Context: an optimization exercise on an open-source flow, tuned for small area, a short achievable clock period and few clock cycles. The choices shown serve that exercise and are no tape-out recipe. Only simulation tests tie the RTL to the original design; equivalence was not proved. Some runs may be left out. An edit can pass the tests and still lose a function that they never use. Power is estimated from default activity; no workload was simulated.

run_1/closeup.png
Window x 95 to 115, y 305 to 325 microns. Cells in gray, sequential cells in the stronger gray; small squares are vias.
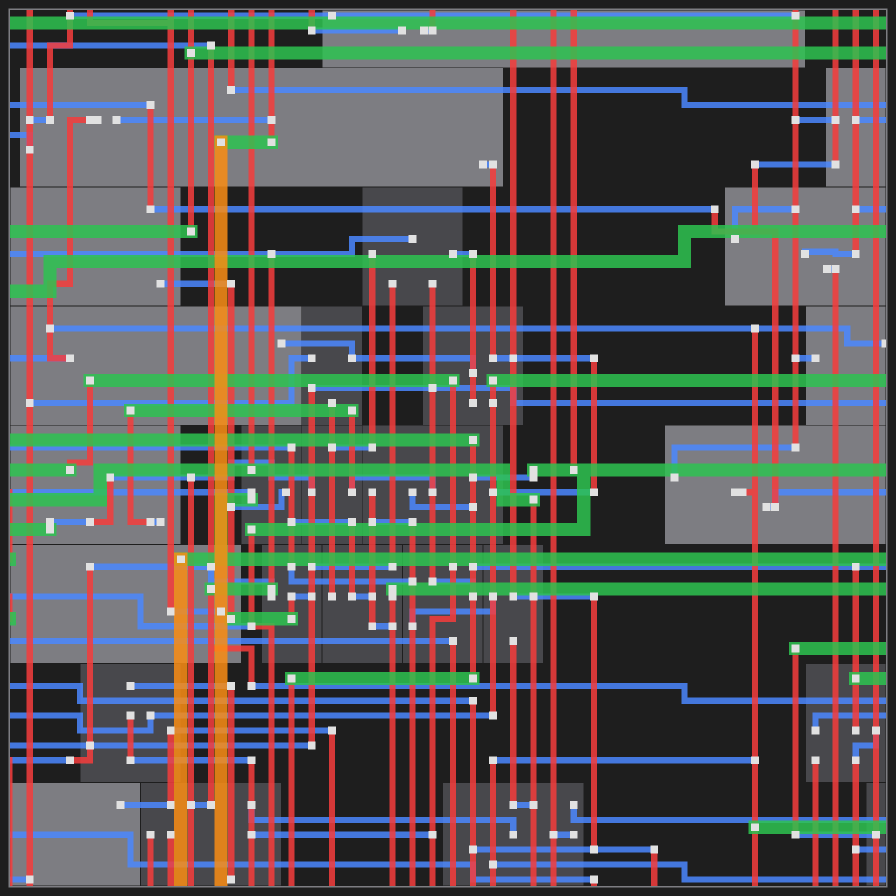
run_1/layers.png
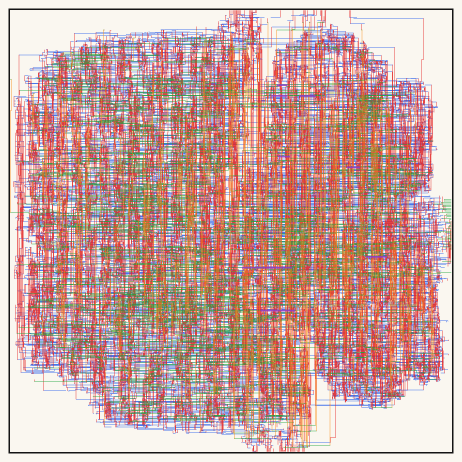
run_1/m1.png
The bar under the picture is 100 microns long. Supply wires on this layer in gray.
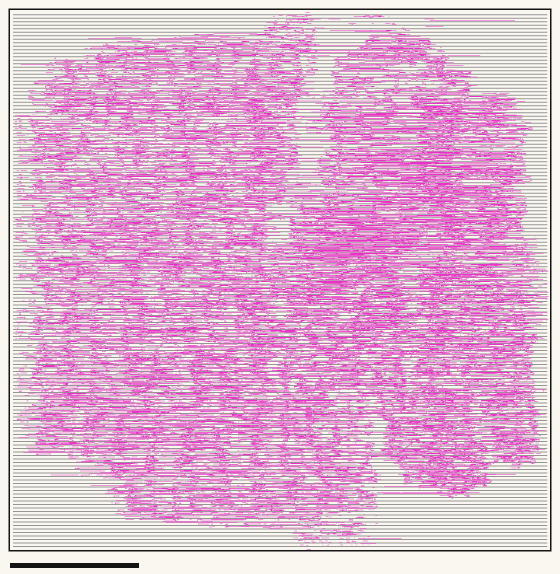
`run.sh`:
```
#!/bin/bash
# synth_recipe.tcl (not shown) runs the flow's synth.tcl, then flattens the netlist and writes it again
# the make line also repeats each setting of config.mk as NAME=value (left out here)
make -C /OpenROAD-flow-scripts/flow DESIGN_CONFIG=/design/flow/config.mk WORK_HOME=/design/flow/orfs CLKGATE_MAP_FILE= SYNTH_SCRIPT=/design/flow/synth_recipe.tcl finish
```
`config.mk`:
```
export PLATFORM = sky130hd
export DESIGN_NAME = processor
export DESIGN_NICKNAME = processor
export VERILOG_FILES = /design/flow/design.v
export SDC_FILE = /design/flow/constraint.sdc
export NUM_CORES = 4
export LEC_CHECK = 0
export CAP_MARGIN = 20
export CORE_MARGIN = 2
export CORE_UTILIZATION = 40
export SLEW_MARGIN = 20
```
`constraint.sdc`:
```
create_clock -name core_clock -period 10.0 [get_ports {clk}]
set_input_delay 2.0000 -clock core_clock [delete_from_list [all_inputs] [get_ports {clk}]]
set_output_delay 2.0000 -clock core_clock [all_outputs]
set_load 0.01 [all_outputs]
```
`design.v`:
```
module alu(
    input  wire logic        clk,
    input  wire logic [31:0] in1_i,
    input  wire logic [31:0] in2_i,
    input  wire logic [2:0]  op_i,
    input                    op_qual_i,  
    output      logic [31:0] out_o
    );
    always_comb begin
        case (op_i)
            3'b000: out_o = op_qual_i ? in1_i - in2_i : in1_i + in2_i;                         
            3'b010: out_o = ($signed(in1_i) < $signed(in2_i)) ? 32'b1 : 32'b0;                 
            3'b011: out_o = (in1_i < in2_i) ? 32'b1 : 32'b0;                                   
            3'b100: out_o = in1_i ^ in2_i;                                                     
            3'b110: out_o = in1_i | in2_i;                                                     
            3'b111: out_o = in1_i & in2_i;                                                     
            3'b001: out_o = in1_i << in2_i[4:0];                                               
            3'b101: out_o = $signed({op_qual_i ? in1_i[31] : 1'b0, in1_i}) >>> in2_i[4:0];     
        endcase
    end
endmodule
module register_file(
    input  wire logic        clk,
    input  wire logic [31:0] in_i,        
    input  wire logic [4:0]  in_sel_i,    
    input  wire logic        in_en_i,     
    input  wire logic [4:0]  out1_sel_i,  
    input  wire logic [4:0]  out2_sel_i,  
    output      logic [31:0] out1_o,
    output      logic [31:0] out2_o
    );
    logic [31:0] regs[31:1];
    always_ff @(posedge clk) begin
        if (in_en_i) begin
            if (in_sel_i != 0)
                regs[in_sel_i] <= in_i;
        end
        out1_o <= (out1_sel_i == 5'd0) ? 32'd0 : regs[out1_sel_i];
        out2_o <= (out2_sel_i == 5'd0) ? 32'd0 : regs[out2_sel_i];
    end
endmodule
module decoder(
    input  wire logic        en_i,
    input  wire logic [31:0] instr_i,
    input  wire logic [31:0] reg_out1_i,
    input  wire logic [31:0] reg_out2_i,
    output      logic [1:0]  next_pc_sel_o,
    output      logic [1:0]  reg_in_source_o,    
    output      logic [4:0]  reg_in_sel_o,
    output      logic        reg_in_en_o,
    output      logic [4:0]  reg_out1_sel_o,
    output      logic [4:0]  reg_out2_sel_o,
    output      logic [2:0]  alu_op_o,
    output      logic        alu_op_qual_o,
    output      logic        d_we_o,
    output      logic        addr_valid_o,
    output      logic [31:0] addr_o,
    output      logic [31:0] imm_o,
    output      logic        alu_in1_sel_o,    
    output      logic        alu_in2_sel_o,    
    output      logic [3:0]  mask_o,
    output      logic        sext_o
    );
    logic [4:0] rd;
    logic [4:0] rs1;
    logic [4:0] rs2;
    logic [31:0] i_imm;
    logic [31:0] s_imm;
    logic [31:0] b_imm;
    logic [31:0] u_imm;
    logic [31:0] j_imm;
    logic [2:0] branch_predicate;
    logic is_branch_taken;
    always_comb begin
        rd   = instr_i[11:7];
        rs1 = instr_i[19:15];
        rs2 = instr_i[24:20];
        i_imm = {{21{instr_i[31]}}, instr_i[30:20]};
        s_imm = {{21{instr_i[31]}}, instr_i[30:25], instr_i[11:7]};
        b_imm = {{20{instr_i[31]}}, instr_i[7], instr_i[30:25], instr_i[11:8], 1'b0};
        u_imm = {instr_i[31:12], {12{1'b0}}};
        j_imm = {{12{instr_i[31]}}, instr_i[19:12], instr_i[20], instr_i[30:21], 1'b0};
    end
    always_comb begin
        next_pc_sel_o   = 2'b00;
        reg_in_source_o = 2'b00;
        reg_in_en_o     = 1'b0;
        alu_op_o        = 3'b000;
        alu_op_qual_o   = 1'b0;
        addr_valid_o    = 1'b0;
        d_we_o          = 1'b0;
        addr_o          = 32'd0;
        imm_o           = 32'd0;
        alu_in1_sel_o   = 1'b0;
        alu_in2_sel_o   = 1'b0;
        is_branch_taken = 1'b0;
        reg_in_sel_o    = 5'b00000;
        reg_out1_sel_o  = 5'b00000;
        reg_out2_sel_o  = 5'b00000;
        mask_o          = 4'b1111;
        sext_o          = 1'b0;
        if (en_i) begin
            case (instr_i[6:0])
                7'b0110111: begin
                    reg_in_sel_o    = rd;
                    reg_out1_sel_o  = 5'b00000;  
                    imm_o           = u_imm;
                    alu_in2_sel_o   = 1'b1;      
                    alu_op_o        = 3'b000;    
                    reg_in_source_o = 2'b00;     
                    reg_in_en_o     = 1'b1;      
                end
                7'b0010111: begin
                    reg_in_sel_o    = rd;
                    imm_o           = u_imm;
                    alu_in1_sel_o   = 1'b1;      
                    alu_in2_sel_o   = 1'b1;      
                    alu_op_o        = 3'b000;    
                    reg_in_source_o = 2'b00;     
                    reg_in_en_o     = 1'b1;      
                end
                7'b1101111: begin
                    reg_in_source_o = 2'b10;  
                    reg_in_sel_o    = rd;
                    reg_in_en_o     = 1'b1;   
                    addr_o          = j_imm;
                    next_pc_sel_o   = 2'b01;  
                end
                7'b1100111: begin
                    reg_in_source_o = 2'b10;  
                    reg_in_sel_o    = rd;
                    reg_in_en_o     = 1'b1;   
                    reg_out1_sel_o  = rs1;
                    addr_o          = reg_out1_i + i_imm;
                    addr_o          = {addr_o[31:1], 1'b0};
                    next_pc_sel_o   = 2'b11;  
                end
                7'b1100011: begin
                    reg_out1_sel_o = rs1;
                    reg_out2_sel_o = rs2;
                    addr_o = b_imm;
                    case (instr_i[14:12])
                        3'b000:
                            if (reg_out1_i == reg_out2_i)
                                is_branch_taken = 1'b1;
                        3'b001:
                            if (reg_out1_i != reg_out2_i)
                                is_branch_taken = 1'b1;
                        3'b100:
                            if ($signed(reg_out1_i) < $signed(reg_out2_i))
                                is_branch_taken = 1'b1;
                        3'b101:
                            if ($signed(reg_out1_i) >= $signed(reg_out2_i))
                                is_branch_taken = 1'b1;
                        3'b110:
                            if (reg_out1_i < reg_out2_i)
                                is_branch_taken = 1'b1;
                        3'b111:
                            if (reg_out1_i >= reg_out2_i)
                                is_branch_taken = 1'b1;
                    endcase
                    if (is_branch_taken)
                        next_pc_sel_o = 2'b01;  
                end
                7'b0000011: begin
                    reg_in_sel_o = rd;                
                    reg_out1_sel_o = rs1;
                    addr_o = reg_out1_i + i_imm;
                    case (instr_i[14:12])
                        3'b000: begin
                            addr_valid_o    = 1'b1;  
                            d_we_o          = 1'b0;  
                            reg_in_source_o = 2'b01;  
                            reg_in_en_o     = 1'b1;  
                            mask_o          = 4'b0001;
                            sext_o          = 1'b1;
                        end
                        3'b001: begin
                            addr_valid_o    = 1'b1;  
                            d_we_o          = 1'b0;  
                            reg_in_source_o = 2'b01;  
                            reg_in_en_o     = 1'b1;  
                            mask_o          = 4'b0011;
                            sext_o          = 1'b1;
                        end
                        3'b010: begin
                            addr_valid_o    = 1'b1;  
                            d_we_o          = 1'b0;  
                            reg_in_source_o = 2'b01;  
                            reg_in_en_o     = 1'b1;  
                        end
                        3'b100: begin
                            addr_valid_o    = 1'b1;  
                            d_we_o          = 1'b0;  
                            reg_in_source_o = 2'b01;  
                            reg_in_en_o     = 1'b1;  
                            mask_o          = 4'b0001;
                        end
                        3'b101: begin
                            addr_valid_o    = 1'b1;  
                            d_we_o          = 1'b0;  
                            reg_in_source_o = 2'b01;  
                            reg_in_en_o     = 1'b1;  
                            mask_o          = 4'b0011;
                        end
                    endcase                
                end
                7'b0100011: begin
                    reg_out1_sel_o = rs1;
                    reg_out2_sel_o = rs2;
                    addr_o = reg_out1_i + s_imm;
                    case (instr_i[14:12])
                        3'b000: begin
                            addr_valid_o    = 1'b1;  
                            d_we_o          = 1'b1;  
                            mask_o          = 4'b0001;
                        end
                        3'b001: begin
                            addr_valid_o    = 1'b1;  
                            d_we_o          = 1'b1;  
                            mask_o          = 4'b0011;
                        end
                        3'b010: begin
                            addr_valid_o    = 1'b1;  
                            d_we_o          = 1'b1;  
                        end
                    endcase
                end
                7'b0010011: begin
                    reg_in_sel_o    = rd;
                    reg_out1_sel_o  = rs1;
                    alu_op_o        = instr_i[14:12];
                    reg_in_source_o = 2'b00;  
                    reg_in_en_o     = 1'b1;  
                    imm_o           = i_imm;
                    alu_in2_sel_o   = 1'b1;  
                    if (instr_i[14:12] == 3'b101) begin
                        alu_op_qual_o   = instr_i[30];
                    end
                end
                7'b0110011: begin
                    reg_in_sel_o    = rd;
                    reg_out1_sel_o  = rs1;
                    reg_out2_sel_o  = rs2;
                    alu_op_o        = instr_i[14:12];
                    alu_op_qual_o   = instr_i[30];
                    reg_in_source_o = 2'b00;  
                    reg_in_en_o     = 1'b1;  
                    alu_in2_sel_o   = 1'b0;  
                end
                7'b0001111: begin
                end
                7'b1110011: begin
                end
            endcase
        end  
    end
endmodule
module processor(
    input wire logic       clk,
    input wire logic       reset_i,
    output      logic        sel_o,
    output      logic [31:0] addr_o,
    output      logic        we_o,
    output      logic [3:0]  wr_mask_o,
    input  wire logic [31:0] data_in_i,
    output      logic [31:0] data_out_o,
    input  wire logic        ack_i
    );
    logic [31:0] d_addr;
    logic [31:0] d_data_out;
    logic        d_we;
    logic        addr_valid;
    logic [31:0] addr;
    logic [31:0] reg_in;
    logic [4:0]  reg_in_sel;
    logic        reg_in_en;
    logic [1:0]  reg_in_source;
    logic [4:0]  reg_out1_sel;
    logic [4:0]  reg_out2_sel;
    logic [31:0] reg_out1;
    logic [31:0] reg_out2;
    logic [31:0] alu_in1;
    logic [31:0] alu_in2;
    logic [2:0]  alu_op;
    logic        alu_op_qual;
    logic [31:0] alu_out;
    logic [31:0] imm;
    logic        alu_in1_sel;
    logic        alu_in2_sel;
    logic [1:0]  next_pc_sel;
    logic [31:0] pc;
    logic [31:0] next_pc;
    logic [31:0] instruction;
    logic [3:0]  mask;
    logic        sext;
    logic [31:0] d_data_out_ext;
    enum {
        FETCH,
        DECODE,
        DECODE2,
        DECODE3,
        WAIT_ACK,
        WRITE,
        WRITE2
    } state;
    register_file register_file(
        .clk(clk),
        .in_i(reg_in),
        .in_sel_i(reg_in_sel),
        .in_en_i(reg_in_en && state == WRITE),
        .out1_sel_i(reg_out1_sel),
        .out2_sel_i(reg_out2_sel),
        .out1_o(reg_out1),
        .out2_o(reg_out2)
    );
    alu alu(
        .clk(clk),
        .in1_i(alu_in1),
        .in2_i(alu_in2),
        .op_i(alu_op),
        .out_o(alu_out),
        .op_qual_i(alu_op_qual)
    );
    decoder decoder(
        .en_i(state == DECODE || state == DECODE2 || state == DECODE3 || state == WAIT_ACK || state == WRITE),
        .instr_i(instruction),
        .reg_out1_i(reg_out1),
        .reg_out2_i(reg_out2),
        .next_pc_sel_o(next_pc_sel),
        .reg_in_source_o(reg_in_source),
        .reg_in_sel_o(reg_in_sel),
        .reg_in_en_o(reg_in_en),
        .reg_out1_sel_o(reg_out1_sel),
        .reg_out2_sel_o(reg_out2_sel),
        .alu_op_o(alu_op),
        .alu_op_qual_o(alu_op_qual),
        .d_we_o(d_we),
        .addr_valid_o(addr_valid),
        .addr_o(addr),
        .imm_o(imm),
        .alu_in1_sel_o(alu_in1_sel),
        .alu_in2_sel_o(alu_in2_sel),
        .mask_o(mask),
        .sext_o(sext)
    );
    always_comb begin
        d_data_out = data_in_i;
    end
    always_comb begin
        next_pc = 32'd0;
        case (next_pc_sel)
            2'b10: begin
                next_pc = reg_out1;
            end
            2'b01: begin
                next_pc = pc + addr;
            end
            2'b11: begin
                next_pc = addr;
            end
            default: begin
                next_pc = pc + 32'd4;
            end
        endcase
    end
    always_comb begin
        d_data_out_ext = d_data_out >> (8 * (d_addr & 2'b11));
        case (mask)
            4'b0001:
                if (sext) begin
                    d_data_out_ext = {{24{d_data_out_ext[7]}}, d_data_out_ext[7:0]};
                end else begin
                    d_data_out_ext = d_data_out_ext & 32'h000000FF;
                end
            4'b0011:
                if (sext) begin
                    d_data_out_ext = {{16{d_data_out_ext[15]}}, d_data_out_ext[15:0]};
                end else begin
                    d_data_out_ext = d_data_out_ext & 32'h0000FFFF;
                end
        endcase
    end
    always_comb begin
        d_addr = (state == DECODE || state == DECODE2 || state == DECODE3 || state == WAIT_ACK || state == WRITE) ? addr : pc;
        reg_in = reg_in_source == 2'b01 ? d_data_out_ext : reg_in_source == 2'b10 ? pc + 4 : alu_out;
        alu_in1 = alu_in1_sel ? pc : reg_out1;
        alu_in2 = alu_in2_sel ? imm : reg_out2;
    end
    always_ff @(posedge clk) begin
        case (state)
            FETCH: begin
                addr_o     <= pc;
                we_o       <= 1'b0;
                sel_o      <= 1'b1;
                if (ack_i) begin
                    sel_o <= 1'b0;
                    instruction <= d_data_out;
                    state <= DECODE;
                end
            end
            DECODE: begin
                state <= DECODE2;
            end
            DECODE2: begin
                addr_o     <= d_addr;
                state <= DECODE3;
            end
            DECODE3: begin
                data_out_o <= reg_out2 << (8 * (d_addr & 2'b11));
                wr_mask_o  <= mask << (d_addr & 2'b11);
                if (addr_valid) begin
                    we_o       <= d_we;
                    sel_o <= 1'b1;
                    state <= WAIT_ACK;
                end else begin
                    state <= WRITE;
                end
            end
            WAIT_ACK: begin
                if (ack_i) begin
                    sel_o <= 1'b0;
                    we_o  <= 1'b0;
                    state <= WRITE;
                end
            end
            WRITE: begin
                pc <= next_pc;
                state <= WRITE2;
            end
            WRITE2: begin
                state <= FETCH;
            end
        endcase
        if (reset_i) begin
            addr_o     <= 32'd0;
            we_o       <= 1'b0;
            wr_mask_o  <= 4'b1111;
            data_out_o <= 32'd0;
            sel_o <= 1'b0;
            state <= FETCH;
            pc    <= 32'd0;
        end
    end
endmodule
```
==> results.toml, run 1 <==
[status]
outcome = "finished clean"

[setup_path]
path_depth = 24
end_kind = "flop"
worstRegToRegCells = 24
path_class = "flop to flop"
critPathTopFamily = "compound AO/OA/AOI/OAI gates"
crit_slowest_cell = "dfxtp_1"
cp.buffers_inverters = 3
start_kind = "flop"
worstPathArrival_ns = 8.46
cp_slowest_stage_delay_ns = 1.00
crit_fanout = 29
cp_cell_sequence = "or2_2 > o21a_1 > and2_1 > nor2b_4 > mux2i_1 > buf_4 > ha_1 > inv_1 > fa_1 > a21o_1 > a21o_1 > a21o_1 > a21oi_1 > nor2b_1 > o41a_1 > a31o_1 > a41o_1 > o41a_1 > a31oi_1 > a21oi_1 > xnor2_1 > a221oi_1 > a211oi_4 > buf_6"
cp.required_ns = 10.52

[sta]
setup_viol = 0
worst-slew-pin-transition_ns = 1.32
finalClockSkew_ns = 0.0586
hold_slack_ns = 0.461
drv_slew = 0
rsz0062_at_grt = "no"
slew_headroom = 0.121
finalHoldViolations = 0
min_period_ns = 7.94
finalSetupTns_ns = 0
finalCritPeriodShare = 0.794
max_clock_freq_ghz = 0.126

[synthesis]
synth_area_sq_um = 69200
synth_fa_ha_area_frac = 0.0366
yosysWarnings = 4
synth_top_family_by_area = "compound AO/OA/AOI/OAI gates"
synthXorXnorAreaFrac = 0.0125
synth_nets = 7411
synth_ff_type = "edfxtp_1"
yosysSeqAreaShare = 0.493
async_flop_share = 0
avgSynthCellArea_sq_um = 9.62
ys_ff_latch = 1193
syn-instance-count = 7190
synth_compound_area_frac = 0.238
synth_cell_types = 109

[placement]
hpwl_microns = 211000
io_buffers = 104
gp_congestion = 1.11

[power]
p_leak_nw = 26.9
ir_worst_vdd_mv = 0.143
fin_total_pwr_mw = 11.8

[global_route]
grtUsageMet1 = 0.469
grt-ovfl-total = 0
grt_max_degree = 170
use_met2 = 0.539
grt_pass1_vias = 61500
grt_pass1_wl_microns = 469000
use_met3 = 0.108

[routing]
viasPerCell = 6.99
drc = 0
routedWlPerCell_microns = 35.8
vias = 66400
ant_nets = 0
dr.pass1.iters = 8

[die]
start_util = 0.403
core_sq_um = 172000
die_area_sq_um = 176000
die_y_microns = 420
io_pins = 105

[finish]
syn2layout_area_growth_pct = 12.6
final_cell_mix = "1315 x nand2_1, 1024 x edfxtp_1, 543 x a21oi_1, 385 x nor2_1, 319 x o21ai_0"
fin_nets = 7274
seq_area_sq_um = 34100
mostFrequentLayoutCell = "nand2_1"
drive_above_1_share = 0.0936
final_area_sq_um = 77900

[clock_tree]
clkTransAtPathRegs_ns = 0.06
cts_made_buffers = 136
numClockSinks = 1193
root_buffer = "clkbuf_16"
clockBufferDepth = 3
hold_buffers = 0
insertion_delay_ns = 0.82
cts_tree = "yes"
cts_resized = 0
post_cts_buffers = 0

[min_path]
hold_depth = 2

[job]
maxCapViolations = 0
Testbench counts for the RTL of run 1, summed over its fixed seeds: cycles 346,476.
## Picture notes: closeup.png
legend:
  blue:
    layer: M1
  green:
    layer: M3
  red:
    layer: M2
  orange:
    layer: M4
netlist names of flops here include: `register_file.regs` (2)
most frequent: nand2_1 (5)
cells with their middle in the window: 16
sequential cells in the window: 2

## Picture notes: layers.png
legend:
  green:
    layer: M3
    wire_length: 44.5 mm
  purple:
    layer: M5
    wire_length: 153 microns
  red:
    layer: M2
    wire_length: 142 mm
  orange:
    layer: M4
    wire_length: 31.6 mm
  blue:
    layer: M1
    wire_length: 122 mm

## Picture notes: m1.png
main direction: horizontal
share of all routed wire: 36%
wire length on this layer: 122 mm

run 1: state kept, by name, indices dropped and copies added, names as in the netlist:
register / cells
addr_o: 32
data_out_o: 32
instruction: 32
pc: 32
register_file.out1_o: 32
register_file.out2_o: 32
register_file.regs: 992
sel_o: 1
state: 3
we_o: 1
wr_mask_o: 4
run 1: Yosys cell counts (90+ instances only):
master / n / area (sq um)
a211oi_1: 159 / 1190
o221ai_1: 202 / 1770
o22ai_1: 311 / 1950
dfxtp_1: 169 / 3380
a31oi_1: 138 / 863
a21oi_1: 552 / 2760
o21ai_0: 329 / 1650
nand2_1: 1332 / 5000
nor3_1: 90 / 450
inv_1: 163 / 612
nor2_1: 426 / 1600
a311oi_1: 223 / 1950
ha_1: 181 / 2260
nand3_1: 194 / 971
clkbuf_1: 489 / 1840
edfxtp_1: 1024 / 30700
mux2i_1: 122 / 1220
run 1: area by class of cell:
type	instances	area share
diodes	17	0.000546
clock buffers	186	0.0483
clock inverters	65	0.00908
inverters	168	0.00810
multi-input cells	5233	0.423
flip-flops and latches	1193	0.438
well taps	2310	0.0371
repair buffers	321	0.0359
run 1: logic make-up after synthesis:
| family | Yosys count |
|---|---|
| buffers and inverters | 764 |
| flip-flops | 1193 |
| multiplexers | 187 |
| AND/OR/NAND/NOR | 2311 |
| XOR/XNOR | 99 |
| adder cells (fa/ha/maj) | 202 |
| AO/OA/AOI/OAI | 2434 |
run 1: path summary, 6_finish.rpt:
kind,start,slack [ns],endpoint
worst max-delay path,state[1],2.06,register_file.regs[16][26]
worst min-delay path,data_out_o[15],0.46,data_out_o[15]
worst max register to register,state[1],2.06,register_file.regs[16][26]
worst min register to register,data_out_o[15],0.46,data_out_o[15]
run 1: report_power, final:
| group | switching (mW) | leakage [nW] | internal [mW] |
|---|---|---|---|
| clock network | 2.16 | 2.18 | 2.90 |
| registers | 0.0806 | 10.8 | 5.46 |
| logic | 0.843 | 13.9 | 0.327 |
| total | 3.08 | 26.9 | 8.69 |
run 1: stage by stage:
step,worst slack [ns],util,instances
2_1_floorplan,1.64,-,7190
3_3_place_gp,2.14,0.426,9220
3_5_place_dp,2.02,0.426,9220
4_1_cts,1.99,0.452,9471
5_1_grt,1.79,0.453,9485
6_report,2.06,0.453,9493
run 1: layer usage:
metal	share of wire	wire, microns
met2	0.42	142000
met4	0.093	31600
met3	0.13	44500
met5	0.00045	152
met1	0.36	122000
run_1/ir_map.png
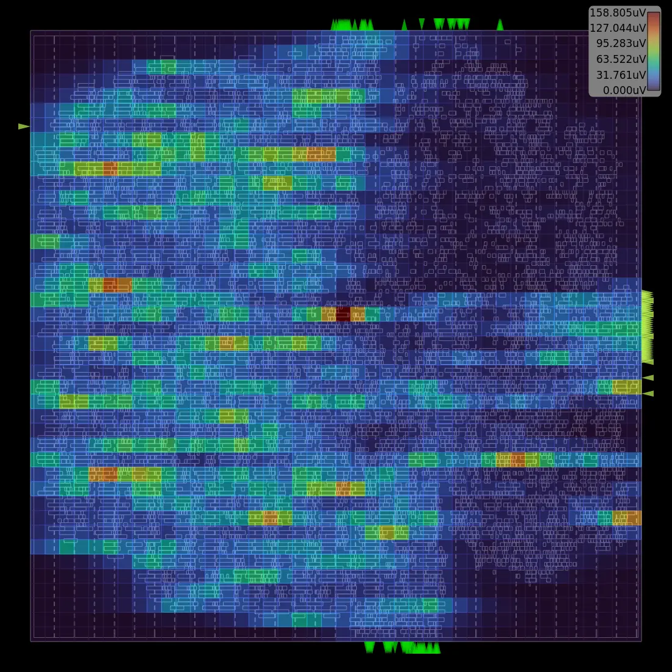

--- run 2 (changed files replaced; the others as in run 1) ---
==> design.v <==
module alu(
    input  wire logic [31:0] in1_i,
    input  wire logic [31:0] in2_i,
    input  wire logic [2:0]  op_i,       
    input  wire logic        sub_i,      
    input  wire logic        arith_i,    
    output      logic [31:0] sum_o,      
    output      logic        eq_o,
    output      logic        lt_o,
    output      logic        ltu_o,
    output      logic [31:0] out_o
    );
    logic [32:0] addsub;
    logic [31:0] x;
    logic [31:0] sr, sl, rin;
    logic [32:0] srx;
    always_comb begin
        addsub = {1'b0, in1_i} + {1'b0, in2_i ^ {32{sub_i}}} + {32'd0, sub_i};
        sum_o  = addsub[31:0];
        x      = in1_i ^ in2_i;
        eq_o   = ~|x;
        ltu_o  = ~addsub[32];
        lt_o   = (in1_i[31] ^ in2_i[31]) ? in1_i[31] : addsub[31];
        for (int i = 0; i < 32; i++) rin[i] = (op_i[2]) ? in1_i[i] : in1_i[31-i];
        srx = $signed({arith_i & op_i[2] & in1_i[31], rin}) >>> in2_i[4:0];
        sr  = srx[31:0];
        for (int i = 0; i < 32; i++) sl[i] = sr[31-i];
        case (op_i)
            3'b000: out_o = sum_o;
            3'b001: out_o = sl;
            3'b010: out_o = {31'd0, lt_o};
            3'b011: out_o = {31'd0, ltu_o};
            3'b100: out_o = x;
            3'b101: out_o = sr;
            3'b110: out_o = in1_i | in2_i;
            default: out_o = in1_i & in2_i;
        endcase
    end
endmodule
module register_file(
    input  wire logic        clk,
    input  wire logic [31:0] in_i,
    input  wire logic [4:0]  in_sel_i,
    input  wire logic        in_en_i,
    input  wire logic [4:0]  out1_sel_i,
    input  wire logic [4:0]  out2_sel_i,
    output      logic [31:0] out1_o,
    output      logic [31:0] out2_o
    );
    logic [31:0] regs[31:1];
    always_ff @(posedge clk) begin
        if (in_en_i && in_sel_i != 5'd0)
            regs[in_sel_i] <= in_i;
    end
    assign out1_o = (out1_sel_i == 5'd0) ? 32'd0 : regs[out1_sel_i];
    assign out2_o = (out2_sel_i == 5'd0) ? 32'd0 : regs[out2_sel_i];
endmodule
module decoder(
    input  wire logic [31:0] instr_i,
    output      logic        is_op_o,        
    output      logic        is_upper_o,     
    output      logic        is_lui_o,
    output      logic        is_jal_o,
    output      logic        is_jalr_o,
    output      logic        is_branch_o,
    output      logic        is_mem_o,       
    output      logic        is_store_o,
    output      logic        use_rs2_o,      
    output      logic        wr_rd_o,        
    output      logic [31:0] imm_o,          
    output      logic [31:0] timm_o          
    );
    logic [4:0] op;
    always_comb begin
        op = instr_i[6:2];
        is_op_o     = ~op[4] &  op[2] & ~op[0];
        is_upper_o  = ~op[4] &  op[2] &  op[0];
        is_lui_o    = ~op[4] &  op[3];
        is_jal_o    =  op[4] &  op[1];
        is_jalr_o   =  op[4] & ~op[1] & op[0];
        is_branch_o =  op[4] & ~op[0];
        is_mem_o    = ~op[4] & ~op[2] & ~op[0];
        is_store_o  =  op[3];           
        use_rs2_o   =  op[3] & (op[2] | (op[4] & ~op[0]));
        wr_rd_o     = (op[4] & op[0]) | (~op[4] & op[2]);
        imm_o = {{21{instr_i[31]}}, instr_i[30:25], (~op[4] & ~op[2] & op[3]) ? instr_i[11:7] : instr_i[24:20]};
        if (~op[4])
            timm_o = {instr_i[31:12], 12'd0};
        else if (op[1])
            timm_o = {{12{instr_i[31]}}, instr_i[19:12], instr_i[20], instr_i[30:21], 1'b0};
        else
            timm_o = {{20{instr_i[31]}}, instr_i[7], instr_i[30:25], instr_i[11:8], 1'b0};
    end
endmodule
module processor(
    input wire logic       clk,
    input wire logic       reset_i,
    output      logic        sel_o,
    output      logic [31:0] addr_o,
    output      logic        we_o,
    output      logic [3:0]  wr_mask_o,
    input  wire logic [31:0] data_in_i,
    output      logic [31:0] data_out_o,
    input  wire logic        ack_i
    );
    typedef enum logic [2:0] {
        FETCH,       
        RD,          
        EX,          
        MEM,         
        LDW          
    } state_t;
    state_t      state;
    logic [31:0] ir;
    logic [31:2] pc;             
    logic [31:0] op_a;
    logic [31:0] op_b;
    logic [4:0]  ld_rd;
    logic [2:0]  ld_f3;
    logic [1:0]  ld_off;
    logic        ldw;            
    logic        is_op, is_upper, is_lui, is_jal, is_jalr, is_branch;
    logic        is_mem, is_store, use_rs2, wr_rd;
    logic [31:0] imm, timm;
    decoder decoder(
        .instr_i(ir),
        .is_op_o(is_op),
        .is_upper_o(is_upper),
        .is_lui_o(is_lui),
        .is_jal_o(is_jal),
        .is_jalr_o(is_jalr),
        .is_branch_o(is_branch),
        .is_mem_o(is_mem),
        .is_store_o(is_store),
        .use_rs2_o(use_rs2),
        .wr_rd_o(wr_rd),
        .imm_o(imm),
        .timm_o(timm)
    );
    logic [2:0]  f3;
    logic [4:0]  rd, rs1, rs2;
    assign f3  = ir[14:12];
    assign rd  = ir[11:7];
    assign rs1 = ir[19:15];
    assign rs2 = ir[24:20];
    logic [31:0] rf_out1, rf_out2;
    logic [31:0] rf_in;
    logic [4:0]  rf_sel;
    logic        rf_en;
    register_file register_file(
        .clk(clk),
        .in_i(rf_in),
        .in_sel_i(rf_sel),
        .in_en_i(rf_en),
        .out1_sel_i(rs1),
        .out2_sel_i(rs2),
        .out1_o(rf_out1),
        .out2_o(rf_out2)
    );
    logic [2:0]  alu_op;
    logic        alu_sub;
    logic [31:0] alu_sum, alu_out;
    logic        alu_eq, alu_lt, alu_ltu;
    assign alu_op  = is_op ? f3 : 3'b000;
    assign alu_sub = (is_op & ((f3 == 3'b000 & ir[30] & ir[5]) | (f3[2:1] == 2'b01))) | is_branch;
    alu alu(
        .in1_i(op_a),
        .in2_i(op_b),
        .op_i(alu_op),
        .sub_i(alu_sub),
        .arith_i(ir[30]),
        .sum_o(alu_sum),
        .eq_o(alu_eq),
        .lt_o(alu_lt),
        .ltu_o(alu_ltu),
        .out_o(alu_out)
    );
    logic [31:0] tsum;           
    logic        cond, taken;
    logic [31:0] wb_x;
    logic [31:0] ld_val;
    logic [31:2] inc_in, inc;
    logic [3:0]  st_mask;
    always_comb begin
        tsum = ({pc, 2'b00} & {32{~(is_upper & is_lui)}}) + timm;
        case (f3[2:1])
            2'b00:   cond = alu_eq;
            2'b10:   cond = alu_lt;
            default: cond = alu_ltu;
        endcase
        taken = (is_branch & (cond ^ f3[0])) | is_jal | is_jalr;
        if (is_jal | is_jalr)
            wb_x = addr_o;               
        else if (is_upper)
            wb_x = tsum;
        else
            wb_x = alu_out;
        case (ld_f3[1:0])
            2'b00: begin
                case (ld_off)
                    2'b00: ld_val[7:0] = op_b[7:0];
                    2'b01: ld_val[7:0] = op_b[15:8];
                    2'b10: ld_val[7:0] = op_b[23:16];
                    default: ld_val[7:0] = op_b[31:24];
                endcase
                ld_val[31:8] = {24{~ld_f3[2] & ld_val[7]}};
            end
            2'b01: begin
                ld_val[15:0] = ld_off[1] ? op_b[31:16] : op_b[15:0];
                ld_val[31:16] = {16{~ld_f3[2] & ld_val[15]}};
            end
            default: ld_val = op_b;
        endcase
        rf_en  = ldw | (state == EX & wr_rd);
        rf_sel = ldw ? ld_rd : rd;
        rf_in  = ldw ? ld_val : wb_x;
        inc_in = (state == MEM) ? pc : addr_o[31:2];
        inc    = inc_in + 30'd1;
        case (f3[1:0])
            2'b00:   st_mask = 4'b0001 << alu_sum[1:0];
            2'b01:   st_mask = alu_sum[1] ? 4'b1100 : 4'b0011;
            default: st_mask = 4'b1111;
        endcase
    end
    always_ff @(posedge clk) begin
        ldw <= 1'b0;
        case (state)
            FETCH: begin
                sel_o <= 1'b1;
                if (sel_o && ack_i) begin
                    ir     <= data_in_i;
                    pc     <= addr_o[31:2];
                    addr_o <= {inc, 2'b00};
                    state  <= RD;
                end
            end
            RD: begin
                op_a <= rf_out1;
                op_b <= use_rs2 ? rf_out2 : imm;
                case (f3[1:0])
                    2'b00:   data_out_o <= {4{rf_out2[7:0]}};
                    2'b01:   data_out_o <= {2{rf_out2[15:0]}};
                    default: data_out_o <= rf_out2;
                endcase
                state <= EX;
            end
            EX: begin
                if (ack_i) begin
                    ir     <= data_in_i;
                    pc     <= addr_o[31:2];
                    ld_rd  <= rd;
                    ld_f3  <= f3;
                    ld_off <= alu_sum[1:0];
                    if (taken) begin
                        addr_o <= is_jalr ? {alu_sum[31:1], 1'b0} : tsum;
                        state  <= FETCH;
                    end else if (is_mem) begin
                        addr_o    <= alu_sum;
                        we_o      <= is_store;
                        wr_mask_o <= st_mask;
                        state     <= MEM;
                    end else begin
                        addr_o <= {inc, 2'b00};
                        state  <= RD;
                    end
                end
            end
            MEM: begin
                if (ack_i) begin
                    we_o   <= 1'b0;
                    op_b   <= data_in_i;
                    ldw    <= ~we_o & (ld_rd != 5'd0);
                    addr_o <= {inc, 2'b00};
                    if (~we_o & (ld_rd != 5'd0) & (ld_rd == rs1 | ld_rd == rs2)) begin
                        sel_o <= 1'b0;
                        state <= LDW;
                    end else begin
                        state <= RD;
                    end
                end
            end
            default: begin   
                sel_o <= 1'b1;
                state <= RD;
            end
        endcase
        if (reset_i) begin
            state  <= FETCH;
            sel_o  <= 1'b0;
            addr_o <= 32'd0;
            we_o   <= 1'b0;
            ldw    <= 1'b0;
        end
    end
endmodule
run_2/ir_map.png
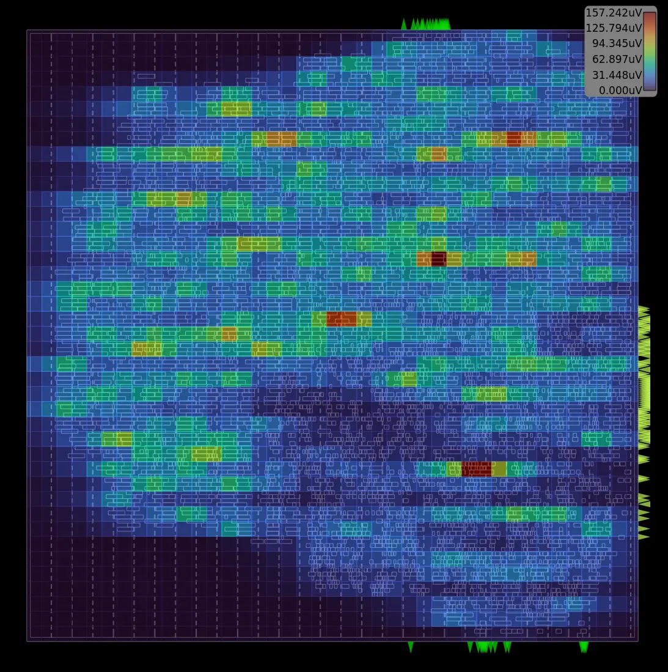
Psw: 4.04 mW
Internal: 9.61 mW
Pwr Total: 13.7 mW
power per cell area: 185 nW/um^2

==> results.toml, run 2 <==
[status]
outcome = "finished clean"

[power]
netSwitchingFraction = 0.296
p_clk_frac = 0.360
seq_power_share = 0.444

[sta]
finalClockSkew_ns = 0.0399
hold_slack_ns = 0.547
drv_slew = 0
worst-slew-pin-transition_ns = 1.29
setup_viol = 0
finalSetupTns_ns = 0
min_period_ns = 6.29
rsz0062_at_grt = "no"
max_clock_freq_ghz = 0.159

[die]
start_util = 0.402
core_sq_um = 162000
die_y_microns = 408
io_pins = 105

[routing]
dr.pass1.iters = 8
drc = 0
ant_nets = 0
routedWlPerCell_microns = 35.9

[finish]
final_cell_count_no_fill = 6804
syn2layout_area_growth_pct = 13.1
drive_above_1_share = 0.228
seq_area_sq_um = 35800
final_cell_mix = "1162 x edfxtp_1, 542 x mux4_2, 283 x a21oi_1, 261 x nand2_1, 218 x mux2i_1"
mostFrequentLayoutCell = "edfxtp_1"
final_area_sq_um = 73700

[setup_path]
cp.required_ns = 10.55
critPathTopFamily = "compound AO/OA/AOI/OAI gates"
path_depth = 16
crit_fanout = 31
cp.buffers_inverters = 2
path_class = "flop to flop"
cp_cell_sequence = "nor4b_2 > o21ai_0 > nand2_1 > buf_4 > xnor2_1 > ha_1 > nand4_1 > nand2b_1 > or3_1 > o221ai_1 > o22ai_1 > o41ai_1 > xor2_1 > a221oi_1 > o41ai_2 > buf_4"
worstPathArrival_ns = 6.83
start_kind = "flop"

[synthesis]
synth_cell_types = 91
yosysMostFrequentCell = "edfxtp_1"
synth_top_area_cell = "edfxtp_1"
synth_top_area_share = 0.536
synth_area_sq_um = 65200
async_flop_share = 0
yosysSeqAreaShare = 0.549
yosysWarnings = 4
ys_ff_latch = 1205
synth_nets = 4629

[clock_tree]
insertion_delay_ns = 0.79
cts_made_buffers = 135
root_buffer = "clkbuf_16"
cts_tree = "yes"
cts_resized = 0
numClockSinks = 1205
post_cts_buffers = 0
clockBufferDepth = 3

[placement]
gp_congestion = 1.05
dp.cells = 6561

[min_path]
hold_depth = 0

[global_route]
grt_pass1_wl_microns = 340000

[job]
maxCapViolations = 0
Testbench counts for the RTL of run 2, summed over its fixed seeds: cycles 107,153.
run_2/closeup.png
Window x 92 to 112, y 296 to 316 microns. Cells in gray, sequential cells in the stronger gray; small squares are vias.
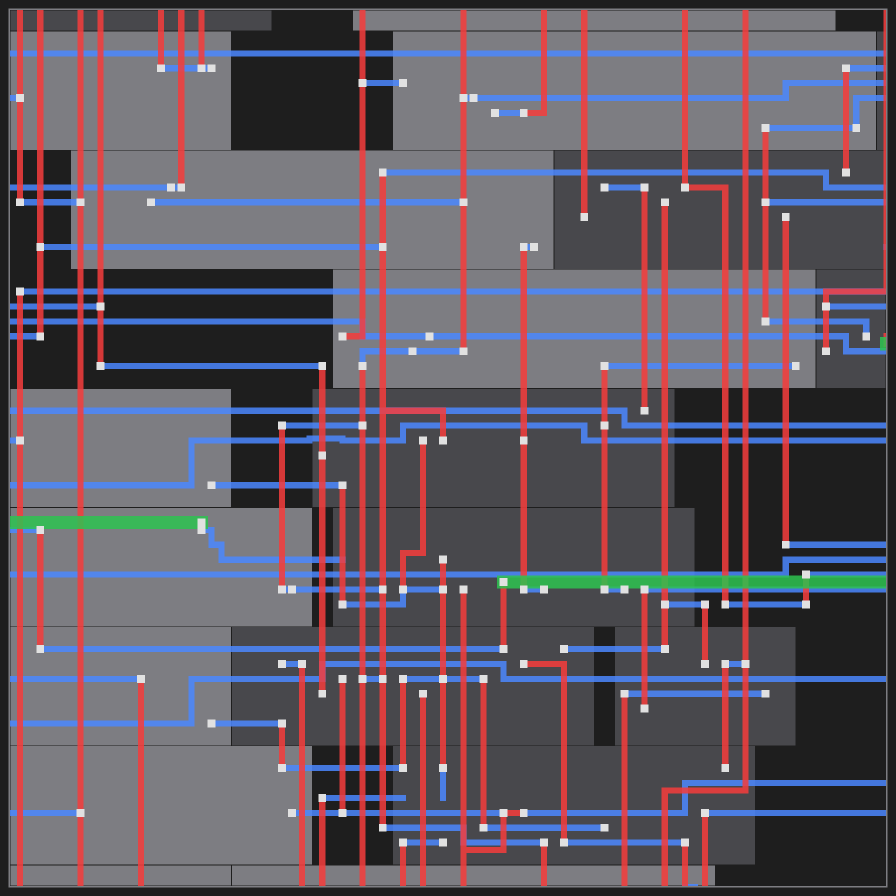
legend:
  green:
    layer: M3
  red:
    layer: M2
  blue:
    layer: M1
most frequent: mux4_2 (5), edfxtp_1 (5)
cells with their middle in the window: 12
sequential cells in the window: 5
netlist names of flops here include: `register_file.regs` (5)

-- run 2: cell count changes after synthesis, sizes merged, moves of 138 or more --
cell	change
o21ai	-143
o22ai	-297
a21oi	-255
a311oi	-222
clkbuf	-274
nand2	-1072
nand3	-139
o221ai	-167
mux4	+505
edfxtp	+138
nor2	-192
-- run 2: power by group through the flow --
stage | clock network (mW) | registers (mW) | logic, mW
2_1_floorplan | 0 | 6.08 | 1.59
3_3_place_gp | 0 | 6.17 | 2.59
3_5_place_dp | 0 | 6.16 | 2.60
4_1_cts | 4.97 | 6.06 | 2.61
5_1_grt | 5.16 | 6.06 | 2.79
6_report | 4.91 | 6.07 | 2.67
-- run 2: cell families after synthesis --
kind of cell / after synthesis / synth area share
and+or+nand+nor: 826 / 0.0589
AOI/OAI and AO/OA: 904 / 0.0895
xor gates and xnor gates: 129 / 0.0175
adders and majority gates: 128 / 0.0248
muxes: 839 / 0.235
buffers and inverters: 435 / 0.0260
DFF: 1205 / 0.549
-- run 2: per-stage QoR --
stage | utilization | setup slack [ns]
6_report | 0.454 | 3.71
5_1_grt | 0.454 | 3.36
4_1_cts | 0.454 | 3.65
3_5_place_dp | 0.427 | 3.70
3_3_place_gp | 0.427 | 3.91
2_1_floorplan | - | 3.66
-- run 2: worst paths after layout --
path | startpoint | end
min | ir[11] | ld_rd[4]
max reg2reg | ir[2] | register_file.regs[22][29]
max | ir[2] | register_file.regs[22][29]
min reg2reg | ir[11] | ld_rd[4]
-- run 2: final cells by class --
type                            count  share of cell area
Clock inverter                     70              0.0104
Timing Repair Buffer              246              0.0295
Sequential cell                  1205               0.486
Multi-Input combinational cell   2826               0.384
Inverter                          110             0.00560
Tap cell                         2175              0.0369
Clock buffer                      172              0.0485
-- run 2: layer usage --
metal | vias to the layer above | GRT usage | share of wire
met4 | 2 | 0.130 | 0.051
met1 | 23700 | 0.400 | 0.39
met5 | - | 0 | 0.000053
met2 | 3039 | 0.433 | 0.45
met3 | 573 | 0.0641 | 0.11
li1 | 18200 | - | -
run_2/layers.png
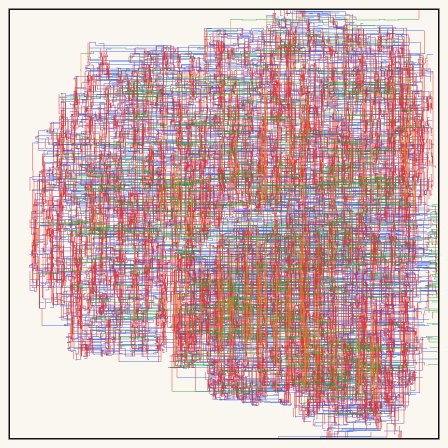

==> run 3: a larger rewrite; changed files in full <==
removed: run.sh
==> design.v <==
module alu(
    input  wire logic [31:0] in1_i,
    input  wire logic [31:0] in2_i,
    input  wire logic [2:0]  op_i,       
    input  wire logic        sub_i,      
    input  wire logic        arith_i,    
    output      logic [31:0] sum_o,      
    output      logic        eq_o,
    output      logic        lt_o,
    output      logic        ltu_o,
    output      logic [31:0] out_o
    );
    logic [33:0] addsub;
    logic [31:0] x;
    logic [31:0] sr, sl, rin;
    logic [32:0] srx;
    always_comb begin
        addsub = {1'b0, in1_i, 1'b1} + {1'b0, in2_i ^ {32{sub_i}}, sub_i};
        sum_o  = addsub[32:1];
        x      = in1_i ^ in2_i;
        eq_o   = ~|x;
        ltu_o  = ~addsub[33];
        lt_o   = (in1_i[31] ^ in2_i[31]) ? in1_i[31] : addsub[32];
        for (int i = 0; i < 32; i++) rin[i] = (op_i[2]) ? in1_i[i] : in1_i[31-i];
        srx = $signed({arith_i & op_i[2] & in1_i[31], rin}) >>> in2_i[4:0];
        sr  = srx[31:0];
        for (int i = 0; i < 32; i++) sl[i] = sr[31-i];
        case (op_i)
            3'b000: out_o = sum_o;
            3'b001: out_o = sl;
            3'b010: out_o = {31'd0, lt_o};
            3'b011: out_o = {31'd0, ltu_o};
            3'b100: out_o = x;
            3'b101: out_o = sr;
            3'b110: out_o = in1_i | in2_i;
            default: out_o = in1_i & in2_i;
        endcase
    end
endmodule
module register_file(
    input  wire logic        clk,
    input  wire logic [31:0] in_i,
    input  wire logic [4:0]  in_sel_i,
    input  wire logic        in_en_i,
    input  wire logic [4:0]  out_sel_i,
    output      logic [31:0] out_o
    );
    logic [31:0] regs[31:1];
    always_ff @(posedge clk) begin
        for (int i = 1; i < 32; i++)
            if (in_en_i && in_sel_i == i[4:0])
                regs[i] <= in_i;
    end
    always_comb begin
        out_o = 32'd0;
        for (int i = 1; i < 32; i++)
            out_o = out_o | (regs[i] & {32{out_sel_i == i[4:0]}});
    end
endmodule
module decoder(
    input  wire logic [31:0] instr_i,
    output      logic        is_op_o,        
    output      logic        is_upper_o,     
    output      logic        is_lui_o,
    output      logic        is_jal_o,
    output      logic        is_jalr_o,
    output      logic        is_branch_o,
    output      logic        is_mem_o,       
    output      logic        is_store_o,
    output      logic        use_rs2_o,      
    output      logic        wr_rd_o,        
    output      logic [31:0] imm_o,          
    output      logic [31:0] timm_o          
    );
    logic [4:0] op;
    always_comb begin
        op = instr_i[6:2];
        is_op_o     = ~op[4] &  op[2] & ~op[0];
        is_upper_o  = ~op[4] &  op[2] &  op[0];
        is_lui_o    = ~op[4] &  op[3];
        is_jal_o    =  op[4] &  op[1];
        is_jalr_o   =  op[4] & ~op[1] & op[0];
        is_branch_o =  op[4] & ~op[0];
        is_mem_o    = ~op[4] & ~op[2] & ~op[0];
        is_store_o  =  op[3];           
        use_rs2_o   =  op[3] & (op[2] | (op[4] & ~op[0]));
        wr_rd_o     = (op[4] & op[0]) | (~op[4] & op[2]);
        imm_o = {{21{instr_i[31]}}, instr_i[30:25], (~op[4] & ~op[2] & op[3]) ? instr_i[11:7] : instr_i[24:20]};
        if (~op[4])
            timm_o = {instr_i[31:12], 12'd0};
        else if (op[1])
            timm_o = {{12{instr_i[31]}}, instr_i[19:12], instr_i[20], instr_i[30:21], 1'b0};
        else
            timm_o = {{20{instr_i[31]}}, instr_i[7], instr_i[30:25], instr_i[11:8], 1'b0};
    end
endmodule
module processor(
    input wire logic       clk,
    input wire logic       reset_i,
    output      logic        sel_o,
    output      logic [31:0] addr_o,
    output      logic        we_o,
    output      logic [3:0]  wr_mask_o,
    input  wire logic [31:0] data_in_i,
    output      logic [31:0] data_out_o,
    input  wire logic        ack_i
    );
    typedef enum logic [1:0] {
        FETCH,       
        RD,          
        EX,          
        MEM          
    } state_t;
    state_t      state;
    logic [31:0] ir;
    logic [31:2] pc;             
    logic [31:0] op_a;
    logic [31:0] op_b;
    logic        b_fix;          
    logic [2:0]  x_op;
    logic        x_sub;
    logic        x_arith;
    logic [31:2] x_tsum;         
    logic [4:0]  ld_rd;
    logic [2:0]  ld_f3;
    logic        w_en;
    logic [4:0]  w_rd;
    logic [31:0] w_val;
    logic        is_op, is_upper, is_lui, is_jal, is_jalr, is_branch;
    logic        is_mem, is_store, use_rs2, wr_rd;
    logic [31:0] imm, timm;
    decoder decoder(
        .instr_i(ir),
        .is_op_o(is_op),
        .is_upper_o(is_upper),
        .is_lui_o(is_lui),
        .is_jal_o(is_jal),
        .is_jalr_o(is_jalr),
        .is_branch_o(is_branch),
        .is_mem_o(is_mem),
        .is_store_o(is_store),
        .use_rs2_o(use_rs2),
        .wr_rd_o(wr_rd),
        .imm_o(imm),
        .timm_o(timm)
    );
    logic [2:0]  f3;
    logic [4:0]  rd, rs1, rs2, in_rs2;
    assign f3     = ir[14:12];
    assign rd     = ir[11:7];
    assign rs1    = ir[19:15];
    assign rs2    = ir[24:20];
    assign in_rs2 = data_in_i[24:20];
    logic [31:0] rf_out;
    register_file register_file(
        .clk(clk),
        .in_i(w_val),
        .in_sel_i(w_rd),
        .in_en_i(w_en),
        .out_sel_i(state == RD ? rs1 : in_rs2),
        .out_o(rf_out)
    );
    logic [31:0] src1, src2;
    assign src1 = (w_en && w_rd == rs1) ? w_val : rf_out;
    assign src2 = b_fix ? w_val : op_b;
    logic [31:0] alu_sum, alu_out;
    logic        alu_eq, alu_lt, alu_ltu;
    alu alu(
        .in1_i(op_a),
        .in2_i(op_b),
        .op_i(x_op),
        .sub_i(x_sub),
        .arith_i(x_arith),
        .sum_o(alu_sum),
        .eq_o(alu_eq),
        .lt_o(alu_lt),
        .ltu_o(alu_ltu),
        .out_o(alu_out)
    );
    logic [31:0] tsum;
    logic        cond, taken;
    logic [31:0] wb_x;
    logic [31:0] ld_val;
    logic [31:2] inc_in, inc;
    logic [3:0]  st_mask;
    always_comb begin
        tsum = ({pc, 2'b00} & {32{~(is_upper & is_lui)}}) + timm;
        case (f3[2:1])
            2'b00:   cond = alu_eq;
            2'b10:   cond = alu_lt;
            default: cond = alu_ltu;
        endcase
        taken = (is_branch & (cond ^ f3[0])) | is_jal | is_jalr;
        if (is_jal | is_jalr)
            wb_x = addr_o;               
        else if (is_upper)
            wb_x = {x_tsum, 2'b00};
        else
            wb_x = alu_out;
        case (ld_f3[1:0])
            2'b00: begin
                case (addr_o[1:0])
                    2'b00: ld_val[7:0] = data_in_i[7:0];
                    2'b01: ld_val[7:0] = data_in_i[15:8];
                    2'b10: ld_val[7:0] = data_in_i[23:16];
                    default: ld_val[7:0] = data_in_i[31:24];
                endcase
                ld_val[31:8] = {24{~ld_f3[2] & ld_val[7]}};
            end
            2'b01: begin
                ld_val[15:0] = addr_o[1] ? data_in_i[31:16] : data_in_i[15:0];
                ld_val[31:16] = {16{~ld_f3[2] & ld_val[15]}};
            end
            default: ld_val = data_in_i;
        endcase
        inc_in = (state == MEM) ? pc : addr_o[31:2];
        inc    = inc_in + 30'd1;
        case (f3[1:0])
            2'b00:   st_mask = 4'b0001 << alu_sum[1:0];
            2'b01:   st_mask = alu_sum[1] ? 4'b1100 : 4'b0011;
            default: st_mask = 4'b1111;
        endcase
    end
    always_ff @(posedge clk) begin
        w_en  <= 1'b0;
        w_rd  <= rd;
        w_val <= wb_x;
        case (state)
            FETCH: begin
                sel_o <= 1'b1;
                if (sel_o && ack_i) begin
                    ir     <= data_in_i;
                    pc     <= addr_o[31:2];
                    op_b   <= rf_out;
                    b_fix  <= 1'b0;
                    addr_o <= {inc, 2'b00};
                    state  <= RD;
                end
            end
            RD: begin
                op_a    <= src1;
                op_b    <= use_rs2 ? src2 : imm;
                x_op    <= is_op ? f3 : 3'b000;
                x_sub   <= (is_op & ((f3 == 3'b000 & ir[30] & ir[5]) | (f3[2:1] == 2'b01))) | is_branch;
                x_arith <= ir[30];
                x_tsum  <= tsum[31:2];
                case (f3[1:0])
                    2'b00:   data_out_o <= {4{src2[7:0]}};
                    2'b01:   data_out_o <= {2{src2[15:0]}};
                    default: data_out_o <= src2;
                endcase
                state <= EX;
            end
            EX: begin
                w_en <= wr_rd & (rd != 5'd0);
                if (ack_i) begin
                    ir     <= data_in_i;
                    pc     <= addr_o[31:2];
                    op_b   <= rf_out;
                    b_fix  <= wr_rd & (rd != 5'd0) & (rd == in_rs2);
                    ld_rd  <= rd;
                    ld_f3  <= f3;
                    if (taken) begin
                        addr_o <= is_jalr ? {alu_sum[31:1], 1'b0} : {x_tsum, 2'b00};
                        state  <= FETCH;
                    end else if (is_mem) begin
                        addr_o    <= alu_sum;
                        we_o      <= is_store;
                        wr_mask_o <= st_mask;
                        state     <= MEM;
                    end else begin
                        addr_o <= {inc, 2'b00};
                        state  <= RD;
                    end
                end
            end
            default: begin   
                w_rd  <= ld_rd;
                w_val <= ld_val;
                if (ack_i) begin
                    w_en   <= ~we_o & (ld_rd != 5'd0);
                    b_fix  <= ~we_o & (ld_rd != 5'd0) & (ld_rd == rs2);
                    we_o   <= 1'b0;
                    addr_o <= {inc, 2'b00};
                    state  <= RD;
                end
            end
        endcase
        if (reset_i) begin
            state  <= FETCH;
            sel_o  <= 1'b0;
            addr_o <= 32'd0;
            we_o   <= 1'b0;
            w_en   <= 1'b0;
        end
    end
endmodule
==> flow/run.sh <==
#!/bin/bash
# Standard ORFS layout, with timing repair aimed below the design's clock
# period (the SDC and its clock period are unchanged).
set -euo pipefail
bash standard.sh SETUP_SLACK_MARGIN=6.3 finish > orfs_make.log 2>&1
==> standard.sh <==
#!/bin/bash
# synth_recipe.tcl (not shown) runs the flow's synth.tcl, then flattens the netlist and writes it again
# the make line also repeats each setting of config.mk as NAME=value (left out here)
make -C /OpenROAD-flow-scripts/flow DESIGN_CONFIG=/design/flow/config.mk WORK_HOME=/design/flow/orfs CLKGATE_MAP_FILE= SYNTH_SCRIPT=/design/flow/synth_recipe.tcl "${@:-finish}"
run_3/layers.png
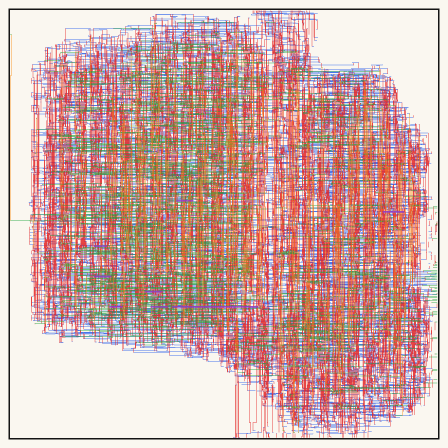
legend:
  orange:
    layer: M4
    wire_length: 22.2 mm
  green:
    layer: M3
    wire_length: 31.6 mm
  blue:
    layer: M1
    wire_length: 90.1 mm
  purple:
    layer: M5
    wire_length: 168 microns
  red:
    layer: M2
    wire_length: 115 mm
total wire length: 259000 microns
Tot GR Track Use: 0.337

==> results.toml, run 3 <==
[status]
outcome = "finished clean"

[finish]
fin_nets = 4989
largest_reg_flops = 992
largest-register = "register_file.regs"
mostFrequentLayoutCell = "edfxtp_1"
final_cell_mix = "1196 x edfxtp_1, 271 x buf_4, 251 x nand2_1, 241 x a22oi_1, 190 x o21ai_0"
drive_above_1_share = 0.286
syn2layout_area_growth_pct = 29.5

[power]
ir_worst_vdd_mv = 0.163
seq_power_share = 0.436
netSwitchingFraction = 0.314
p_comb_frac = 0.233
p_int_mw = 10.2
p_clk_frac = 0.332
p_per_area_nw_per_um2 = 201
power_switching_mw = 4.68
fin_total_pwr_mw = 14.9
p_leak_nw = 25.4

[sta]
finalHoldViolations = 0
worst-slew-pin-transition_ns = 1.39
drv_slew = 0
slew_headroom = 0.0756
finalCritPeriodShare = 0.430
max_clock_freq_ghz = 0.233
rsz0062_at_grt = "yes"
min_period_ns = 4.30
finalSetupTns_ns = 0
finalClockSkew_ns = 0.0482
setup_viol = 0

[routing]
routedWlPerCell_microns = 37.9
dr.pass1.iters = 7
ant_nets = 0
drc = 0
wl_met2_microns = 115000
met1_length_microns = 90100
viasPerCell = 6.65
drtIter0Drc = 8404
wl_met3_microns = 31600
top_layer = "met5"
vias = 45400

[synthesis]
synth_area_sq_um = 57500
synth_nets = 4516
synthXorXnorAreaFrac = 0.0206
netlist_top_cells_count = "1196 x edfxtp_1, 294 x a22oi_1, 279 x nor2_1"
synth.area.mux_share = 0.0366
synth_edf_count = 1196
yosysMostFrequentCell = "edfxtp_1"
synth_top_area_cell = "edfxtp_1"
yosysWarnings = 5
synth_cell_types = 89
async_flop_share = 0
yosysSeqAreaShare = 0.651
syn-instance-count = 4350
synth_top_family_by_area = "compound AO/OA/AOI/OAI gates"
synth_top_area_share = 0.625
synthTopCellsByArea = "edfxtp_1 63%, a22oi_1 3.8%, ha_1 2.8%"
synth_fa_ha_area_frac = 0.0287
synth_compound_area_frac = 0.158
ys_ff_latch = 1270
avgSynthCellArea_sq_um = 13.2
synth_simple_gate_area_frac = 0.0798
synth_ff_type = "edfxtp_1"

[setup_path]
worstRegToRegCells = 18
worstPathArrival_ns = 4.96
cp_slowest_stage_delay_ns = 0.42
path_class = "flop to flop"
end_kind = "flop"
path_depth = 18
critPathTopFamily = "compound AO/OA/AOI/OAI gates"
crit_slowest_cell = "ha_2"
cp.required_ns = 10.66
crit_top_cell = "buf_6"
crit_fanout = 5
start_kind = "flop"
cp_cell_sequence = "buf_6 > buf_12 > buf_6 > xor2_1 > ha_2 > nor2b_2 > o31ai_4 > a211oi_4 > o21ai_4 > a21oi_4 > o211ai_4 > a221oi_4 > buf_4 > buf_6 > buf_4 > nand4b_2 > and3_1 > o31a_1"
cp.buffers_inverters = 6

[placement]
dpl_cell_area_sq_um = 61700
io_buffers = 104
gp_congestion = 0.999
hpwl_microns = 138000

[die]
die_y_microns = 383
die_area_sq_um = 147000
fp.dieW_microns = 383
io_pins = 105
start_util = 0.401

[clock_tree]
insertion_delay_ns = 0.81
clkTransAtPathRegs_ns = 0.06
clockBufferDepth = 3
root_buffer = "clkbuf_16"
hold_buffers = 0
cts_made_buffers = 133
cts_tree = "yes"
numClockSinks = 1270
htree_levels = 4

[global_route]
grt_pass1_vias = 42100
grt-ovfl-total = 0
antenna_found_initial = 10
grt_pass1_wl_microns = 343000
grt_max_degree = 93

[job]
maxCapViolations = 0

[min_path]
hold_class = "flop to flop"
hold_depth = 2
Testbench counts for the RTL of run 3, summed over its fixed seeds: cycles 107,048.
run_3/class_map.png
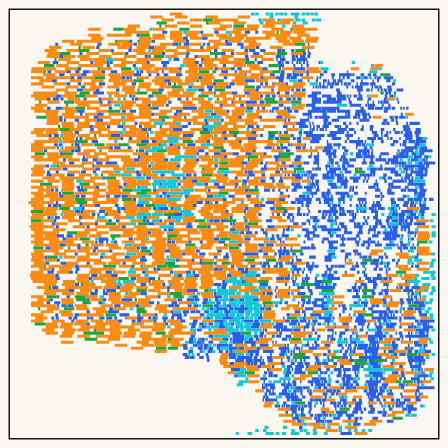
legend:
  blue:
    class: remaining logic cells
    cells: 2827
  cyan:
    class: remaining buffers and delay cells
    cells: 591
  orange:
    class: registers
    cells: 1270
  green:
    class: clock drivers and dummy loads
    cells: 236
Core Util, Final: 0.520
Site Rows: 139
Design Area, Final: 74400 sq um
Core ar.: 143000 sq um

run 3: kinds of logic (layout without fill, tap and decap cells):
group,after synthesis,in the layout
AO/OA/AOI/OAI,1291,1291
XOR/XNOR,135,135
adder cells (fa/ha/maj),131,131
buffers and inverters,387,955
flip-flops,1270,1270
multiplexers,161,161
other,0,1
AND/OR/NAND/NOR,975,981
run 3: repair_timing:
item | CTS | global route
pin swaps | 236 | 257
hold endpoints to repair | 0 | 0
setup buffers | 209 | 105
endpoints found under the setup margin | 200 | 178
gates cloned | 42 | 11
gates resized for setup | 743 | 282
run 3: power groups by stage:
stage | clock network [mW] | registers [mW] | logic (mW)
floorplan | 0 | 6.47 | 1.43
global placement | 0 | 6.57 | 2.47
detailed placement | 0 | 6.58 | 2.47
CTS | 4.92 | 6.47 | 3.02
global route | 5.14 | 6.50 | 3.58
finish | 4.95 | 6.50 | 3.47
run 3: worst paths after layout:
check	from	to	slack [ns]
setup / recovery	x_sub	addr_o[28]	5.70
hold / removal	addr_o[18]	addr_o[18]	0.49
setup reg to reg	x_sub	addr_o[28]	5.70
hold reg to reg	addr_o[18]	addr_o[18]	0.49
run 3: area by class of cell:
| class | count | area, sq um |
|---|---|---|
| fillers | 11800 | 68800 |
| diodes | 1 | 2.50 |
| multi-input cells | 2699 | 22700 |
| well taps | 1903 | 2380 |
| inverters | 127 | 505 |
| repair inverters | 1 | 5.00 |
| flip-flops and latches | 1270 | 37500 |
| clock buffers | 169 | 3550 |
| clock inverters | 67 | 718 |
| repair buffers | 591 | 7050 |
run 3: worst reg2reg max path, stage by stage, from the launching register on:
cell	delay [ns]
edfxtp_1	0.40
buf_6	0.16
buf_12	0.15
buf_6	0.12
xor2_1	0.13
ha_2	0.42
nor2b_2	0.26
o31ai_4	0.09
a211oi_4	0.33
o21ai_4	0.13
a21oi_4	0.30
o211ai_4	0.15
a221oi_4	0.32
buf_4	0.16
buf_6	0.10
buf_4	0.10
nand4b_2	0.27
and3_1	0.29
o31a_1	0.29
run 3: metrics by stage:
step	hold slack, ns	setup slack, ns	cells
detailed placement	0.511	3.86	6224
global placement	0.508	3.94	6224
finish	0.490	5.70	6828
global route	0.512	5.58	6828
CTS	0.490	5.72	6711
floorplan	0.424	5.67	4350
run 3: routing by layer:
metal  GRT usage  vias up
li1            -    18100
met1       0.420    22800
met2       0.515     3661
met3      0.0811      827
met4       0.243       16
met5           0        -
run_3/closeup.png
Window x 86 to 106, y 277 to 297 microns. Cells in gray, sequential cells in the stronger gray; small squares are vias.
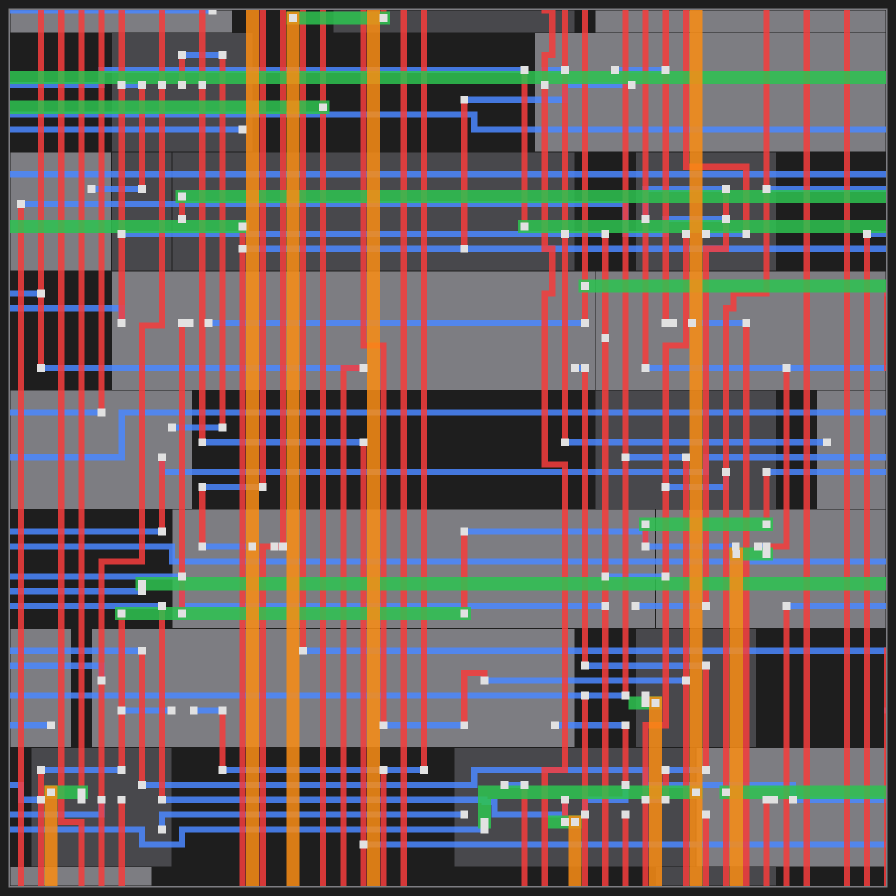

## Run 4: what changed since run 3
--- a/design.v
+++ b/design.v
@@ -4,3 +4,3 @@
     input  wire logic [2:0]  op_i,       
-    input  wire logic        sub_i,      
+    input  wire logic        cin_i,      
     input  wire logic        arith_i,    
@@ -12,3 +12,3 @@
     );
-    logic [33:0] addsub;
+    logic [32:0] addc;
     logic [31:0] x;
@@ -17,8 +17,8 @@
     always_comb begin
-        addsub = {1'b0, in1_i, 1'b1} + {1'b0, in2_i ^ {32{sub_i}}, sub_i};
-        sum_o  = addsub[32:1];
-        x      = in1_i ^ in2_i;
-        eq_o   = ~|x;
-        ltu_o  = ~addsub[33];
-        lt_o   = (in1_i[31] ^ in2_i[31]) ? in1_i[31] : addsub[32];
+        addc  = {in1_i, 1'b1} + {in2_i, cin_i};
+        sum_o = addc[32:1];
+        x     = in1_i ^ in2_i;
+        eq_o  = ~|x;
+        ltu_o = in1_i < in2_i;
+        lt_o  = ltu_o ^ in1_i[31] ^ in2_i[31];
         for (int i = 0; i < 32; i++) rin[i] = (op_i[2]) ? in1_i[i] : in1_i[31-i];
@@ -165,2 +165,4 @@
     assign src2 = b_fix ? w_val : op_b;
+    logic        is_sub;
+    assign is_sub = is_op & (f3 == 3'b000) & ir[30] & ir[5];
     logic [31:0] alu_sum, alu_out;
@@ -171,3 +173,3 @@
         .op_i(x_op),
-        .sub_i(x_sub),
+        .cin_i(x_sub),
         .arith_i(x_arith),
@@ -227,2 +229,6 @@
         w_val <= wb_x;
+        x_op    <= is_op ? f3 : 3'b000;
+        x_sub   <= is_sub;
+        x_arith <= ir[30];
+        x_tsum  <= tsum[31:2];
         case (state)
@@ -241,7 +247,3 @@
                 op_a    <= src1;
-                op_b    <= use_rs2 ? src2 : imm;
-                x_op    <= is_op ? f3 : 3'b000;
-                x_sub   <= (is_op & ((f3 == 3'b000 & ir[30] & ir[5]) | (f3[2:1] == 2'b01))) | is_branch;
-                x_arith <= ir[30];
-                x_tsum  <= tsum[31:2];
+                op_b    <= use_rs2 ? (is_sub ? ~src2 : src2) : imm;
                 case (f3[1:0])
==> flow/run.sh (replaced) <==
#!/bin/bash
# Standard ORFS layout, with timing repair aimed below the design's clock
# period (the SDC and its clock period are unchanged) and held to the worst
# endpoint.
set -euo pipefail
bash standard.sh SETUP_SLACK_MARGIN=6.5 TNS_END_PERCENT=0 finish > orfs_make.log 2>&1
run_4/closeup.png
Window x 86 to 106, y 278 to 298 microns. Cells in gray, sequential cells in the stronger gray; small squares are vias.
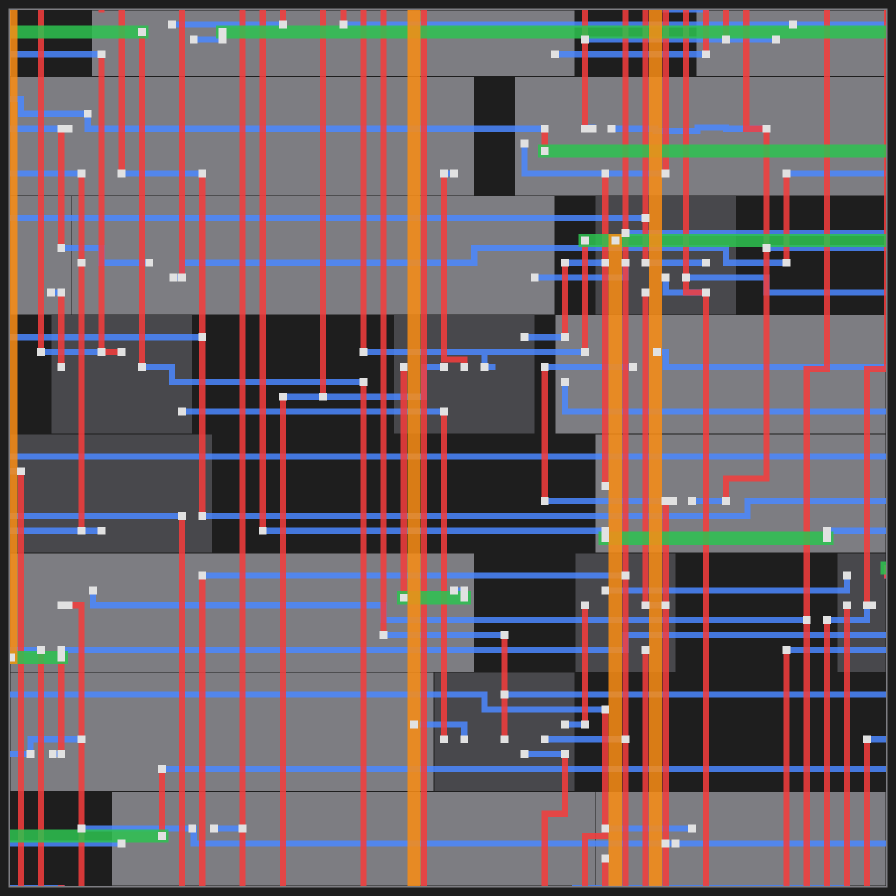
legend:
  red:
    layer: M2
  green:
    layer: M3
  orange:
    layer: M4
  blue:
    layer: M1
netlist names of flops here include: `register_file.regs` (10)
most frequent: edfxtp_1 (10), a22o_1 (2), a221oi_1 (2)
cells with their middle in the window: 16
sequential cells in the window: 10

==> results.toml, run 4 <==
[sta]
hold_slack_ns = 0.490
finalCritPeriodShare = 0.405
slew_headroom = 0.121
finalHoldViolations = 0
finalClockSkew_ns = 0.0655
setup_viol = 0
finalSetupTns_ns = 0
drv_slew = 0
worst-slew-pin-transition_ns = 1.32
min_period_ns = 4.05

[synthesis]
ys_ff_latch = 1270
synth_area_sq_um = 57800
synth_compound_area_frac = 0.162
synthTopCellsByArea = "edfxtp_1 60%, dfxtp_1 3.8%, a22oi_1 3.4%"
synth_top_family_by_area = "compound AO/OA/AOI/OAI gates"
syn-instance-count = 4326
synth_ff_type = "edfxtp_1"
synth.area.mux_share = 0.0438
synthXorXnorAreaFrac = 0.0203
synth_top_area_share = 0.604
synth_edf_count = 1161
synth_nets = 4493
yosysSeqAreaShare = 0.641
synth_fa_ha_area_frac = 0.0289
yosysWarnings = 5
synth_top_area_cell = "edfxtp_1"
async_flop_share = 0
avgSynthCellArea_sq_um = 13.4

[finish]
drive_above_1_share = 0.203
mostFrequentLayoutCell = "edfxtp_1"
largest_reg_flops = 992
syn2layout_area_growth_pct = 20.7
largest-register = "register_file.regs"
final_cell_mix = "1161 x edfxtp_1, 251 x a22oi_1, 226 x nand2_1, 225 x buf_4, 169 x nor2_1"
fin_nets = 4784

[global_route]
use_met2 = 0.498
grt_max_degree = 89
grt_pass1_vias = 41200
grt.busiest_layer = "met2"
use_met3 = 0.0714
grt_pass1_wl_microns = 334000
grt-ovfl-total = 0
grtUsageMet1 = 0.422

[clock_tree]
post_cts_buffers = 160
clockBufferDepth = 3
root_buffer = "clkbuf_16"
numClockSinks = 1270
hold_buffers = 0
htree_levels = 4
clkTransAtPathRegs_ns = 0.06
cts_resized = 413
cts_made_buffers = 133

[setup_path]
path_class = "input port to flop"
reg2reg_to = "w_val[19]"
cp.required_ns = 10.59
worstPathArrival_ns = 4.64
start_kind = "input port"
worstRegToRegCells = 12
cp_slowest_stage_delay_ns = 0.88
cp_cell_sequence = "dlygate4sd2_1 > nor2b_1 > a21o_1 > a21oi_1 > or2_2 > o31ai_1 > buf_4 > a31oi_1 > buf_6 > a222oi_1"
crit_fanout = 4
rrSetupSlack_ns = 5.96
crit_slowest_cell = "a222oi_1"

[die]
rows = 139
die_area_sq_um = 147000
fp.dieW_microns = 384
start_util = 0.403
die_y_microns = 384
io_pins = 105

[power]
ir_worst_vdd_mv = 0.147
fin_total_pwr_mw = 14.9
p_per_area_nw_per_um2 = 214
p_leak_nw = 23.5

[job]
maxCapViolations = 0

[status]
outcome = "finished clean"

[routing]
drtIter0Drc = 7506
dr.pass1.iters = 6
top_layer = "met5"
met1_length_microns = 88100
drc = 0
ant_nets = 0
wl_met2_microns = 109000
viasPerCell = 6.68

[placement]
hpwl_microns = 137000
io_buffers = 104
gp_congestion = 1.02

[min_path]
worstHoldStart = "addr_o[18]"
whs_endpoint = "addr_o[18]"
hold_depth = 2
hold_class = "flop to flop"
Testbench counts for the RTL of run 4, summed over its fixed seeds: cycles 107,048.
run_4/class_map.png
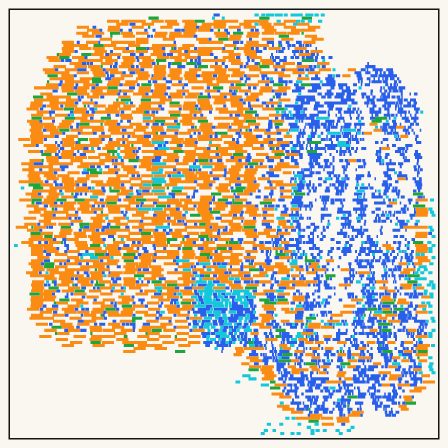
legend:
  cyan:
    class: remaining buffers and delay cells
    cells: 425
  green:
    class: clock drivers and dummy loads
    cells: 235
  blue:
    class: remaining logic cells
    cells: 2787
  orange:
    class: registers
    cells: 1270
Design Area, Final: 69700 sq um
sequential cell area share: 0.533
Core ar.: 143000 sq um
Core Util, Final: 0.486

[run 4: cell types whose count changed in the layout (fill, tap and decap cells not counted), moves of 28 or more]
cell | previous run | this run
dfxtp_1 | 21 | 58
dlygate4sd2_1 | 57 | 8
buf_12 | 81 | 48
o21ai_0 | 190 | 156
clkdlybuf4s50_1 | 37 | 90
a22o_1 | 82 | 110
edfxtp_1 | 1196 | 1161
a221oi_1 | 53 | 119
buf_6 | 73 | 24
a22oi_2 | 53 | 7
buf_4 | 271 | 225
mux2_2 | 43 | 72
[run 4: critical path: cells and delay by family]
family | cells | cell delay, ns
AO/OA/AOI/OAI | 5 | 1.45
AND/OR/NAND/NOR | 2 | 0.51
buffers and inverters | 3 | 0.69
[run 4: how the worst max path moves through the flow]
stage / depth (start not counted) / slack (ns) / endpoint
finish: 10 / 5.95 / w_val[19]
detailed placement: 10 / 3.84 / op_a[27]
global placement: 10 / 3.98 / op_a[21]
global route: 13 / 6.03 / x_tsum[30]
floorplan: 9 / 5.66 / op_a[9]
CTS: 13 / 6.20 / op_a[2]
[run 4: power breakdown]
group | total, mW | internal (mW) | switching [mW]
sequential | 6.88 | 6.42 | 0.461
combinational | 3.13 | 1.10 | 2.03
clock | 4.88 | 2.68 | 2.20
[run 4: kinds of logic (layout without fill, tap and decap cells)]
group | count (synthesis) | in the layout
AO/OA/AOI/OAI | 1279 | 1279
XOR/XNOR | 134 | 134
adder cells (fa/ha/maj) | 132 | 132
buffers and inverters | 402 | 789
flip-flops | 1270 | 1270
multiplexers | 196 | 197
AND/OR/NAND/NOR | 913 | 916
[run 4: stage by stage]
| stage | cell area [sq um] | setup WS, ns | cells |
|---|---|---|---|
| after detailed placement | 61600 | 3.84 | 6187 |
| after global routing | 69700 | 6.03 | 6620 |
| after floorplan | 57900 | 5.66 | 4326 |
| after CTS | 69400 | 6.20 | 6606 |
| final | 69700 | 5.95 | 6620 |
| after global placement | 61600 | 3.98 | 6187 |
[run 4: cell type report]
class / count / area, sq um
multi-input cells: 2658 / 20800
fillers: 12300 / 73800
clock inverters: 72 / 732
clock buffers: 163 / 3500
well taps: 1903 / 2380
repair buffers: 425 / 4670
flip-flops and latches: 1270 / 37100
inverters: 129 / 519
run_4/layers.png
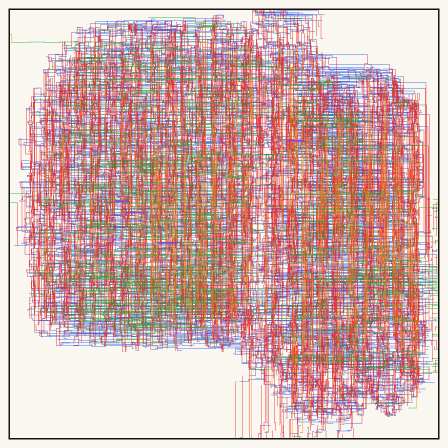

## Run 5: what changed since run 4
--- a/design.v
+++ b/design.v
@@ -6,2 +6,3 @@
     input  wire logic        arith_i,    
+    input  wire logic [4:0]  shamt_i,    
     output      logic [31:0] sum_o,      
@@ -24,3 +25,3 @@
         for (int i = 0; i < 32; i++) rin[i] = (op_i[2]) ? in1_i[i] : in1_i[31-i];
-        srx = $signed({arith_i & op_i[2] & in1_i[31], rin}) >>> in2_i[4:0];
+        srx = $signed({arith_i & op_i[2] & in1_i[31], rin}) >>> shamt_i;
         sr  = srx[31:0];
@@ -118,2 +119,3 @@
     logic [31:0] op_b;
+    logic [4:0]  shamt;          
     logic        b_fix;          
@@ -175,2 +177,3 @@
         .arith_i(x_arith),
+        .shamt_i(shamt),
         .sum_o(alu_sum),
@@ -248,2 +251,3 @@
                 op_b    <= use_rs2 ? (is_sub ? ~src2 : src2) : imm;
+                shamt   <= use_rs2 ? src2[4:0] : imm[4:0];
                 case (f3[1:0])
==> flow/run.sh (replaced) <==
#!/bin/bash
# Standard ORFS layout (standard.sh) with these changes, all within
# the design's SDC and clock period:
#  - timing repair aimed below the clock period, held to the worst endpoint;
#  - port buffers start as buf_2 (repair may resize them);
#  - clock tree built from clkbuf_4/clkbuf_8, without dummy loads.
set -euo pipefail
bash standard.sh \
  SETUP_SLACK_MARGIN=6.5 \
  TNS_END_PERCENT=0 \
  "BUFFER_PORTS_ARGS=-buffer_cell sky130_fd_sc_hd__buf_2" \
  "CTS_ARGS=-sink_clustering_enable -repair_clock_nets -dont_use_dummy_load -buf_list {sky130_fd_sc_hd__clkbuf_4 sky130_fd_sc_hd__clkbuf_8}" \
  finish > orfs_make.log 2>&1
run_5/layers.png
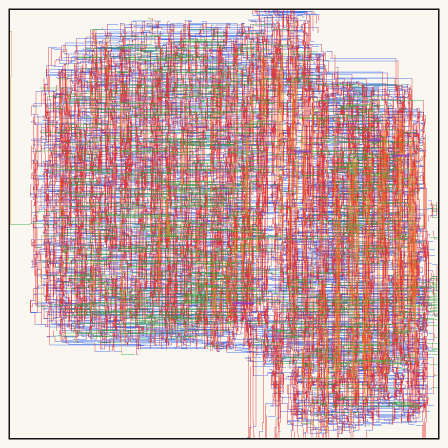
legend:
  purple:
    layer: M5
    wire_length: 55.2 microns
  red:
    layer: M2
    wire_length: 104 mm
  blue:
    layer: M1
    wire_length: 86.5 mm
  orange:
    layer: M4
    wire_length: 14300 microns
  green:
    layer: M3
    wire_length: 24.5 mm

run_5/ir_map.png
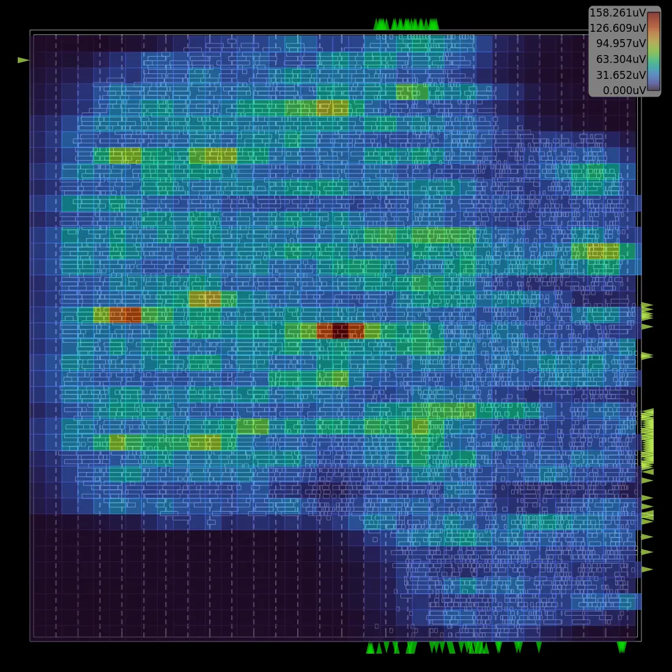
Internal: 9.18 mW
power per cell area: 202 nW/um^2

==> results.toml, run 5 <==
[global_route]
grt-ovfl-total = 0
grt_max_degree = 80
grt_pass1_vias = 40100
grt_pass1_wl_microns = 315000
antenna_found_initial = 9

[synthesis]
ys_ff_latch = 1275
yosysSeqAreaShare = 0.645
netlist_top_cells_count = "1166 x edfxtp_1, 301 x a22oi_1, 290 x nor2_1"
synth_cell_types = 93
async_flop_share = 0
synth_ff_type = "edfxtp_1"
syn-instance-count = 4345
synth_top_area_cell = "edfxtp_1"
avgSynthCellArea_sq_um = 13.3
synth_edf_count = 1166
synth_nets = 4512
synth_top_area_share = 0.607
synthTopCellsByArea = "edfxtp_1 61%, a22oi_1 3.9%, dfxtp_1 3.8%"
synth_area_sq_um = 57700
yosysWarnings = 5

[setup_path]
start_kind = "input port"
cp_slowest_stage_delay_ns = 0.60
worstRegToRegCells = 12
worstPathArrival_ns = 4.61
cp.buffers_inverters = 3
rrSetupSlack_ns = 6.04
path_depth = 10
critPathTopFamily = "simple AND/OR/NAND/NOR gates"
crit_fanout = 32
cp.required_ns = 10.65
rr_startpoint = "op_a[0]"
crit_slowest_cell = "or4_4"
end_kind = "flop"
endpoint = "op_a[22]"
startpoint = "data_in_i[20]"
path_class = "input port to flop"
cp_cell_sequence = "clkbuf_4 > inv_1 > o32a_1 > or2_4 > nor2_4 > buf_8 > a222oi_1 > nand3_1 > or4_4 > mux2_2"
reg2reg_to = "w_val[25]"

[finish]
final_area_sq_um = 66200
mostFrequentLayoutCell = "edfxtp_1"
drive_above_1_share = 0.200
final_cell_mix = "1166 x edfxtp_1, 300 x a22oi_1, 227 x nor2_1, 214 x a21oi_1, 207 x nand2_1"
fin_nets = 4775
final_util = 0.462
largest-register = "register_file.regs"
largest_reg_flops = 992
syn2layout_area_growth_pct = 14.7
final_cell_count_no_fill = 6514

[sta]
finalSetupTns_ns = 0
drv_slew = 0
setup_viol = 0
finalClockSkew_ns = 0.115
finalCritPeriodShare = 0.396
hold_slack_ns = 0.463
worst-slew-pin-transition_ns = 1.12
worst_slack_ns = 6.04
min_period_ns = 3.96
rsz0062_at_grt = "yes"
finalHoldViolations = 0
slew_headroom = 0.254

[die]
rows = 139
io_pins = 105
die_area_sq_um = 147000
start_util = 0.403
fp.dieW_microns = 384
core_sq_um = 143000
die_y_microns = 384

[power]
p_clk_frac = 0.275
top_power_group = "sequential cells"
p_leak_nw = 22.3
clk-power_mw = 3.68
seq_power_mw = 6.90
p_comb_frac = 0.210
pg_comb_mw = 2.81
netSwitchingFraction = 0.314
power_switching_mw = 4.21
fin_total_pwr_mw = 13.4
seq_power_share = 0.515
ir_worst_vdd_mv = 0.146

[min_path]
hold_class = "flop to flop"

[placement]
dpl_cell_area_sq_um = 61000
gp_congestion = 1.00
dp.cells = 6196
io_buffers = 104
hpwl_microns = 134000
dp_slack_ns = 4.51

[clock_tree]
root_buffer = "clkbuf_8"
clockBufferDepth = 3
hold_buffers = 0
clkTransAtPathRegs_ns = 0.05
htree_levels = 4
numClockSinks = 1275
insertion_delay_ns = 0.97
cts_made_buffers = 205

[routing]
routedWlPerCell_microns = 35.2
drtIter0Drc = 6421
dr.pass1.iters = 6
ant_nets = 0
drc = 0
viasPerCell = 6.53
wirelength_microns = 230000
vias = 42600

[job]
maxCapViolations = 0

[status]
outcome = "finished clean"
Testbench counts for the RTL of run 5, summed over its fixed seeds: cycles 107,048.
==> run 5: cell count changes after synthesis, moves of 18 or more <==
| cell | previous run | this run |
|---|---|---|
| or3_1 | 34 | 16 |
| o21a_1 | 47 | 17 |
| nand2_1 | 233 | 214 |
| a22o_1 | 110 | 84 |
| nor3_1 | 63 | 41 |
| o21ai_0 | 163 | 128 |
| nor2_1 | 224 | 290 |
| a22oi_1 | 258 | 301 |
| xnor2_1 | 75 | 97 |
| o211ai_1 | 69 | 27 |
| a21oi_1 | 170 | 220 |
| clkbuf_1 | 198 | 216 |
==> run 5: tightest hold or removal path, stage by stage (launching register included) <==
cell and delay, ns:
dfxtp_1 0.31, nand2_1 0.05, a211oi_1 0.05
==> run 5: worst min path at each step <==
stage | to | depth (start not counted) | start | slack (ns)
2_1_floorplan | x_arith | 0 | ir[30] | 0.36
3_3_place_gp | addr_o[11] | 2 | x_tsum[11] | 0.45
3_5_place_dp | addr_o[11] | 2 | x_tsum[11] | 0.46
4_1_cts | addr_o[11] | 2 | x_tsum[11] | 0.46
5_1_grt | addr_o[11] | 2 | x_tsum[11] | 0.47
6_report | addr_o[11] | 2 | x_tsum[11] | 0.46
==> run 5: cell type report <==
cell class,instances,area (sq um)
Timing Repair Buffer,329,2860
Sequential cell,1275,37200
Multi-Input combinational cell,2653,20300
Inverter,144,542
Tap cell,1903,2380
Antenna cell,5,12.5
Fill cell,12800,77100
Clock buffer,205,2820
==> run 5: repair_timing <==
| action | 4_1_cts | 5_1_grt |
|---|---|---|
| buffers inserted | 77 | 21 |
| gates cloned | 8 | 1 |
| pin swaps | 39 | 39 |
| setup endpoints to repair | 203 | 188 |
| gates resized for setup | 180 | 81 |
==> run 5: routing by layer <==
layer  vias up  track usage  wire [microns]
met5         -            0              55
met4         8        0.163           14300
met3       596       0.0625           24500
met2      2903        0.475          104000
met1     21600        0.399           86500
li1      17500            -               -
==> run 5: kinds of logic (layout without fill, tap and decap cells) <==
group                    after synthesis  count (layout)  synth area share
flip-flops                          1275            1275             0.645
AO/OA/AOI/OAI                       1243            1245             0.154
AND/OR/NAND/NOR                      925             926            0.0767
buffers and inverters                420             678            0.0289
multiplexers                         206             206            0.0450
XOR/XNOR                             144             144            0.0219
adder cells (fa/ha/maj)              132             132            0.0289
other                                  0               5                 0
run_5/class_map.png
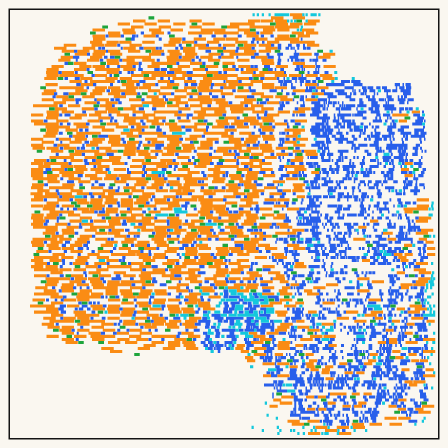

## Run 6: what changed since run 5
--- a/design.v
+++ b/design.v
@@ -3,4 +3,5 @@
     input  wire logic [31:0] in2_i,
-    input  wire logic [2:0]  op_i,       
+    input  wire logic [7:0]  sel_i,      
     input  wire logic        cin_i,      
+    input  wire logic        right_i,    
     input  wire logic        arith_i,    
@@ -24,16 +25,13 @@
         lt_o  = ltu_o ^ in1_i[31] ^ in2_i[31];
-        for (int i = 0; i < 32; i++) rin[i] = (op_i[2]) ? in1_i[i] : in1_i[31-i];
-        srx = $signed({arith_i & op_i[2] & in1_i[31], rin}) >>> shamt_i;
+        for (int i = 0; i < 32; i++) rin[i] = right_i ? in1_i[i] : in1_i[31-i];
+        srx = $signed({arith_i & in1_i[31], rin}) >>> shamt_i;
         sr  = srx[31:0];
         for (int i = 0; i < 32; i++) sl[i] = sr[31-i];
-        case (op_i)
-            3'b000: out_o = sum_o;
-            3'b001: out_o = sl;
-            3'b010: out_o = {31'd0, lt_o};
-            3'b011: out_o = {31'd0, ltu_o};
-            3'b100: out_o = x;
-            3'b101: out_o = sr;
-            3'b110: out_o = in1_i | in2_i;
-            default: out_o = in1_i & in2_i;
-        endcase
+        out_o = ({32{sel_i[0]}} & sum_o)
+              | ({32{sel_i[1]}} & sl)
+              | {31'd0, (sel_i[2] & lt_o) | (sel_i[3] & ltu_o)}
+              | ({32{sel_i[4]}} & x)
+              | ({32{sel_i[5]}} & sr)
+              | ({32{sel_i[6]}} & (in1_i | in2_i))
+              | ({32{sel_i[7]}} & (in1_i & in2_i));
     end
@@ -121,4 +119,7 @@
     logic        b_fix;          
-    logic [2:0]  x_op;
+    logic [7:0]  x_sel;          
+    logic        x_link;         
+    logic        x_upper;        
     logic        x_sub;
+    logic        x_right;
     logic        x_arith;
@@ -174,4 +175,5 @@
         .in2_i(op_b),
-        .op_i(x_op),
+        .sel_i(x_sel),
         .cin_i(x_sub),
+        .right_i(x_right),
         .arith_i(x_arith),
@@ -198,8 +200,5 @@
         taken = (is_branch & (cond ^ f3[0])) | is_jal | is_jalr;
-        if (is_jal | is_jalr)
-            wb_x = addr_o;               
-        else if (is_upper)
-            wb_x = {x_tsum, 2'b00};
-        else
-            wb_x = alu_out;
+        wb_x = alu_out
+             | ({32{x_link}} & addr_o)
+             | ({32{x_upper}} & {x_tsum, 2'b00});
         case (ld_f3[1:0])
@@ -232,5 +231,9 @@
         w_val <= wb_x;
-        x_op    <= is_op ? f3 : 3'b000;
+        for (int i = 0; i < 8; i++)
+            x_sel[i] <= is_op & (f3 == i[2:0]);
+        x_link  <= is_jal | is_jalr;
+        x_upper <= is_upper;
         x_sub   <= is_sub;
-        x_arith <= ir[30];
+        x_right <= f3[2];
+        x_arith <= f3[2] & ir[30];
         x_tsum  <= tsum[31:2];
run_6/class_map.png
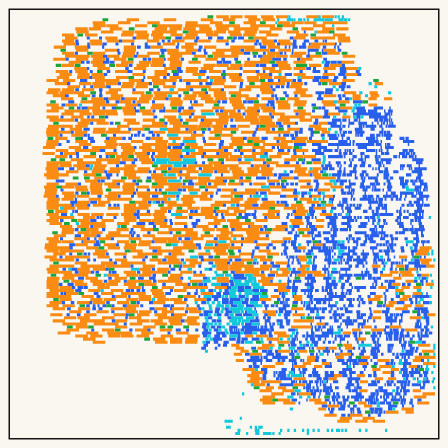
legend:
  green:
    class: clock-net drivers
    cells: 201
  cyan:
    class: remaining buffers and delay cells
    cells: 391
  blue:
    class: remaining logic cells
    cells: 2702
  orange:
    class: registers
    cells: 1283
sequential cell area share: 0.561
Site Rows: 138
Core Util, Final: 0.470
Core ar.: 142000 sq um
Design Area, Final: 66700 sq um

==> results.toml, run 6 <==
[finish]
final_cell_count_no_fill = 6469
final_cell_mix = "1166 x edfxtp_1, 313 x a22oi_1, 240 x nor2_1, 221 x a21oi_1, 201 x clkbuf_8"
drive_above_1_share = 0.211
largest-register = "register_file.regs"
fin_nets = 4746
largest_reg_flops = 992
syn2layout_area_growth_pct = 16.2

[sta]
min_period_ns = 3.81
drv_slew = 0
setup_viol = 0
finalHoldViolations = 0
rsz0062_at_grt = "yes"
finalClockSkew_ns = 0.126
slew_headroom = 0.209
finalCritPeriodShare = 0.381
worst-slew-pin-transition_ns = 1.18

[routing]
drtIter0Drc = 7095
dr.pass1.iters = 9
drc = 0
routedWlPerCell_microns = 36.2
wirelength_microns = 234000
ant_nets = 0
viasPerCell = 6.59
vias = 42600

[setup_path]
reg2reg_to = "w_val[27]"
path_class = "input port to flop"
worstRegToRegCells = 10
worstPathArrival_ns = 4.41
rr_startpoint = "op_a[0]"
cp.required_ns = 10.60
crit_fanout = 16
start_kind = "input port"
rrSetupSlack_ns = 6.22
end_kind = "flop"

[power]
p_per_area_nw_per_um2 = 191
ir_worst_vdd_mv = 0.152

[global_route]
antenna_found_initial = 13
grt-ovfl-total = 0
grt_max_degree = 79

[clock_tree]
cts_made_buffers = 201
numClockSinks = 1283
insertion_delay_ns = 0.93
root_buffer = "clkbuf_8"
clkTransAtPathRegs_ns = 0.06
clockBufferDepth = 3
hold_buffers = 0
htree_levels = 4

[synthesis]
synthTopCellsByArea = "edfxtp_1 61%, a22oi_1 4.1%, dfxtp_1 4.1%"
syn-instance-count = 4256
synth_cell_types = 86
avgSynthCellArea_sq_um = 13.5
synth_area_sq_um = 57400
yosysSeqAreaShare = 0.651
ys_ff_latch = 1283
synth_nets = 4423
synth_top_area_cell = "edfxtp_1"
synth_ff_type = "edfxtp_1"
synth_top_area_share = 0.610

[die]
die_y_microns = 383
io_pins = 105
start_util = 0.404
fp.dieW_microns = 383
die_area_sq_um = 146000

[placement]
io_buffers = 104
dp.cells = 6102
gp_congestion = 1.02
hpwl_microns = 134000

[min_path]
hold_class = "flop to flop"
hold_depth = 0
whs_endpoint = "pc[6]"
worstHoldStart = "addr_o[6]"

[status]
outcome = "finished clean"
Testbench counts for the RTL of run 6, summed over its fixed seeds: cycles 107,048.
run_6/ir_map.png
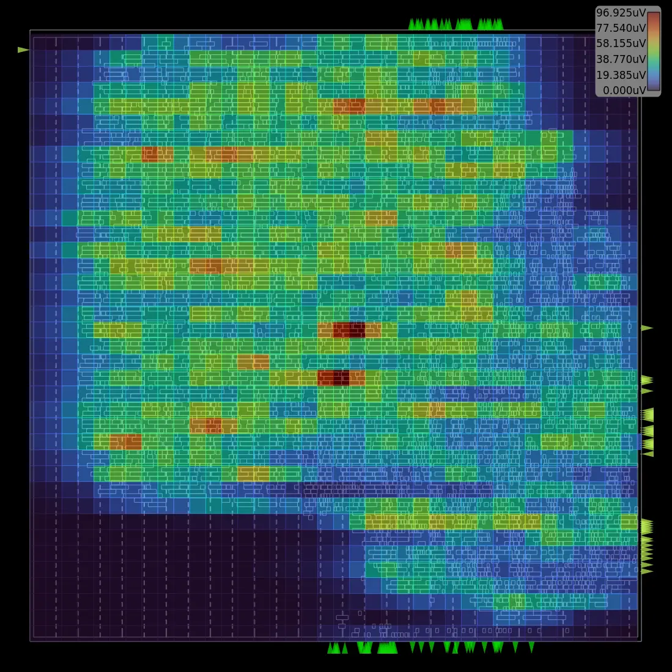
Psw: 3.83 mW
Pwr Total: 12.7 mW

[run 6: cell type report]
class	count	area [sq um]
diodes	2	5.00
repair buffers	391	3770
well taps	1890	2360
fillers	12400	75300
inverters	138	529
flip-flops and latches	1283	37400
multi-input cells	2564	19800
clock buffers	201	2770
[run 6: timing repair]
action / 4_1_cts / 5_1_grt
pin swaps: 50 / 28
gates resized for setup: 243 / 56
endpoints found under the setup margin: 195 / 177
buffers inserted: 116 / 34
gates cloned: 13 / 1
[run 6: how the worst max path moves through the flow]
stage                   from  depth (start not counted)   endpoint
6_report       data_in_i[21]                         12    op_a[1]
4_1_cts        data_in_i[20]                         11    op_a[8]
3_3_place_gp   data_in_i[24]                          9   op_b[22]
2_1_floorplan  data_in_i[20]                         10   op_a[16]
3_5_place_dp   data_in_i[24]                          9   op_b[22]
5_1_grt             op_a[31]                         17  addr_o[2]
[run 6: kinds of logic (layout without fill, tap and decap cells)]
group                    count (synthesis)  after routing  synth area share
AND/OR/NAND/NOR                        890            891            0.0750
XOR/XNOR                               127            127            0.0194
flip-flops                            1283           1283             0.651
adder cells (fa/ha/maj)                132            132            0.0291
multiplexers                           172            172            0.0388
buffers and inverters                  410            730            0.0294
AO/OA/AOI/OAI                         1242           1242             0.157
other                                    0              2                 0
[run 6: critical path: stages]
cell      delay (ns)
buf_6           0.13
nand2_1         0.07
nor2_1          0.05
a31oi_4         0.19
buf_12          0.18
nor3_2          0.07
buf_6           0.19
a22o_4          0.30
a221oi_2        0.24
nand3_1         0.12
or4_4           0.55
mux2_2          0.28
[run 6: layer usage]
layer	routed length, microns	part of all wire	vias up	GRT usage
met5	107	0.00046	-	0
met4	17700	0.075	14	0.197
met3	26700	0.11	747	0.0725
met2	107000	0.45	3191	0.491
met1	83300	0.36	21300	0.389
li1	-	-	17300	-
[run 6: metrics by stage]
step	total power, mW	area, sq um	worst slack, ns	util	hold slack [ns]
after floorplan	7.78	57500	5.69	-	0.424
after detailed placement	8.75	60600	4.48	0.427	0.518
after CTS	12.5	66100	6.35	0.465	0.514
after global routing	13.0	66700	6.17	0.470	0.514
final	12.7	66700	6.19	0.470	0.527
after global placement	8.73	60600	4.45	0.427	0.506
[run 6: report_power, final]
part	total, mW	internal (mW)	switching [mW]	leakage, nW
Sequential	6.53	6.20	0.332	11.8
Combinational	2.56	0.916	1.64	9.40
Clock	3.61	1.76	1.86	1.45
## Run 7: what changed since run 6
--- a/flow/run.sh
+++ b/flow/run.sh
@@ -8,3 +8,3 @@
 bash standard.sh \
-  SETUP_SLACK_MARGIN=6.5 \
+  SETUP_SLACK_MARGIN=6.8 \
   TNS_END_PERCENT=0 \
run_7/m1.png
The bar under the picture is 100 microns long. Supply wires on this layer in gray.
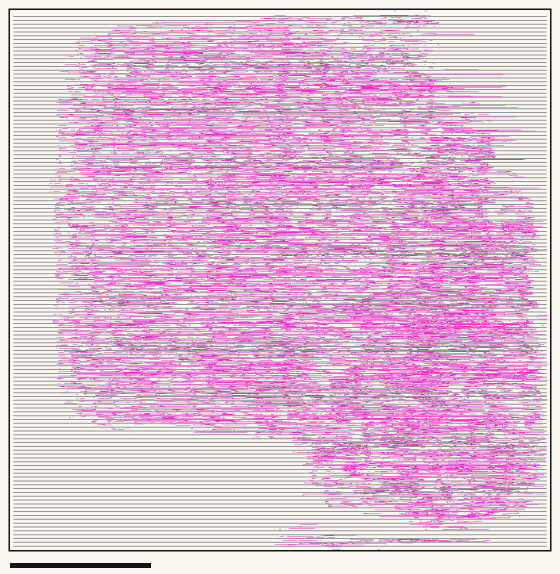
share of all routed wire: 36%
nets with wire on the layer: 4500
main direction: horizontal
wire length on this layer: 83.3 mm
met1 Usage GRT: 0.389
total wire length: 234000 microns
detailed-route via count: 42600

run_7/layers.png
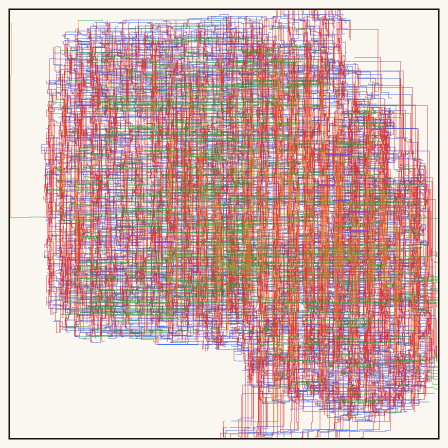
legend:
  orange:
    layer: M4
    wire_length: 17700 microns
  green:
    layer: M3
    wire_length: 26.7 mm
  red:
    layer: M2
    wire_length: 107 mm
  purple:
    layer: M5
    wire_length: 108 microns
  blue:
    layer: M1
    wire_length: 83.3 mm
Tot GR Track Use: 0.312
WL/cell: 36.2 microns

==> results.toml, run 7 <==
[status]
outcome = "finished clean"

[die]
start_util = 0.404
core_sq_um = 142000
die_area_sq_um = 146000
die_y_microns = 383
rows = 138
fp.dieW_microns = 383
io_pins = 105

[routing]
dr.pass1.iters = 9
drc = 0
drtIter0Drc = 7095
viasPerCell = 6.59
ant_nets = 0

[setup_path]
worstPathArrival_ns = 4.41
cp_slowest_stage_delay_ns = 0.55
path_class = "input port to flop"
start_kind = "input port"
crit_top_cell = "buf_6"
end_kind = "flop"
cp_cell_sequence = "buf_6 > nand2_1 > nor2_1 > a31oi_4 > buf_12 > nor3_2 > buf_6 > a22o_4 > a221oi_2 > nand3_1 > or4_4 > mux2_2"
crit_fanout = 16
rr_startpoint = "op_a[0]"
worstRegToRegCells = 10
crit_slowest_cell = "or4_4"
critPathTopFamily = "simple AND/OR/NAND/NOR gates"
reg2reg_to = "w_val[27]"
cp.buffers_inverters = 3
rrSetupSlack_ns = 6.22
cp.required_ns = 10.60

[global_route]
grt-ovfl-total = 0
antenna_found_initial = 13
grt_pass1_vias = 39900
grt_max_degree = 79
grt_pass1_wl_microns = 319000

[synthesis]
synth_ff_type = "edfxtp_1"
ys_ff_latch = 1283
syn-instance-count = 4256
async_flop_share = 0
avgSynthCellArea_sq_um = 13.5
synth_edf_count = 1166
synth_top_area_share = 0.610
yosysWarnings = 5
synth_cell_types = 86
synth_nets = 4423
synth_top_area_cell = "edfxtp_1"
netlist_top_cells_count = "1166 x edfxtp_1, 315 x a22oi_1, 274 x nor2_1"
yosysMostFrequentCell = "edfxtp_1"
synth_area_sq_um = 57400
synthTopCellsByArea = "edfxtp_1 61%, a22oi_1 4.1%, dfxtp_1 4.1%"
yosysSeqAreaShare = 0.651

[sta]
hold_slack_ns = 0.527
slew_headroom = 0.209
drv_slew = 0
finalSetupTns_ns = 0
max_clock_freq_ghz = 0.262
finalCritPeriodShare = 0.381
min_period_ns = 3.81
worst-slew-pin-transition_ns = 1.18
finalClockSkew_ns = 0.126
setup_viol = 0
worst_slack_ns = 6.19
finalHoldViolations = 0
rsz0062_at_grt = "yes"

[clock_tree]
insertion_delay_ns = 0.93
htree_levels = 4
cts_made_buffers = 201
root_buffer = "clkbuf_8"
numClockSinks = 1283
cts_tree = "yes"
clockBufferDepth = 3
hold_buffers = 0
clkTransAtPathRegs_ns = 0.06

[placement]
gp_congestion = 1.02
dp_slack_ns = 4.48
io_buffers = 104
hpwl_microns = 134000

[finish]
final_cell_mix = "1166 x edfxtp_1, 313 x a22oi_1, 240 x nor2_1, 221 x a21oi_1, 201 x clkbuf_8"
mostFrequentLayoutCell = "edfxtp_1"
largest_reg_flops = 992
fin_nets = 4746
drive_above_1_share = 0.211
fill_cells = 12400
largest-register = "register_file.regs"
syn2layout_area_growth_pct = 16.2

[min_path]
whs_endpoint = "pc[6]"
hold_depth = 0
hold_class = "flop to flop"
worstHoldStart = "addr_o[6]"

[job]
maxCapViolations = 0

[power]
p_per_area_nw_per_um2 = 191
p_leak_nw = 22.7
ir_worst_vdd_mv = 0.152
[run 7: cell counts after synthesis]
No cell type changed its count.
[run 7: cell type report]
type	count	area, sq um	share of cell area
Inverter	138	529	0.00794
Antenna cell	2	5.00	0.0000751
Multi-Input combinational cell	2564	19800	0.298
Tap cell	1890	2360	0.0355
Clock buffer	201	2770	0.0415
Timing Repair Buffer	391	3770	0.0566
Sequential cell	1283	37400	0.561
[run 7: layer usage]
layer  part of all wire  up-vias  track usage
li1                   -    17300            -
met1               0.36    21300        0.389
met2               0.45     3191        0.491
met3               0.11      747       0.0725
met4              0.075       14        0.197
met5            0.00046        -            0
[run 7: cells by family (layout without fill, tap and decap cells)]
kind of cell    count (synthesis)  after routing  share of synthesized area
flops                        1283           1283                      0.651
compound gates               1242           1242                      0.157
simple gates                  890            891                     0.0750
buf+inv                       410            730                     0.0294
mux                           172            172                     0.0388
fa+ha+maj                     132            132                     0.0291
xor+xnor                      127            127                     0.0194
other cells                     0              2                          0
[run 7: worst max path at each step]
stage | cells past startpoint | startpoint | endpoint | slack [ns]
2_1_floorplan | 10 | data_in_i[20] | op_a[16] | 5.69
3_3_place_gp | 9 | data_in_i[24] | op_b[22] | 4.45
3_5_place_dp | 9 | data_in_i[24] | op_b[22] | 4.48
4_1_cts | 11 | data_in_i[20] | op_a[8] | 6.35
5_1_grt | 17 | op_a[31] | addr_o[2] | 6.17
6_report | 12 | data_in_i[21] | op_a[1] | 6.19
[run 7: what timing repair did]
| item | CTS | global route |
|---|---|---|
| buffers inserted | 116 | 34 |
| pin swaps | 50 | 28 |
| gates cloned | 13 | 1 |
| resized for setup | 243 | 56 |
| endpoints found under the setup margin | 222 | 254 |
[run 7: metrics by stage]
step	utilization	instance area [sq um]	power, mW	std cells
final	0.470	66700	12.7	6469
after global routing	0.470	66700	13.0	6468
after CTS	0.465	66100	12.5	6432
after detailed placement	0.427	60600	8.75	6102
after global placement	0.427	60600	8.73	6102
after floorplan	-	57500	7.78	4256
[run 7: report_power, final]
group	leakage, nW	switching, mW	total [mW]	internal, mW
Sequential	11.8	0.332	6.53	6.20
Clock	1.45	1.86	3.61	1.76
Combinational	9.40	1.64	2.56	0.916
Total	22.7	3.83	12.7	8.87
run_7/closeup.png
Window x 86 to 106, y 277 to 297 microns. Cells in gray, sequential cells in the stronger gray; small squares are vias.
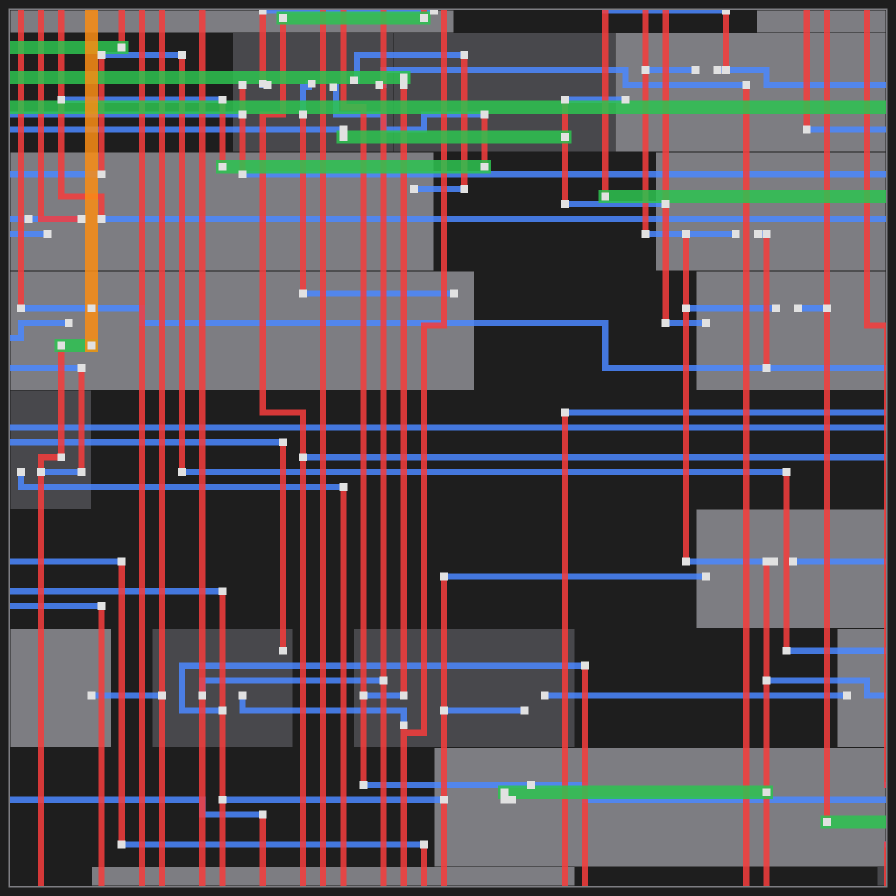

## Run 8: what changed since run 7
--- a/flow/run.sh
+++ b/flow/run.sh
@@ -3,2 +3,3 @@
 # the design's SDC and clock period:
+#  - placement not routability-driven;
 #  - timing repair aimed below the clock period, held to the worst endpoint;
@@ -8,4 +9,5 @@
 bash standard.sh \
-  SETUP_SLACK_MARGIN=6.8 \
+  SETUP_SLACK_MARGIN=6.5 \
   TNS_END_PERCENT=0 \
+  GPL_ROUTABILITY_DRIVEN=0 \
   "BUFFER_PORTS_ARGS=-buffer_cell sky130_fd_sc_hd__buf_2" \
run_8/closeup.png
Window x 86 to 106, y 277 to 297 microns. Cells in gray, sequential cells in the stronger gray; small squares are vias.
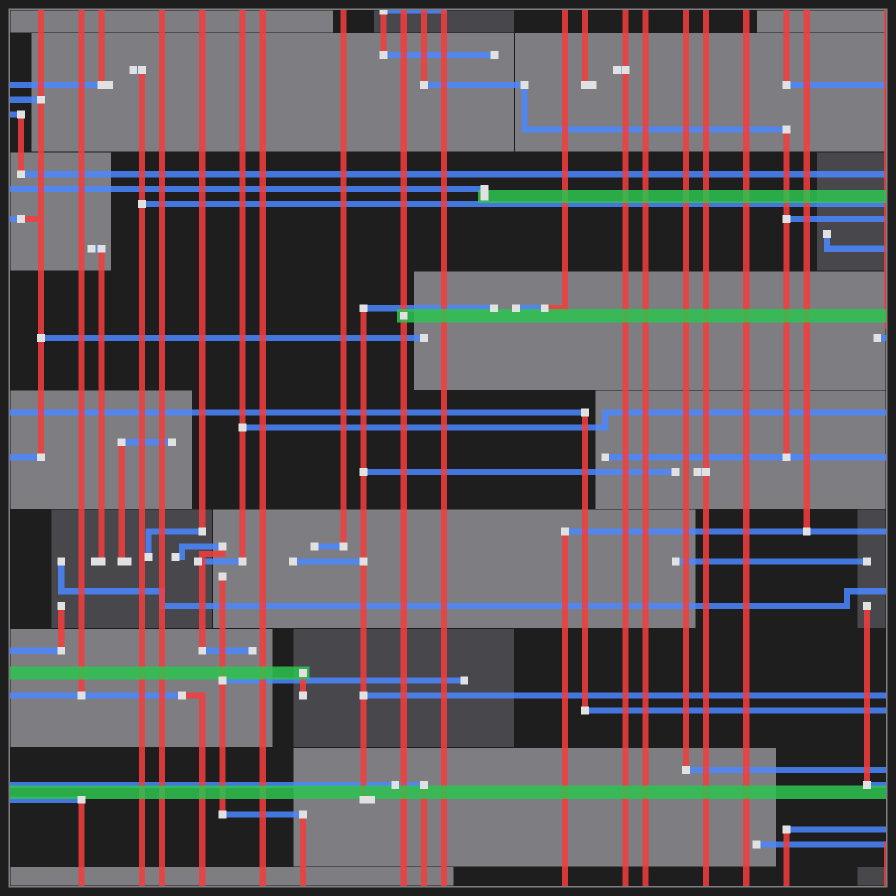
legend:
  red:
    layer: M2
  blue:
    layer: M1
  green:
    layer: M3
most frequent: edfxtp_1 (7), a222oi_1 (1), clkbuf_8 (1)
sequential cells in the window: 7
netlist names of flops here include: `register_file.regs` (7)
cells with their middle in the window: 9

run_8/m1.png
The bar under the picture is 100 microns long. Supply wires on this layer in gray.
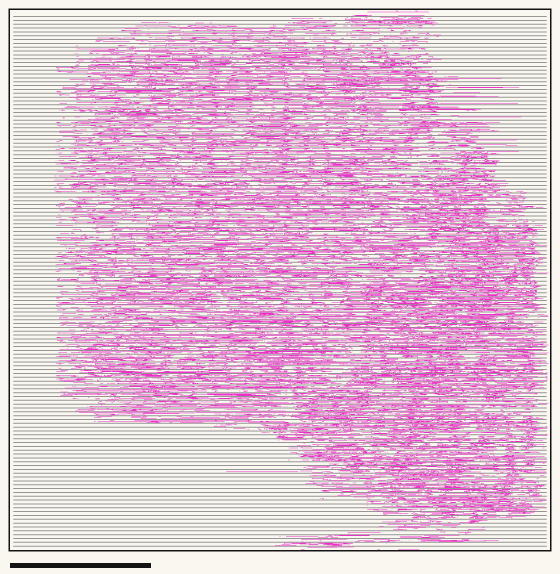
share of all routed wire: 36%
main direction: horizontal
wire length on this layer: 81.5 mm
longest straight run: 104 microns
nets with wire on the layer: 4441

==> results.toml, run 8 <==
[placement]
dpl_cell_area_sq_um = 60600
io_buffers = 104
hpwl_microns = 131000
dp.cells = 6101

[setup_path]
start_kind = "flop"
end_kind = "flop"
crit_fanout = 13
rr_startpoint = "op_b[4]"
path_class = "flop to flop"
startpoint = "op_b[4]"
cp.required_ns = 10.67
worstPathArrival_ns = 4.50

[job]
maxCapViolations = 0

[global_route]
antenna_found_initial = 12
grt_pass1_vias = 39700
grt-ovfl-total = 0
track_usage = 0.303
grt_pass1_wl_microns = 311000
grt_max_degree = 83

[sta]
drv_slew = 0
rsz0062_at_grt = "yes"
setup_viol = 0
worst-slew-pin-transition_ns = 1.28
finalClockSkew_ns = 0.137
finalCritPeriodShare = 0.384
min_period_ns = 3.84
max_clock_freq_ghz = 0.261
finalSetupTns_ns = 0
slew_headroom = 0.150
finalHoldViolations = 0

[power]
p_clk_frac = 0.288
p_per_area_nw_per_um2 = 192
seq_power_share = 0.516
p_comb_frac = 0.196
ir_worst_vdd_mv = 0.153
power_switching_mw = 3.79
p_int_mw = 8.84
p_leak_nw = 22.3
fin_total_pwr_mw = 12.6
netSwitchingFraction = 0.300

[die]
core_sq_um = 142000
fp.dieW_microns = 383
die_y_microns = 383
rows = 138
die_area_sq_um = 146000

[synthesis]
synth_top_area_share = 0.610
synth_area_sq_um = 57400
syn-instance-count = 4256
yosysSeqAreaShare = 0.651
synth_nets = 4423
synthTopCellsByArea = "edfxtp_1 61%, a22oi_1 4.1%, dfxtp_1 4.1%"
synth_top_area_cell = "edfxtp_1"
yosysWarnings = 5
avgSynthCellArea_sq_um = 13.5
synth_edf_count = 1166
netlist_top_cells_count = "1166 x edfxtp_1, 315 x a22oi_1, 274 x nor2_1"
synth_cell_types = 86
yosysMostFrequentCell = "edfxtp_1"
synth_ff_type = "edfxtp_1"
async_flop_share = 0
ys_ff_latch = 1283

[finish]
seq_area_sq_um = 37400
fill_cells = 12500
final_area_sq_um = 65900
mostFrequentLayoutCell = "edfxtp_1"
largest_reg_flops = 992
final_cell_count_no_fill = 6432
largest-register = "register_file.regs"
final_cell_mix = "1166 x edfxtp_1, 314 x a22oi_1, 239 x nor2_1, 224 x a21oi_1, 203 x clkbuf_8"
fin_nets = 4708
drive_above_1_share = 0.200
syn2layout_area_growth_pct = 14.9
multiInputGateArea_sq_um = 19600

[clock_tree]
cts_tree = "yes"
hold_buffers = 0
cts_resized = 189
root_buffer = "clkbuf_8"
post_cts_buffers = 94
clockBufferDepth = 3
htree_levels = 4
cts_made_buffers = 203
numClockSinks = 1283
insertion_delay_ns = 0.96

[routing]
drtIter0Drc = 6952
ant_nets = 0
routedWlPerCell_microns = 35.7
viasPerCell = 6.56
wirelength_microns = 229000
drc = 0
dr.pass1.iters = 6

[min_path]
worstHoldStart = "addr_o[13]"
hold_class = "flop to flop"

[status]
outcome = "finished clean"
run 8: cell types whose count changed in the layout (fill, tap and decap cells not counted), moves of 4 or more:
cell       delta
a221oi_1      +6
a221oi_2      -6
buf_12        -5
buf_4        -27
buf_6         -4
bufbuf_16     -5
dfxtp_1       +5
dfxtp_2       -5
ha_4          -4
nor3_2        +4
nor3_4        -4
run 8: worst max-delay path, stage by stage, from the launching register on:
cell	delay (ns)
edfxtp_1	0.48
inv_2	0.15
ha_2	0.32
or4_4	0.56
o211a_1	0.31
o211ai_4	0.23
buf_12	0.15
a21o_2	0.22
a2111oi_2	0.11
or3_4	0.40
buf_4	0.21
a32oi_1	0.31
a211oi_2	0.12
run 8: final timing paths:
check	end	slack [ns]	depth (start not counted)
setup / recovery	addr_o[9]	6.16	12
hold / removal	pc[13]	0.54	0
setup reg to reg	addr_o[9]	6.16	12
hold reg to reg	pc[13]	0.54	0
run 8: through the flow:
stage,hold slack [ns],setup slack (ns)
after global routing,0.559,6.20
final,0.537,6.16
after detailed placement,0.513,4.45
after floorplan,0.424,5.69
after CTS,0.525,6.31
after global placement,0.511,4.48
run 8: cell type report:
class,count,area share
flip-flops and latches,1283,0.567
multi-input cells,2565,0.297
repair buffers,350,0.0496
clock buffers,203,0.0424
well taps,1890,0.0359
inverters,138,0.00797
diodes,3,0.000114
run 8: cells by family (layout without fill, tap and decap cells):
family,count (synthesis),count (layout),share of synthesized area
xor gates and xnor gates,127,127,0.0194
muxes,172,173,0.0388
DFF,1283,1283,0.651
adders and majority gates,132,132,0.0291
buffers and inverters,410,691,0.0294
other,0,3,0
and+or+nand+nor,890,891,0.0750
AOI/OAI and AO/OA,1242,1242,0.157
run 8: power by group through the flow:
| stage | clock network [mW] | logic (mW) | registers [mW] |
|---|---|---|---|
| after floorplan | 0 | 1.28 | 6.50 |
| final | 3.64 | 2.48 | 6.51 |
| after global routing | 3.88 | 2.57 | 6.52 |
| after detailed placement | 0 | 2.10 | 6.63 |
| after CTS | 3.67 | 2.34 | 6.49 |
| after global placement | 0 | 2.08 | 6.63 |
run 8: layer usage:
layer / global-route usage / vias up / part of all wire
met3: 0.0683 / 712 / 0.11
met4: 0.188 / 6 / 0.074
met5: 0 / - / 0.00017
li1: - / 17200 / -
met2: 0.480 / 3224 / 0.46
met1: 0.379 / 21000 / 0.36
run_8/layers.png
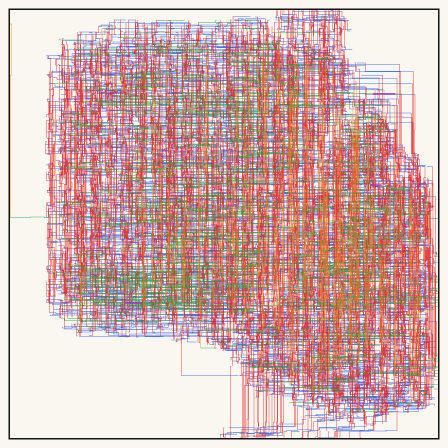

## Run 9: what changed since run 8
==> flow/run.sh (replaced) <==
#!/bin/bash
# Standard ORFS layout (standard.sh) with these changes, all within
# the design's SDC and clock period:
#  - timing repair aimed below the clock period, held to the worst endpoint;
#  - port buffers start as buf_2 (repair may resize them);
#  - clock tree built from clkbuf_8 in clusters of up to 16 sinks, without
#    dummy loads.
set -euo pipefail
bash standard.sh \
  SETUP_SLACK_MARGIN=6.5 \
  TNS_END_PERCENT=0 \
  "BUFFER_PORTS_ARGS=-buffer_cell sky130_fd_sc_hd__buf_2" \
  "CTS_ARGS=-sink_clustering_enable -repair_clock_nets -dont_use_dummy_load -sink_clustering_size 16 -sink_clustering_max_diameter 50 -buf_list {sky130_fd_sc_hd__clkbuf_8}" \
  finish > orfs_make.log 2>&1
run_9/layers.png
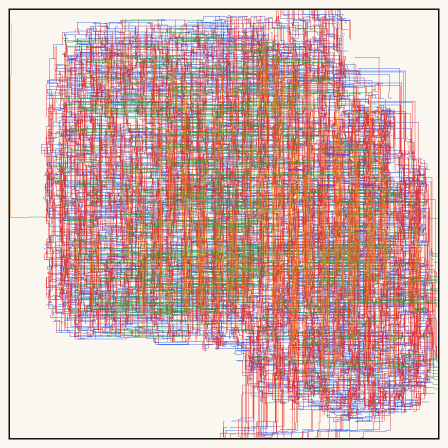
legend:
  blue:
    layer: M1
    wire_length: 82.6 mm
  purple:
    layer: M5
    wire_length: 63.5 microns
  red:
    layer: M2
    wire_length: 107 mm
  green:
    layer: M3
    wire_length: 27.1 mm
  orange:
    layer: M4
    wire_length: 18400 microns

run_9/class_map.png
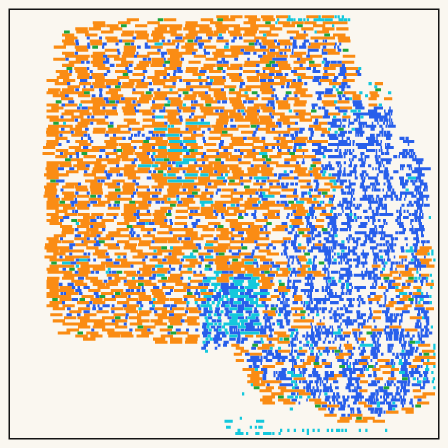
legend:
  blue:
    class: remaining logic cells
    cells: 2703
  cyan:
    class: remaining buffers and delay cells
    cells: 391
  orange:
    class: registers
    cells: 1283
  green:
    class: clock-net drivers
    cells: 117
Design Area, Final: 65800 sq um
sequential cell area share: 0.568
Core Util, Final: 0.464

==> results.toml, run 9 <==
[min_path]
hold_class = "flop to flop"

[clock_tree]
cts_tree = "yes"
insertion_delay_ns = 0.92
hold_buffers = 0
clockBufferDepth = 3
root_buffer = "clkbuf_8"
cts_made_buffers = 117
htree_levels = 3

[synthesis]
syn-instance-count = 4256
synth_top_area_cell = "edfxtp_1"
synthTopCellsByArea = "edfxtp_1 61%, a22oi_1 4.1%, dfxtp_1 4.1%"
netlist_top_cells_count = "1166 x edfxtp_1, 315 x a22oi_1, 274 x nor2_1"
yosysSeqAreaShare = 0.651
synth_area_sq_um = 57400
async_flop_share = 0
synth_edf_count = 1166
avgSynthCellArea_sq_um = 13.5
synth_top_area_share = 0.610
ys_ff_latch = 1283
yosysWarnings = 5
yosysMostFrequentCell = "edfxtp_1"
synth_cell_types = 86
synth_ff_type = "edfxtp_1"
synth_nets = 4423

[placement]
io_buffers = 104
hpwl_microns = 134000

[die]
die_y_microns = 383
rows = 138
io_pins = 105
core_sq_um = 142000
die_area_sq_um = 146000
fp.dieW_microns = 383

[setup_path]
worstPathArrival_ns = 4.35
end_kind = "flop"
crit_fanout = 32
cp.required_ns = 10.52
start_kind = "input port"
path_class = "input port to flop"

[sta]
worst-slew-pin-transition_ns = 1.25
min_period_ns = 3.83
finalHoldViolations = 0
max_clock_freq_ghz = 0.261
rsz0062_at_grt = "yes"
slew_headroom = 0.162
setup_viol = 0
finalCritPeriodShare = 0.383
finalClockSkew_ns = 0.176
drv_slew = 0
finalSetupTns_ns = 0

[job]
maxCapViolations = 0

[global_route]
antenna_found_initial = 10
track_usage = 0.312
grt_max_degree = 79
grt_pass1_vias = 39500
grt_pass1_wl_microns = 319000
grt-ovfl-total = 0

[routing]
routedWlPerCell_microns = 36.8
drtIter0Drc = 6965
drc = 0
viasPerCell = 6.64
ant_nets = 0
wirelength_microns = 235000
dr.pass1.iters = 8

[power]
ir_worst_vdd_mv = 0.121
p_int_mw = 8.13
seq_power_share = 0.553
netSwitchingFraction = 0.310
power_switching_mw = 3.66
p_comb_frac = 0.216
p_per_area_nw_per_um2 = 179
p_leak_nw = 22.2
fin_total_pwr_mw = 11.8
p_clk_frac = 0.231

[finish]
final_cell_mix = "1166 x edfxtp_1, 307 x a22oi_1, 239 x nor2_1, 223 x a21oi_1, 192 x buf_4"
fin_nets = 4663
syn2layout_area_growth_pct = 14.7
largest-register = "register_file.regs"
drive_above_1_share = 0.198
mostFrequentLayoutCell = "edfxtp_1"
largest_reg_flops = 992
fill_cells = 12500

[status]
outcome = "finished clean"
[run 9: cell families after synthesis]
group | Yosys count | synth area share
adders and majority gates | 132 | 0.0291
DFF | 1283 | 0.651
muxes | 172 | 0.0388
AOI/OAI and AO/OA | 1242 | 0.157
xor gates and xnor gates | 127 | 0.0194
buffers and inverters | 410 | 0.0294
and+or+nand+nor | 890 | 0.0750
[run 9: path summary, 6_finish.rpt]
kind              cells after the start          to     startpoint  slack [ns]
hold / removal                        2  addr_o[18]     x_tsum[18]        0.54
setup reg to reg                     11   w_val[14]        op_a[0]        6.22
setup / recovery                     10     op_a[2]  data_in_i[24]        6.17
hold reg to reg                       2  addr_o[18]     x_tsum[18]        0.54
[run 9: metal layers]
metal  track usage  routed length [microns]  part of all wire
met1         0.382                    82600              0.35
met5             0                       63           0.00027
met3        0.0769                    27100              0.12
met2         0.492                   107000              0.45
met4         0.208                    18400             0.078
[run 9: critical path: stages]
cell	delay, ns
buf_4	0.16
mux2i_4	0.23
clkbuf_16	0.22
nor3_2	0.06
buf_6	0.24
a22o_1	0.29
a221oi_1	0.24
nand3_1	0.14
or4_4	0.47
mux2_4	0.28
[run 9: metrics by stage]
step           hold WS [ns]  setup slack [ns]  cell area, sq um  std cells  utilization
6_report              0.536              6.17             65800       6387        0.464
5_1_grt               0.543              6.18             65800       6385        0.463
4_1_cts               0.533              6.33             65300       6370        0.460
3_5_place_dp          0.518              4.48             60600       6102        0.427
3_3_place_gp          0.506              4.45             60600       6102        0.427
2_1_floorplan         0.424              5.69             57500       4256            -
[run 9: area by class of cell]
type                       instances  area [sq um]  area share
sequential                      1283         37400       0.568
multi-input combinational       2565         19900       0.302
timing repair buffer             391          4000      0.0609
tap                             1890          2360      0.0359
clock buffer                     117          1610      0.0245
inverter                         138           526     0.00799
antenna                            3          7.51    0.000114
[run 9: power groups by stage]
stage	Clock (mW)	Combinational (mW)	Sequential, mW
after floorplan	0	1.28	6.50
after detailed placement	0	2.09	6.66
final	2.72	2.54	6.52
after CTS	2.74	2.40	6.50
after global placement	0	2.08	6.65
after global routing	2.90	2.64	6.53
[run 9: what timing repair did]
item                       in CTS  in global routing
cloned                         19                  1
hold endpoints to repair        0                  0
resized for setup             251                 59
pin swaps                      48                 30
setup buffers                 132                 13
setup endpoints to repair     205                163
run_9/closeup.png
Window x 86 to 106, y 277 to 297 microns. Cells in gray, sequential cells in the stronger gray; small squares are vias.
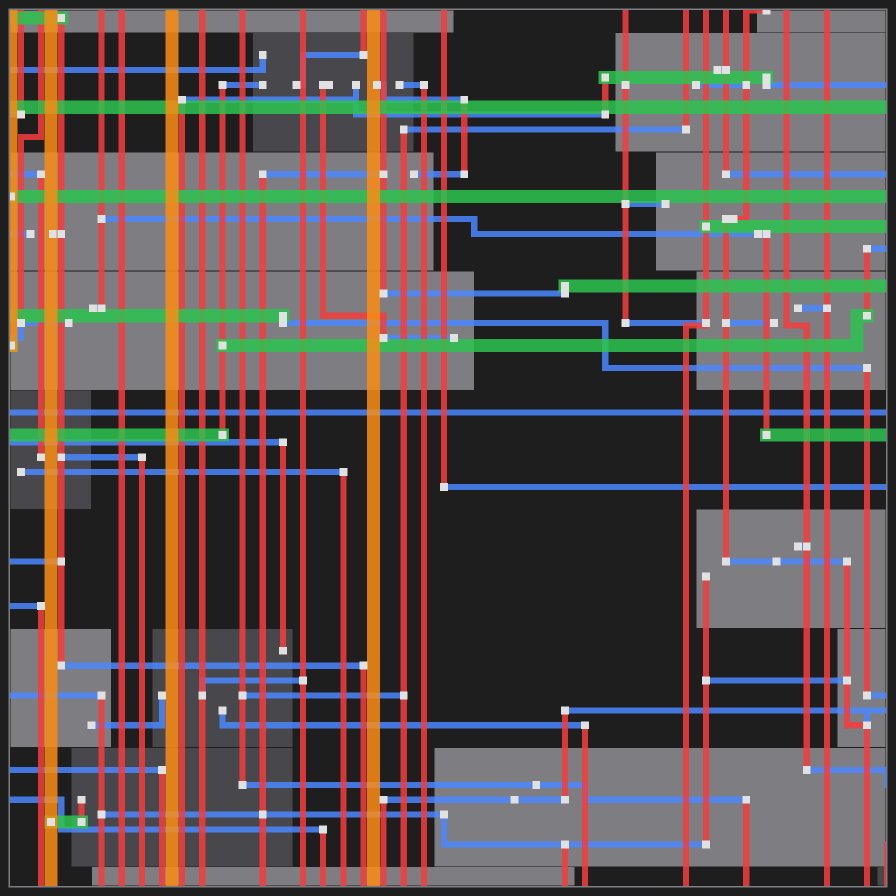

## Run 10: what changed since run 9
--- a/config.mk
+++ b/config.mk
@@ -9,3 +9,3 @@
 export CORE_MARGIN = 2
-export CORE_UTILIZATION = 40
+export CORE_UTILIZATION = 50
 export SLEW_MARGIN = 20
run_10/closeup.png
Window x 76 to 96, y 247 to 267 microns. Cells in gray, sequential cells in the stronger gray; small squares are vias.
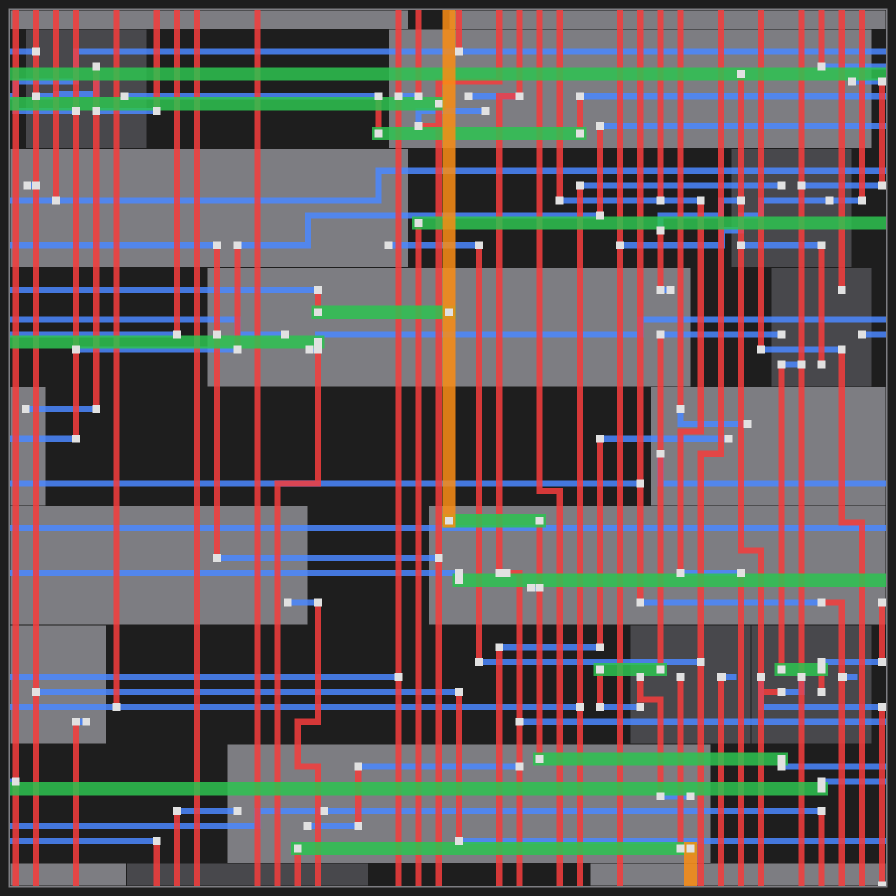
legend:
  green:
    layer: M3
  red:
    layer: M2
  blue:
    layer: M1
  orange:
    layer: M4
sequential cells in the window: 6
most frequent: edfxtp_1 (6), a22oi_1 (4), nand4_1 (1)
cells with their middle in the window: 11
netlist names of flops here include: `register_file.regs` (6)

run_10/m1.png
The bar under the picture is 100 microns long. Supply wires on this layer in gray.
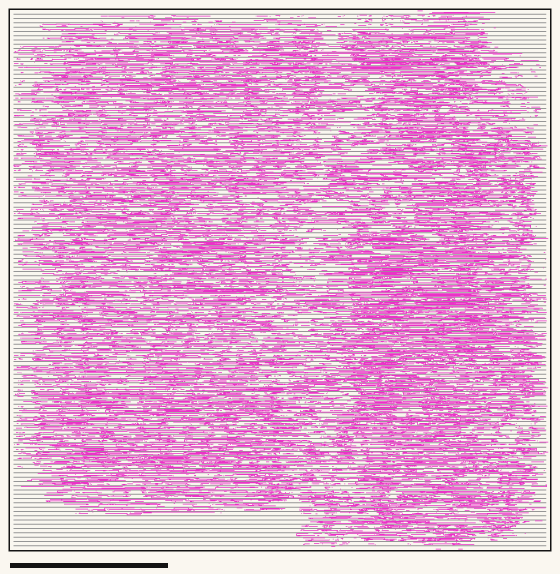
wire length on this layer: 82.8 mm
main direction: horizontal
met1 Usage GRT: 0.500
detailed-route via count: 42000
total wire length: 235000 microns

==> results.toml, run 10 <==
[die]
die_y_microns = 343
die_area_sq_um = 117000
core_sq_um = 114000
fp.dieW_microns = 343

[synthesis]
ys_ff_latch = 1283
synth_nets = 4423
synth_area_sq_um = 57400
yosysSeqAreaShare = 0.651
synth_edf_count = 1166
yosysWarnings = 5
synth_top_area_cell = "edfxtp_1"
async_flop_share = 0
yosysMostFrequentCell = "edfxtp_1"
synth_top_area_share = 0.610
synth_cell_types = 86

[routing]
drc = 0
routedWlPerCell_microns = 39.2

[clock_tree]
cts_tree = "yes"
root_buffer = "clkbuf_8"
insertion_delay_ns = 0.93
clockBufferDepth = 3
htree_levels = 4
cts_made_buffers = 132

[status]
outcome = "finished clean"

[global_route]
track_usage = 0.393
antenna_found_initial = 8
grt_max_degree = 87
grt_pass1_wl_microns = 316000
grt_pass1_vias = 38900

[sta]
finalSetupTns_ns = 0
hold_slack_ns = 0.502
rsz0062_at_grt = "yes"
finalHoldViolations = 0
drv_slew = 0
slew_headroom = 0.191

[finish]
final_util = 0.568
fin_nets = 4635
drive_above_1_share = 0.184
syn2layout_area_growth_pct = 12.9
largest-register = "register_file.regs"
mostFrequentLayoutCell = "edfxtp_1"

[setup_path]
start_kind = "input port"
crit_fanout = 32
critPathTopFamily = "simple AND/OR/NAND/NOR gates"
cp.required_ns = 10.63
worstPathArrival_ns = 4.56

[power]
p_per_area_nw_per_um2 = 185
p_leak_nw = 21.9
ir_worst_vdd_mv = 0.148

[placement]
hpwl_microns = 133000

[min_path]
hold_class = "flop to flop"

[job]
maxCapViolations = 0
run 10: cell counts after synthesis:
Identical to the previous run, type by type.
run 10: final timing paths:
path | slack [ns] | depth (start not counted) | to | from
max | 6.07 | 12 | op_a[27] | data_in_i[20]
min | 0.50 | 2 | w_val[0] | x_sel[2]
max reg2reg | 6.12 | 13 | addr_o[25] | op_a[10]
min reg2reg | 0.50 | 2 | w_val[0] | x_sel[2]
run 10: kinds of logic after synthesis:
kind of cell / count (synthesis) / synth area share
adders and majority gates: 132 / 0.0291
AOI/OAI and AO/OA: 1242 / 0.157
DFF: 1283 / 0.651
xor gates and xnor gates: 127 / 0.0194
buffers and inverters: 410 / 0.0294
and+or+nand+nor: 890 / 0.0750
muxes: 172 / 0.0388
run 10: final cells by class:
cell class	count	area, sq um
fill	9245	49300
sequential	1283	37400
multi-input combinational	2564	19600
timing repair buffer	349	3480
tap	1512	1890
clock buffer	132	1820
inverter	138	524
antenna	11	27.5
run 10: repair_timing:
item                                    4_1_cts  5_1_grt
cloned                                       15        3
pin swaps                                    46       20
resized for setup                           217       31
endpoints found under the setup margin      166      168
hold buffers                                  0        0
endpoints found under the hold margin         0        0
buffers inserted                             89       20
run 10: layer usage:
metal / GRT usage / part of all wire / vias up
met3: 0.0792 / 0.11 / 698
met1: 0.500 / 0.35 / 21100
met4: 0.256 / 0.079 / 6
met5: 0 / 0.00017 / -
met2: 0.616 / 0.46 / 3118
li1: - / - / 17100
run 10: power breakdown:
| part | internal (mW) | total [mW] | switching (mW) |
|---|---|---|---|
| Clock | 1.17 | 2.92 | 1.74 |
| Sequential | 6.19 | 6.53 | 0.338 |
| Combinational | 0.864 | 2.55 | 1.68 |
| Total | 8.23 | 12.0 | 3.77 |
run 10: stage by stage:
stage	std cells	worst slack (ns)	cell area, sq um	power [mW]
after floorplan	4256	5.69	57500	7.78
after global placement	5719	4.58	60100	8.81
after detailed placement	5719	4.54	60100	8.82
after CTS	5955	6.22	64300	11.8
after global routing	5981	6.04	64700	12.3
final	5989	6.07	64700	12.0

separate check: timing with driven ports:
No port has a modelled driver above. Below, the same layouts with a new extraction and two added sets of constraints. Step 1 assumes that a clkbuf_16 drives the clock port and a buf_2 every other input. Step 2, shift: input delay + t, output delay - t, t = (earliest + latest rising clock arrival at the registers) / 2. This alone moves slack from input paths to output paths. a / b / c = ideal / step 1 / step 2; a / b = the first two.
run | t (ns) | setup slack, ns
run 1 | 0.867 | 2.059 / 2.059 / 2.059
run 2 | 0.854 | 3.715 / 3.715 / 3.715
run 3 | 0.865 | 5.700 / 5.700 / 5.004
run 4 | 0.867 | 5.947 / 5.957 / 5.136
run 5 | 0.985 | 6.042 / 6.043 / 5.067
run 6 | 0.949 | 6.190 / 6.222 / 5.277
run 7 | 0.949 | 6.190 / 6.222 / 5.277
run 8 | 0.962 | 6.163 / 6.163 / 5.282
run 9 | 0.891 | 6.165 / 6.211 / 5.320
run 10 | 0.938 | 6.073 / 6.120 / 5.182
After both steps setup and hold are still met in every run listed.
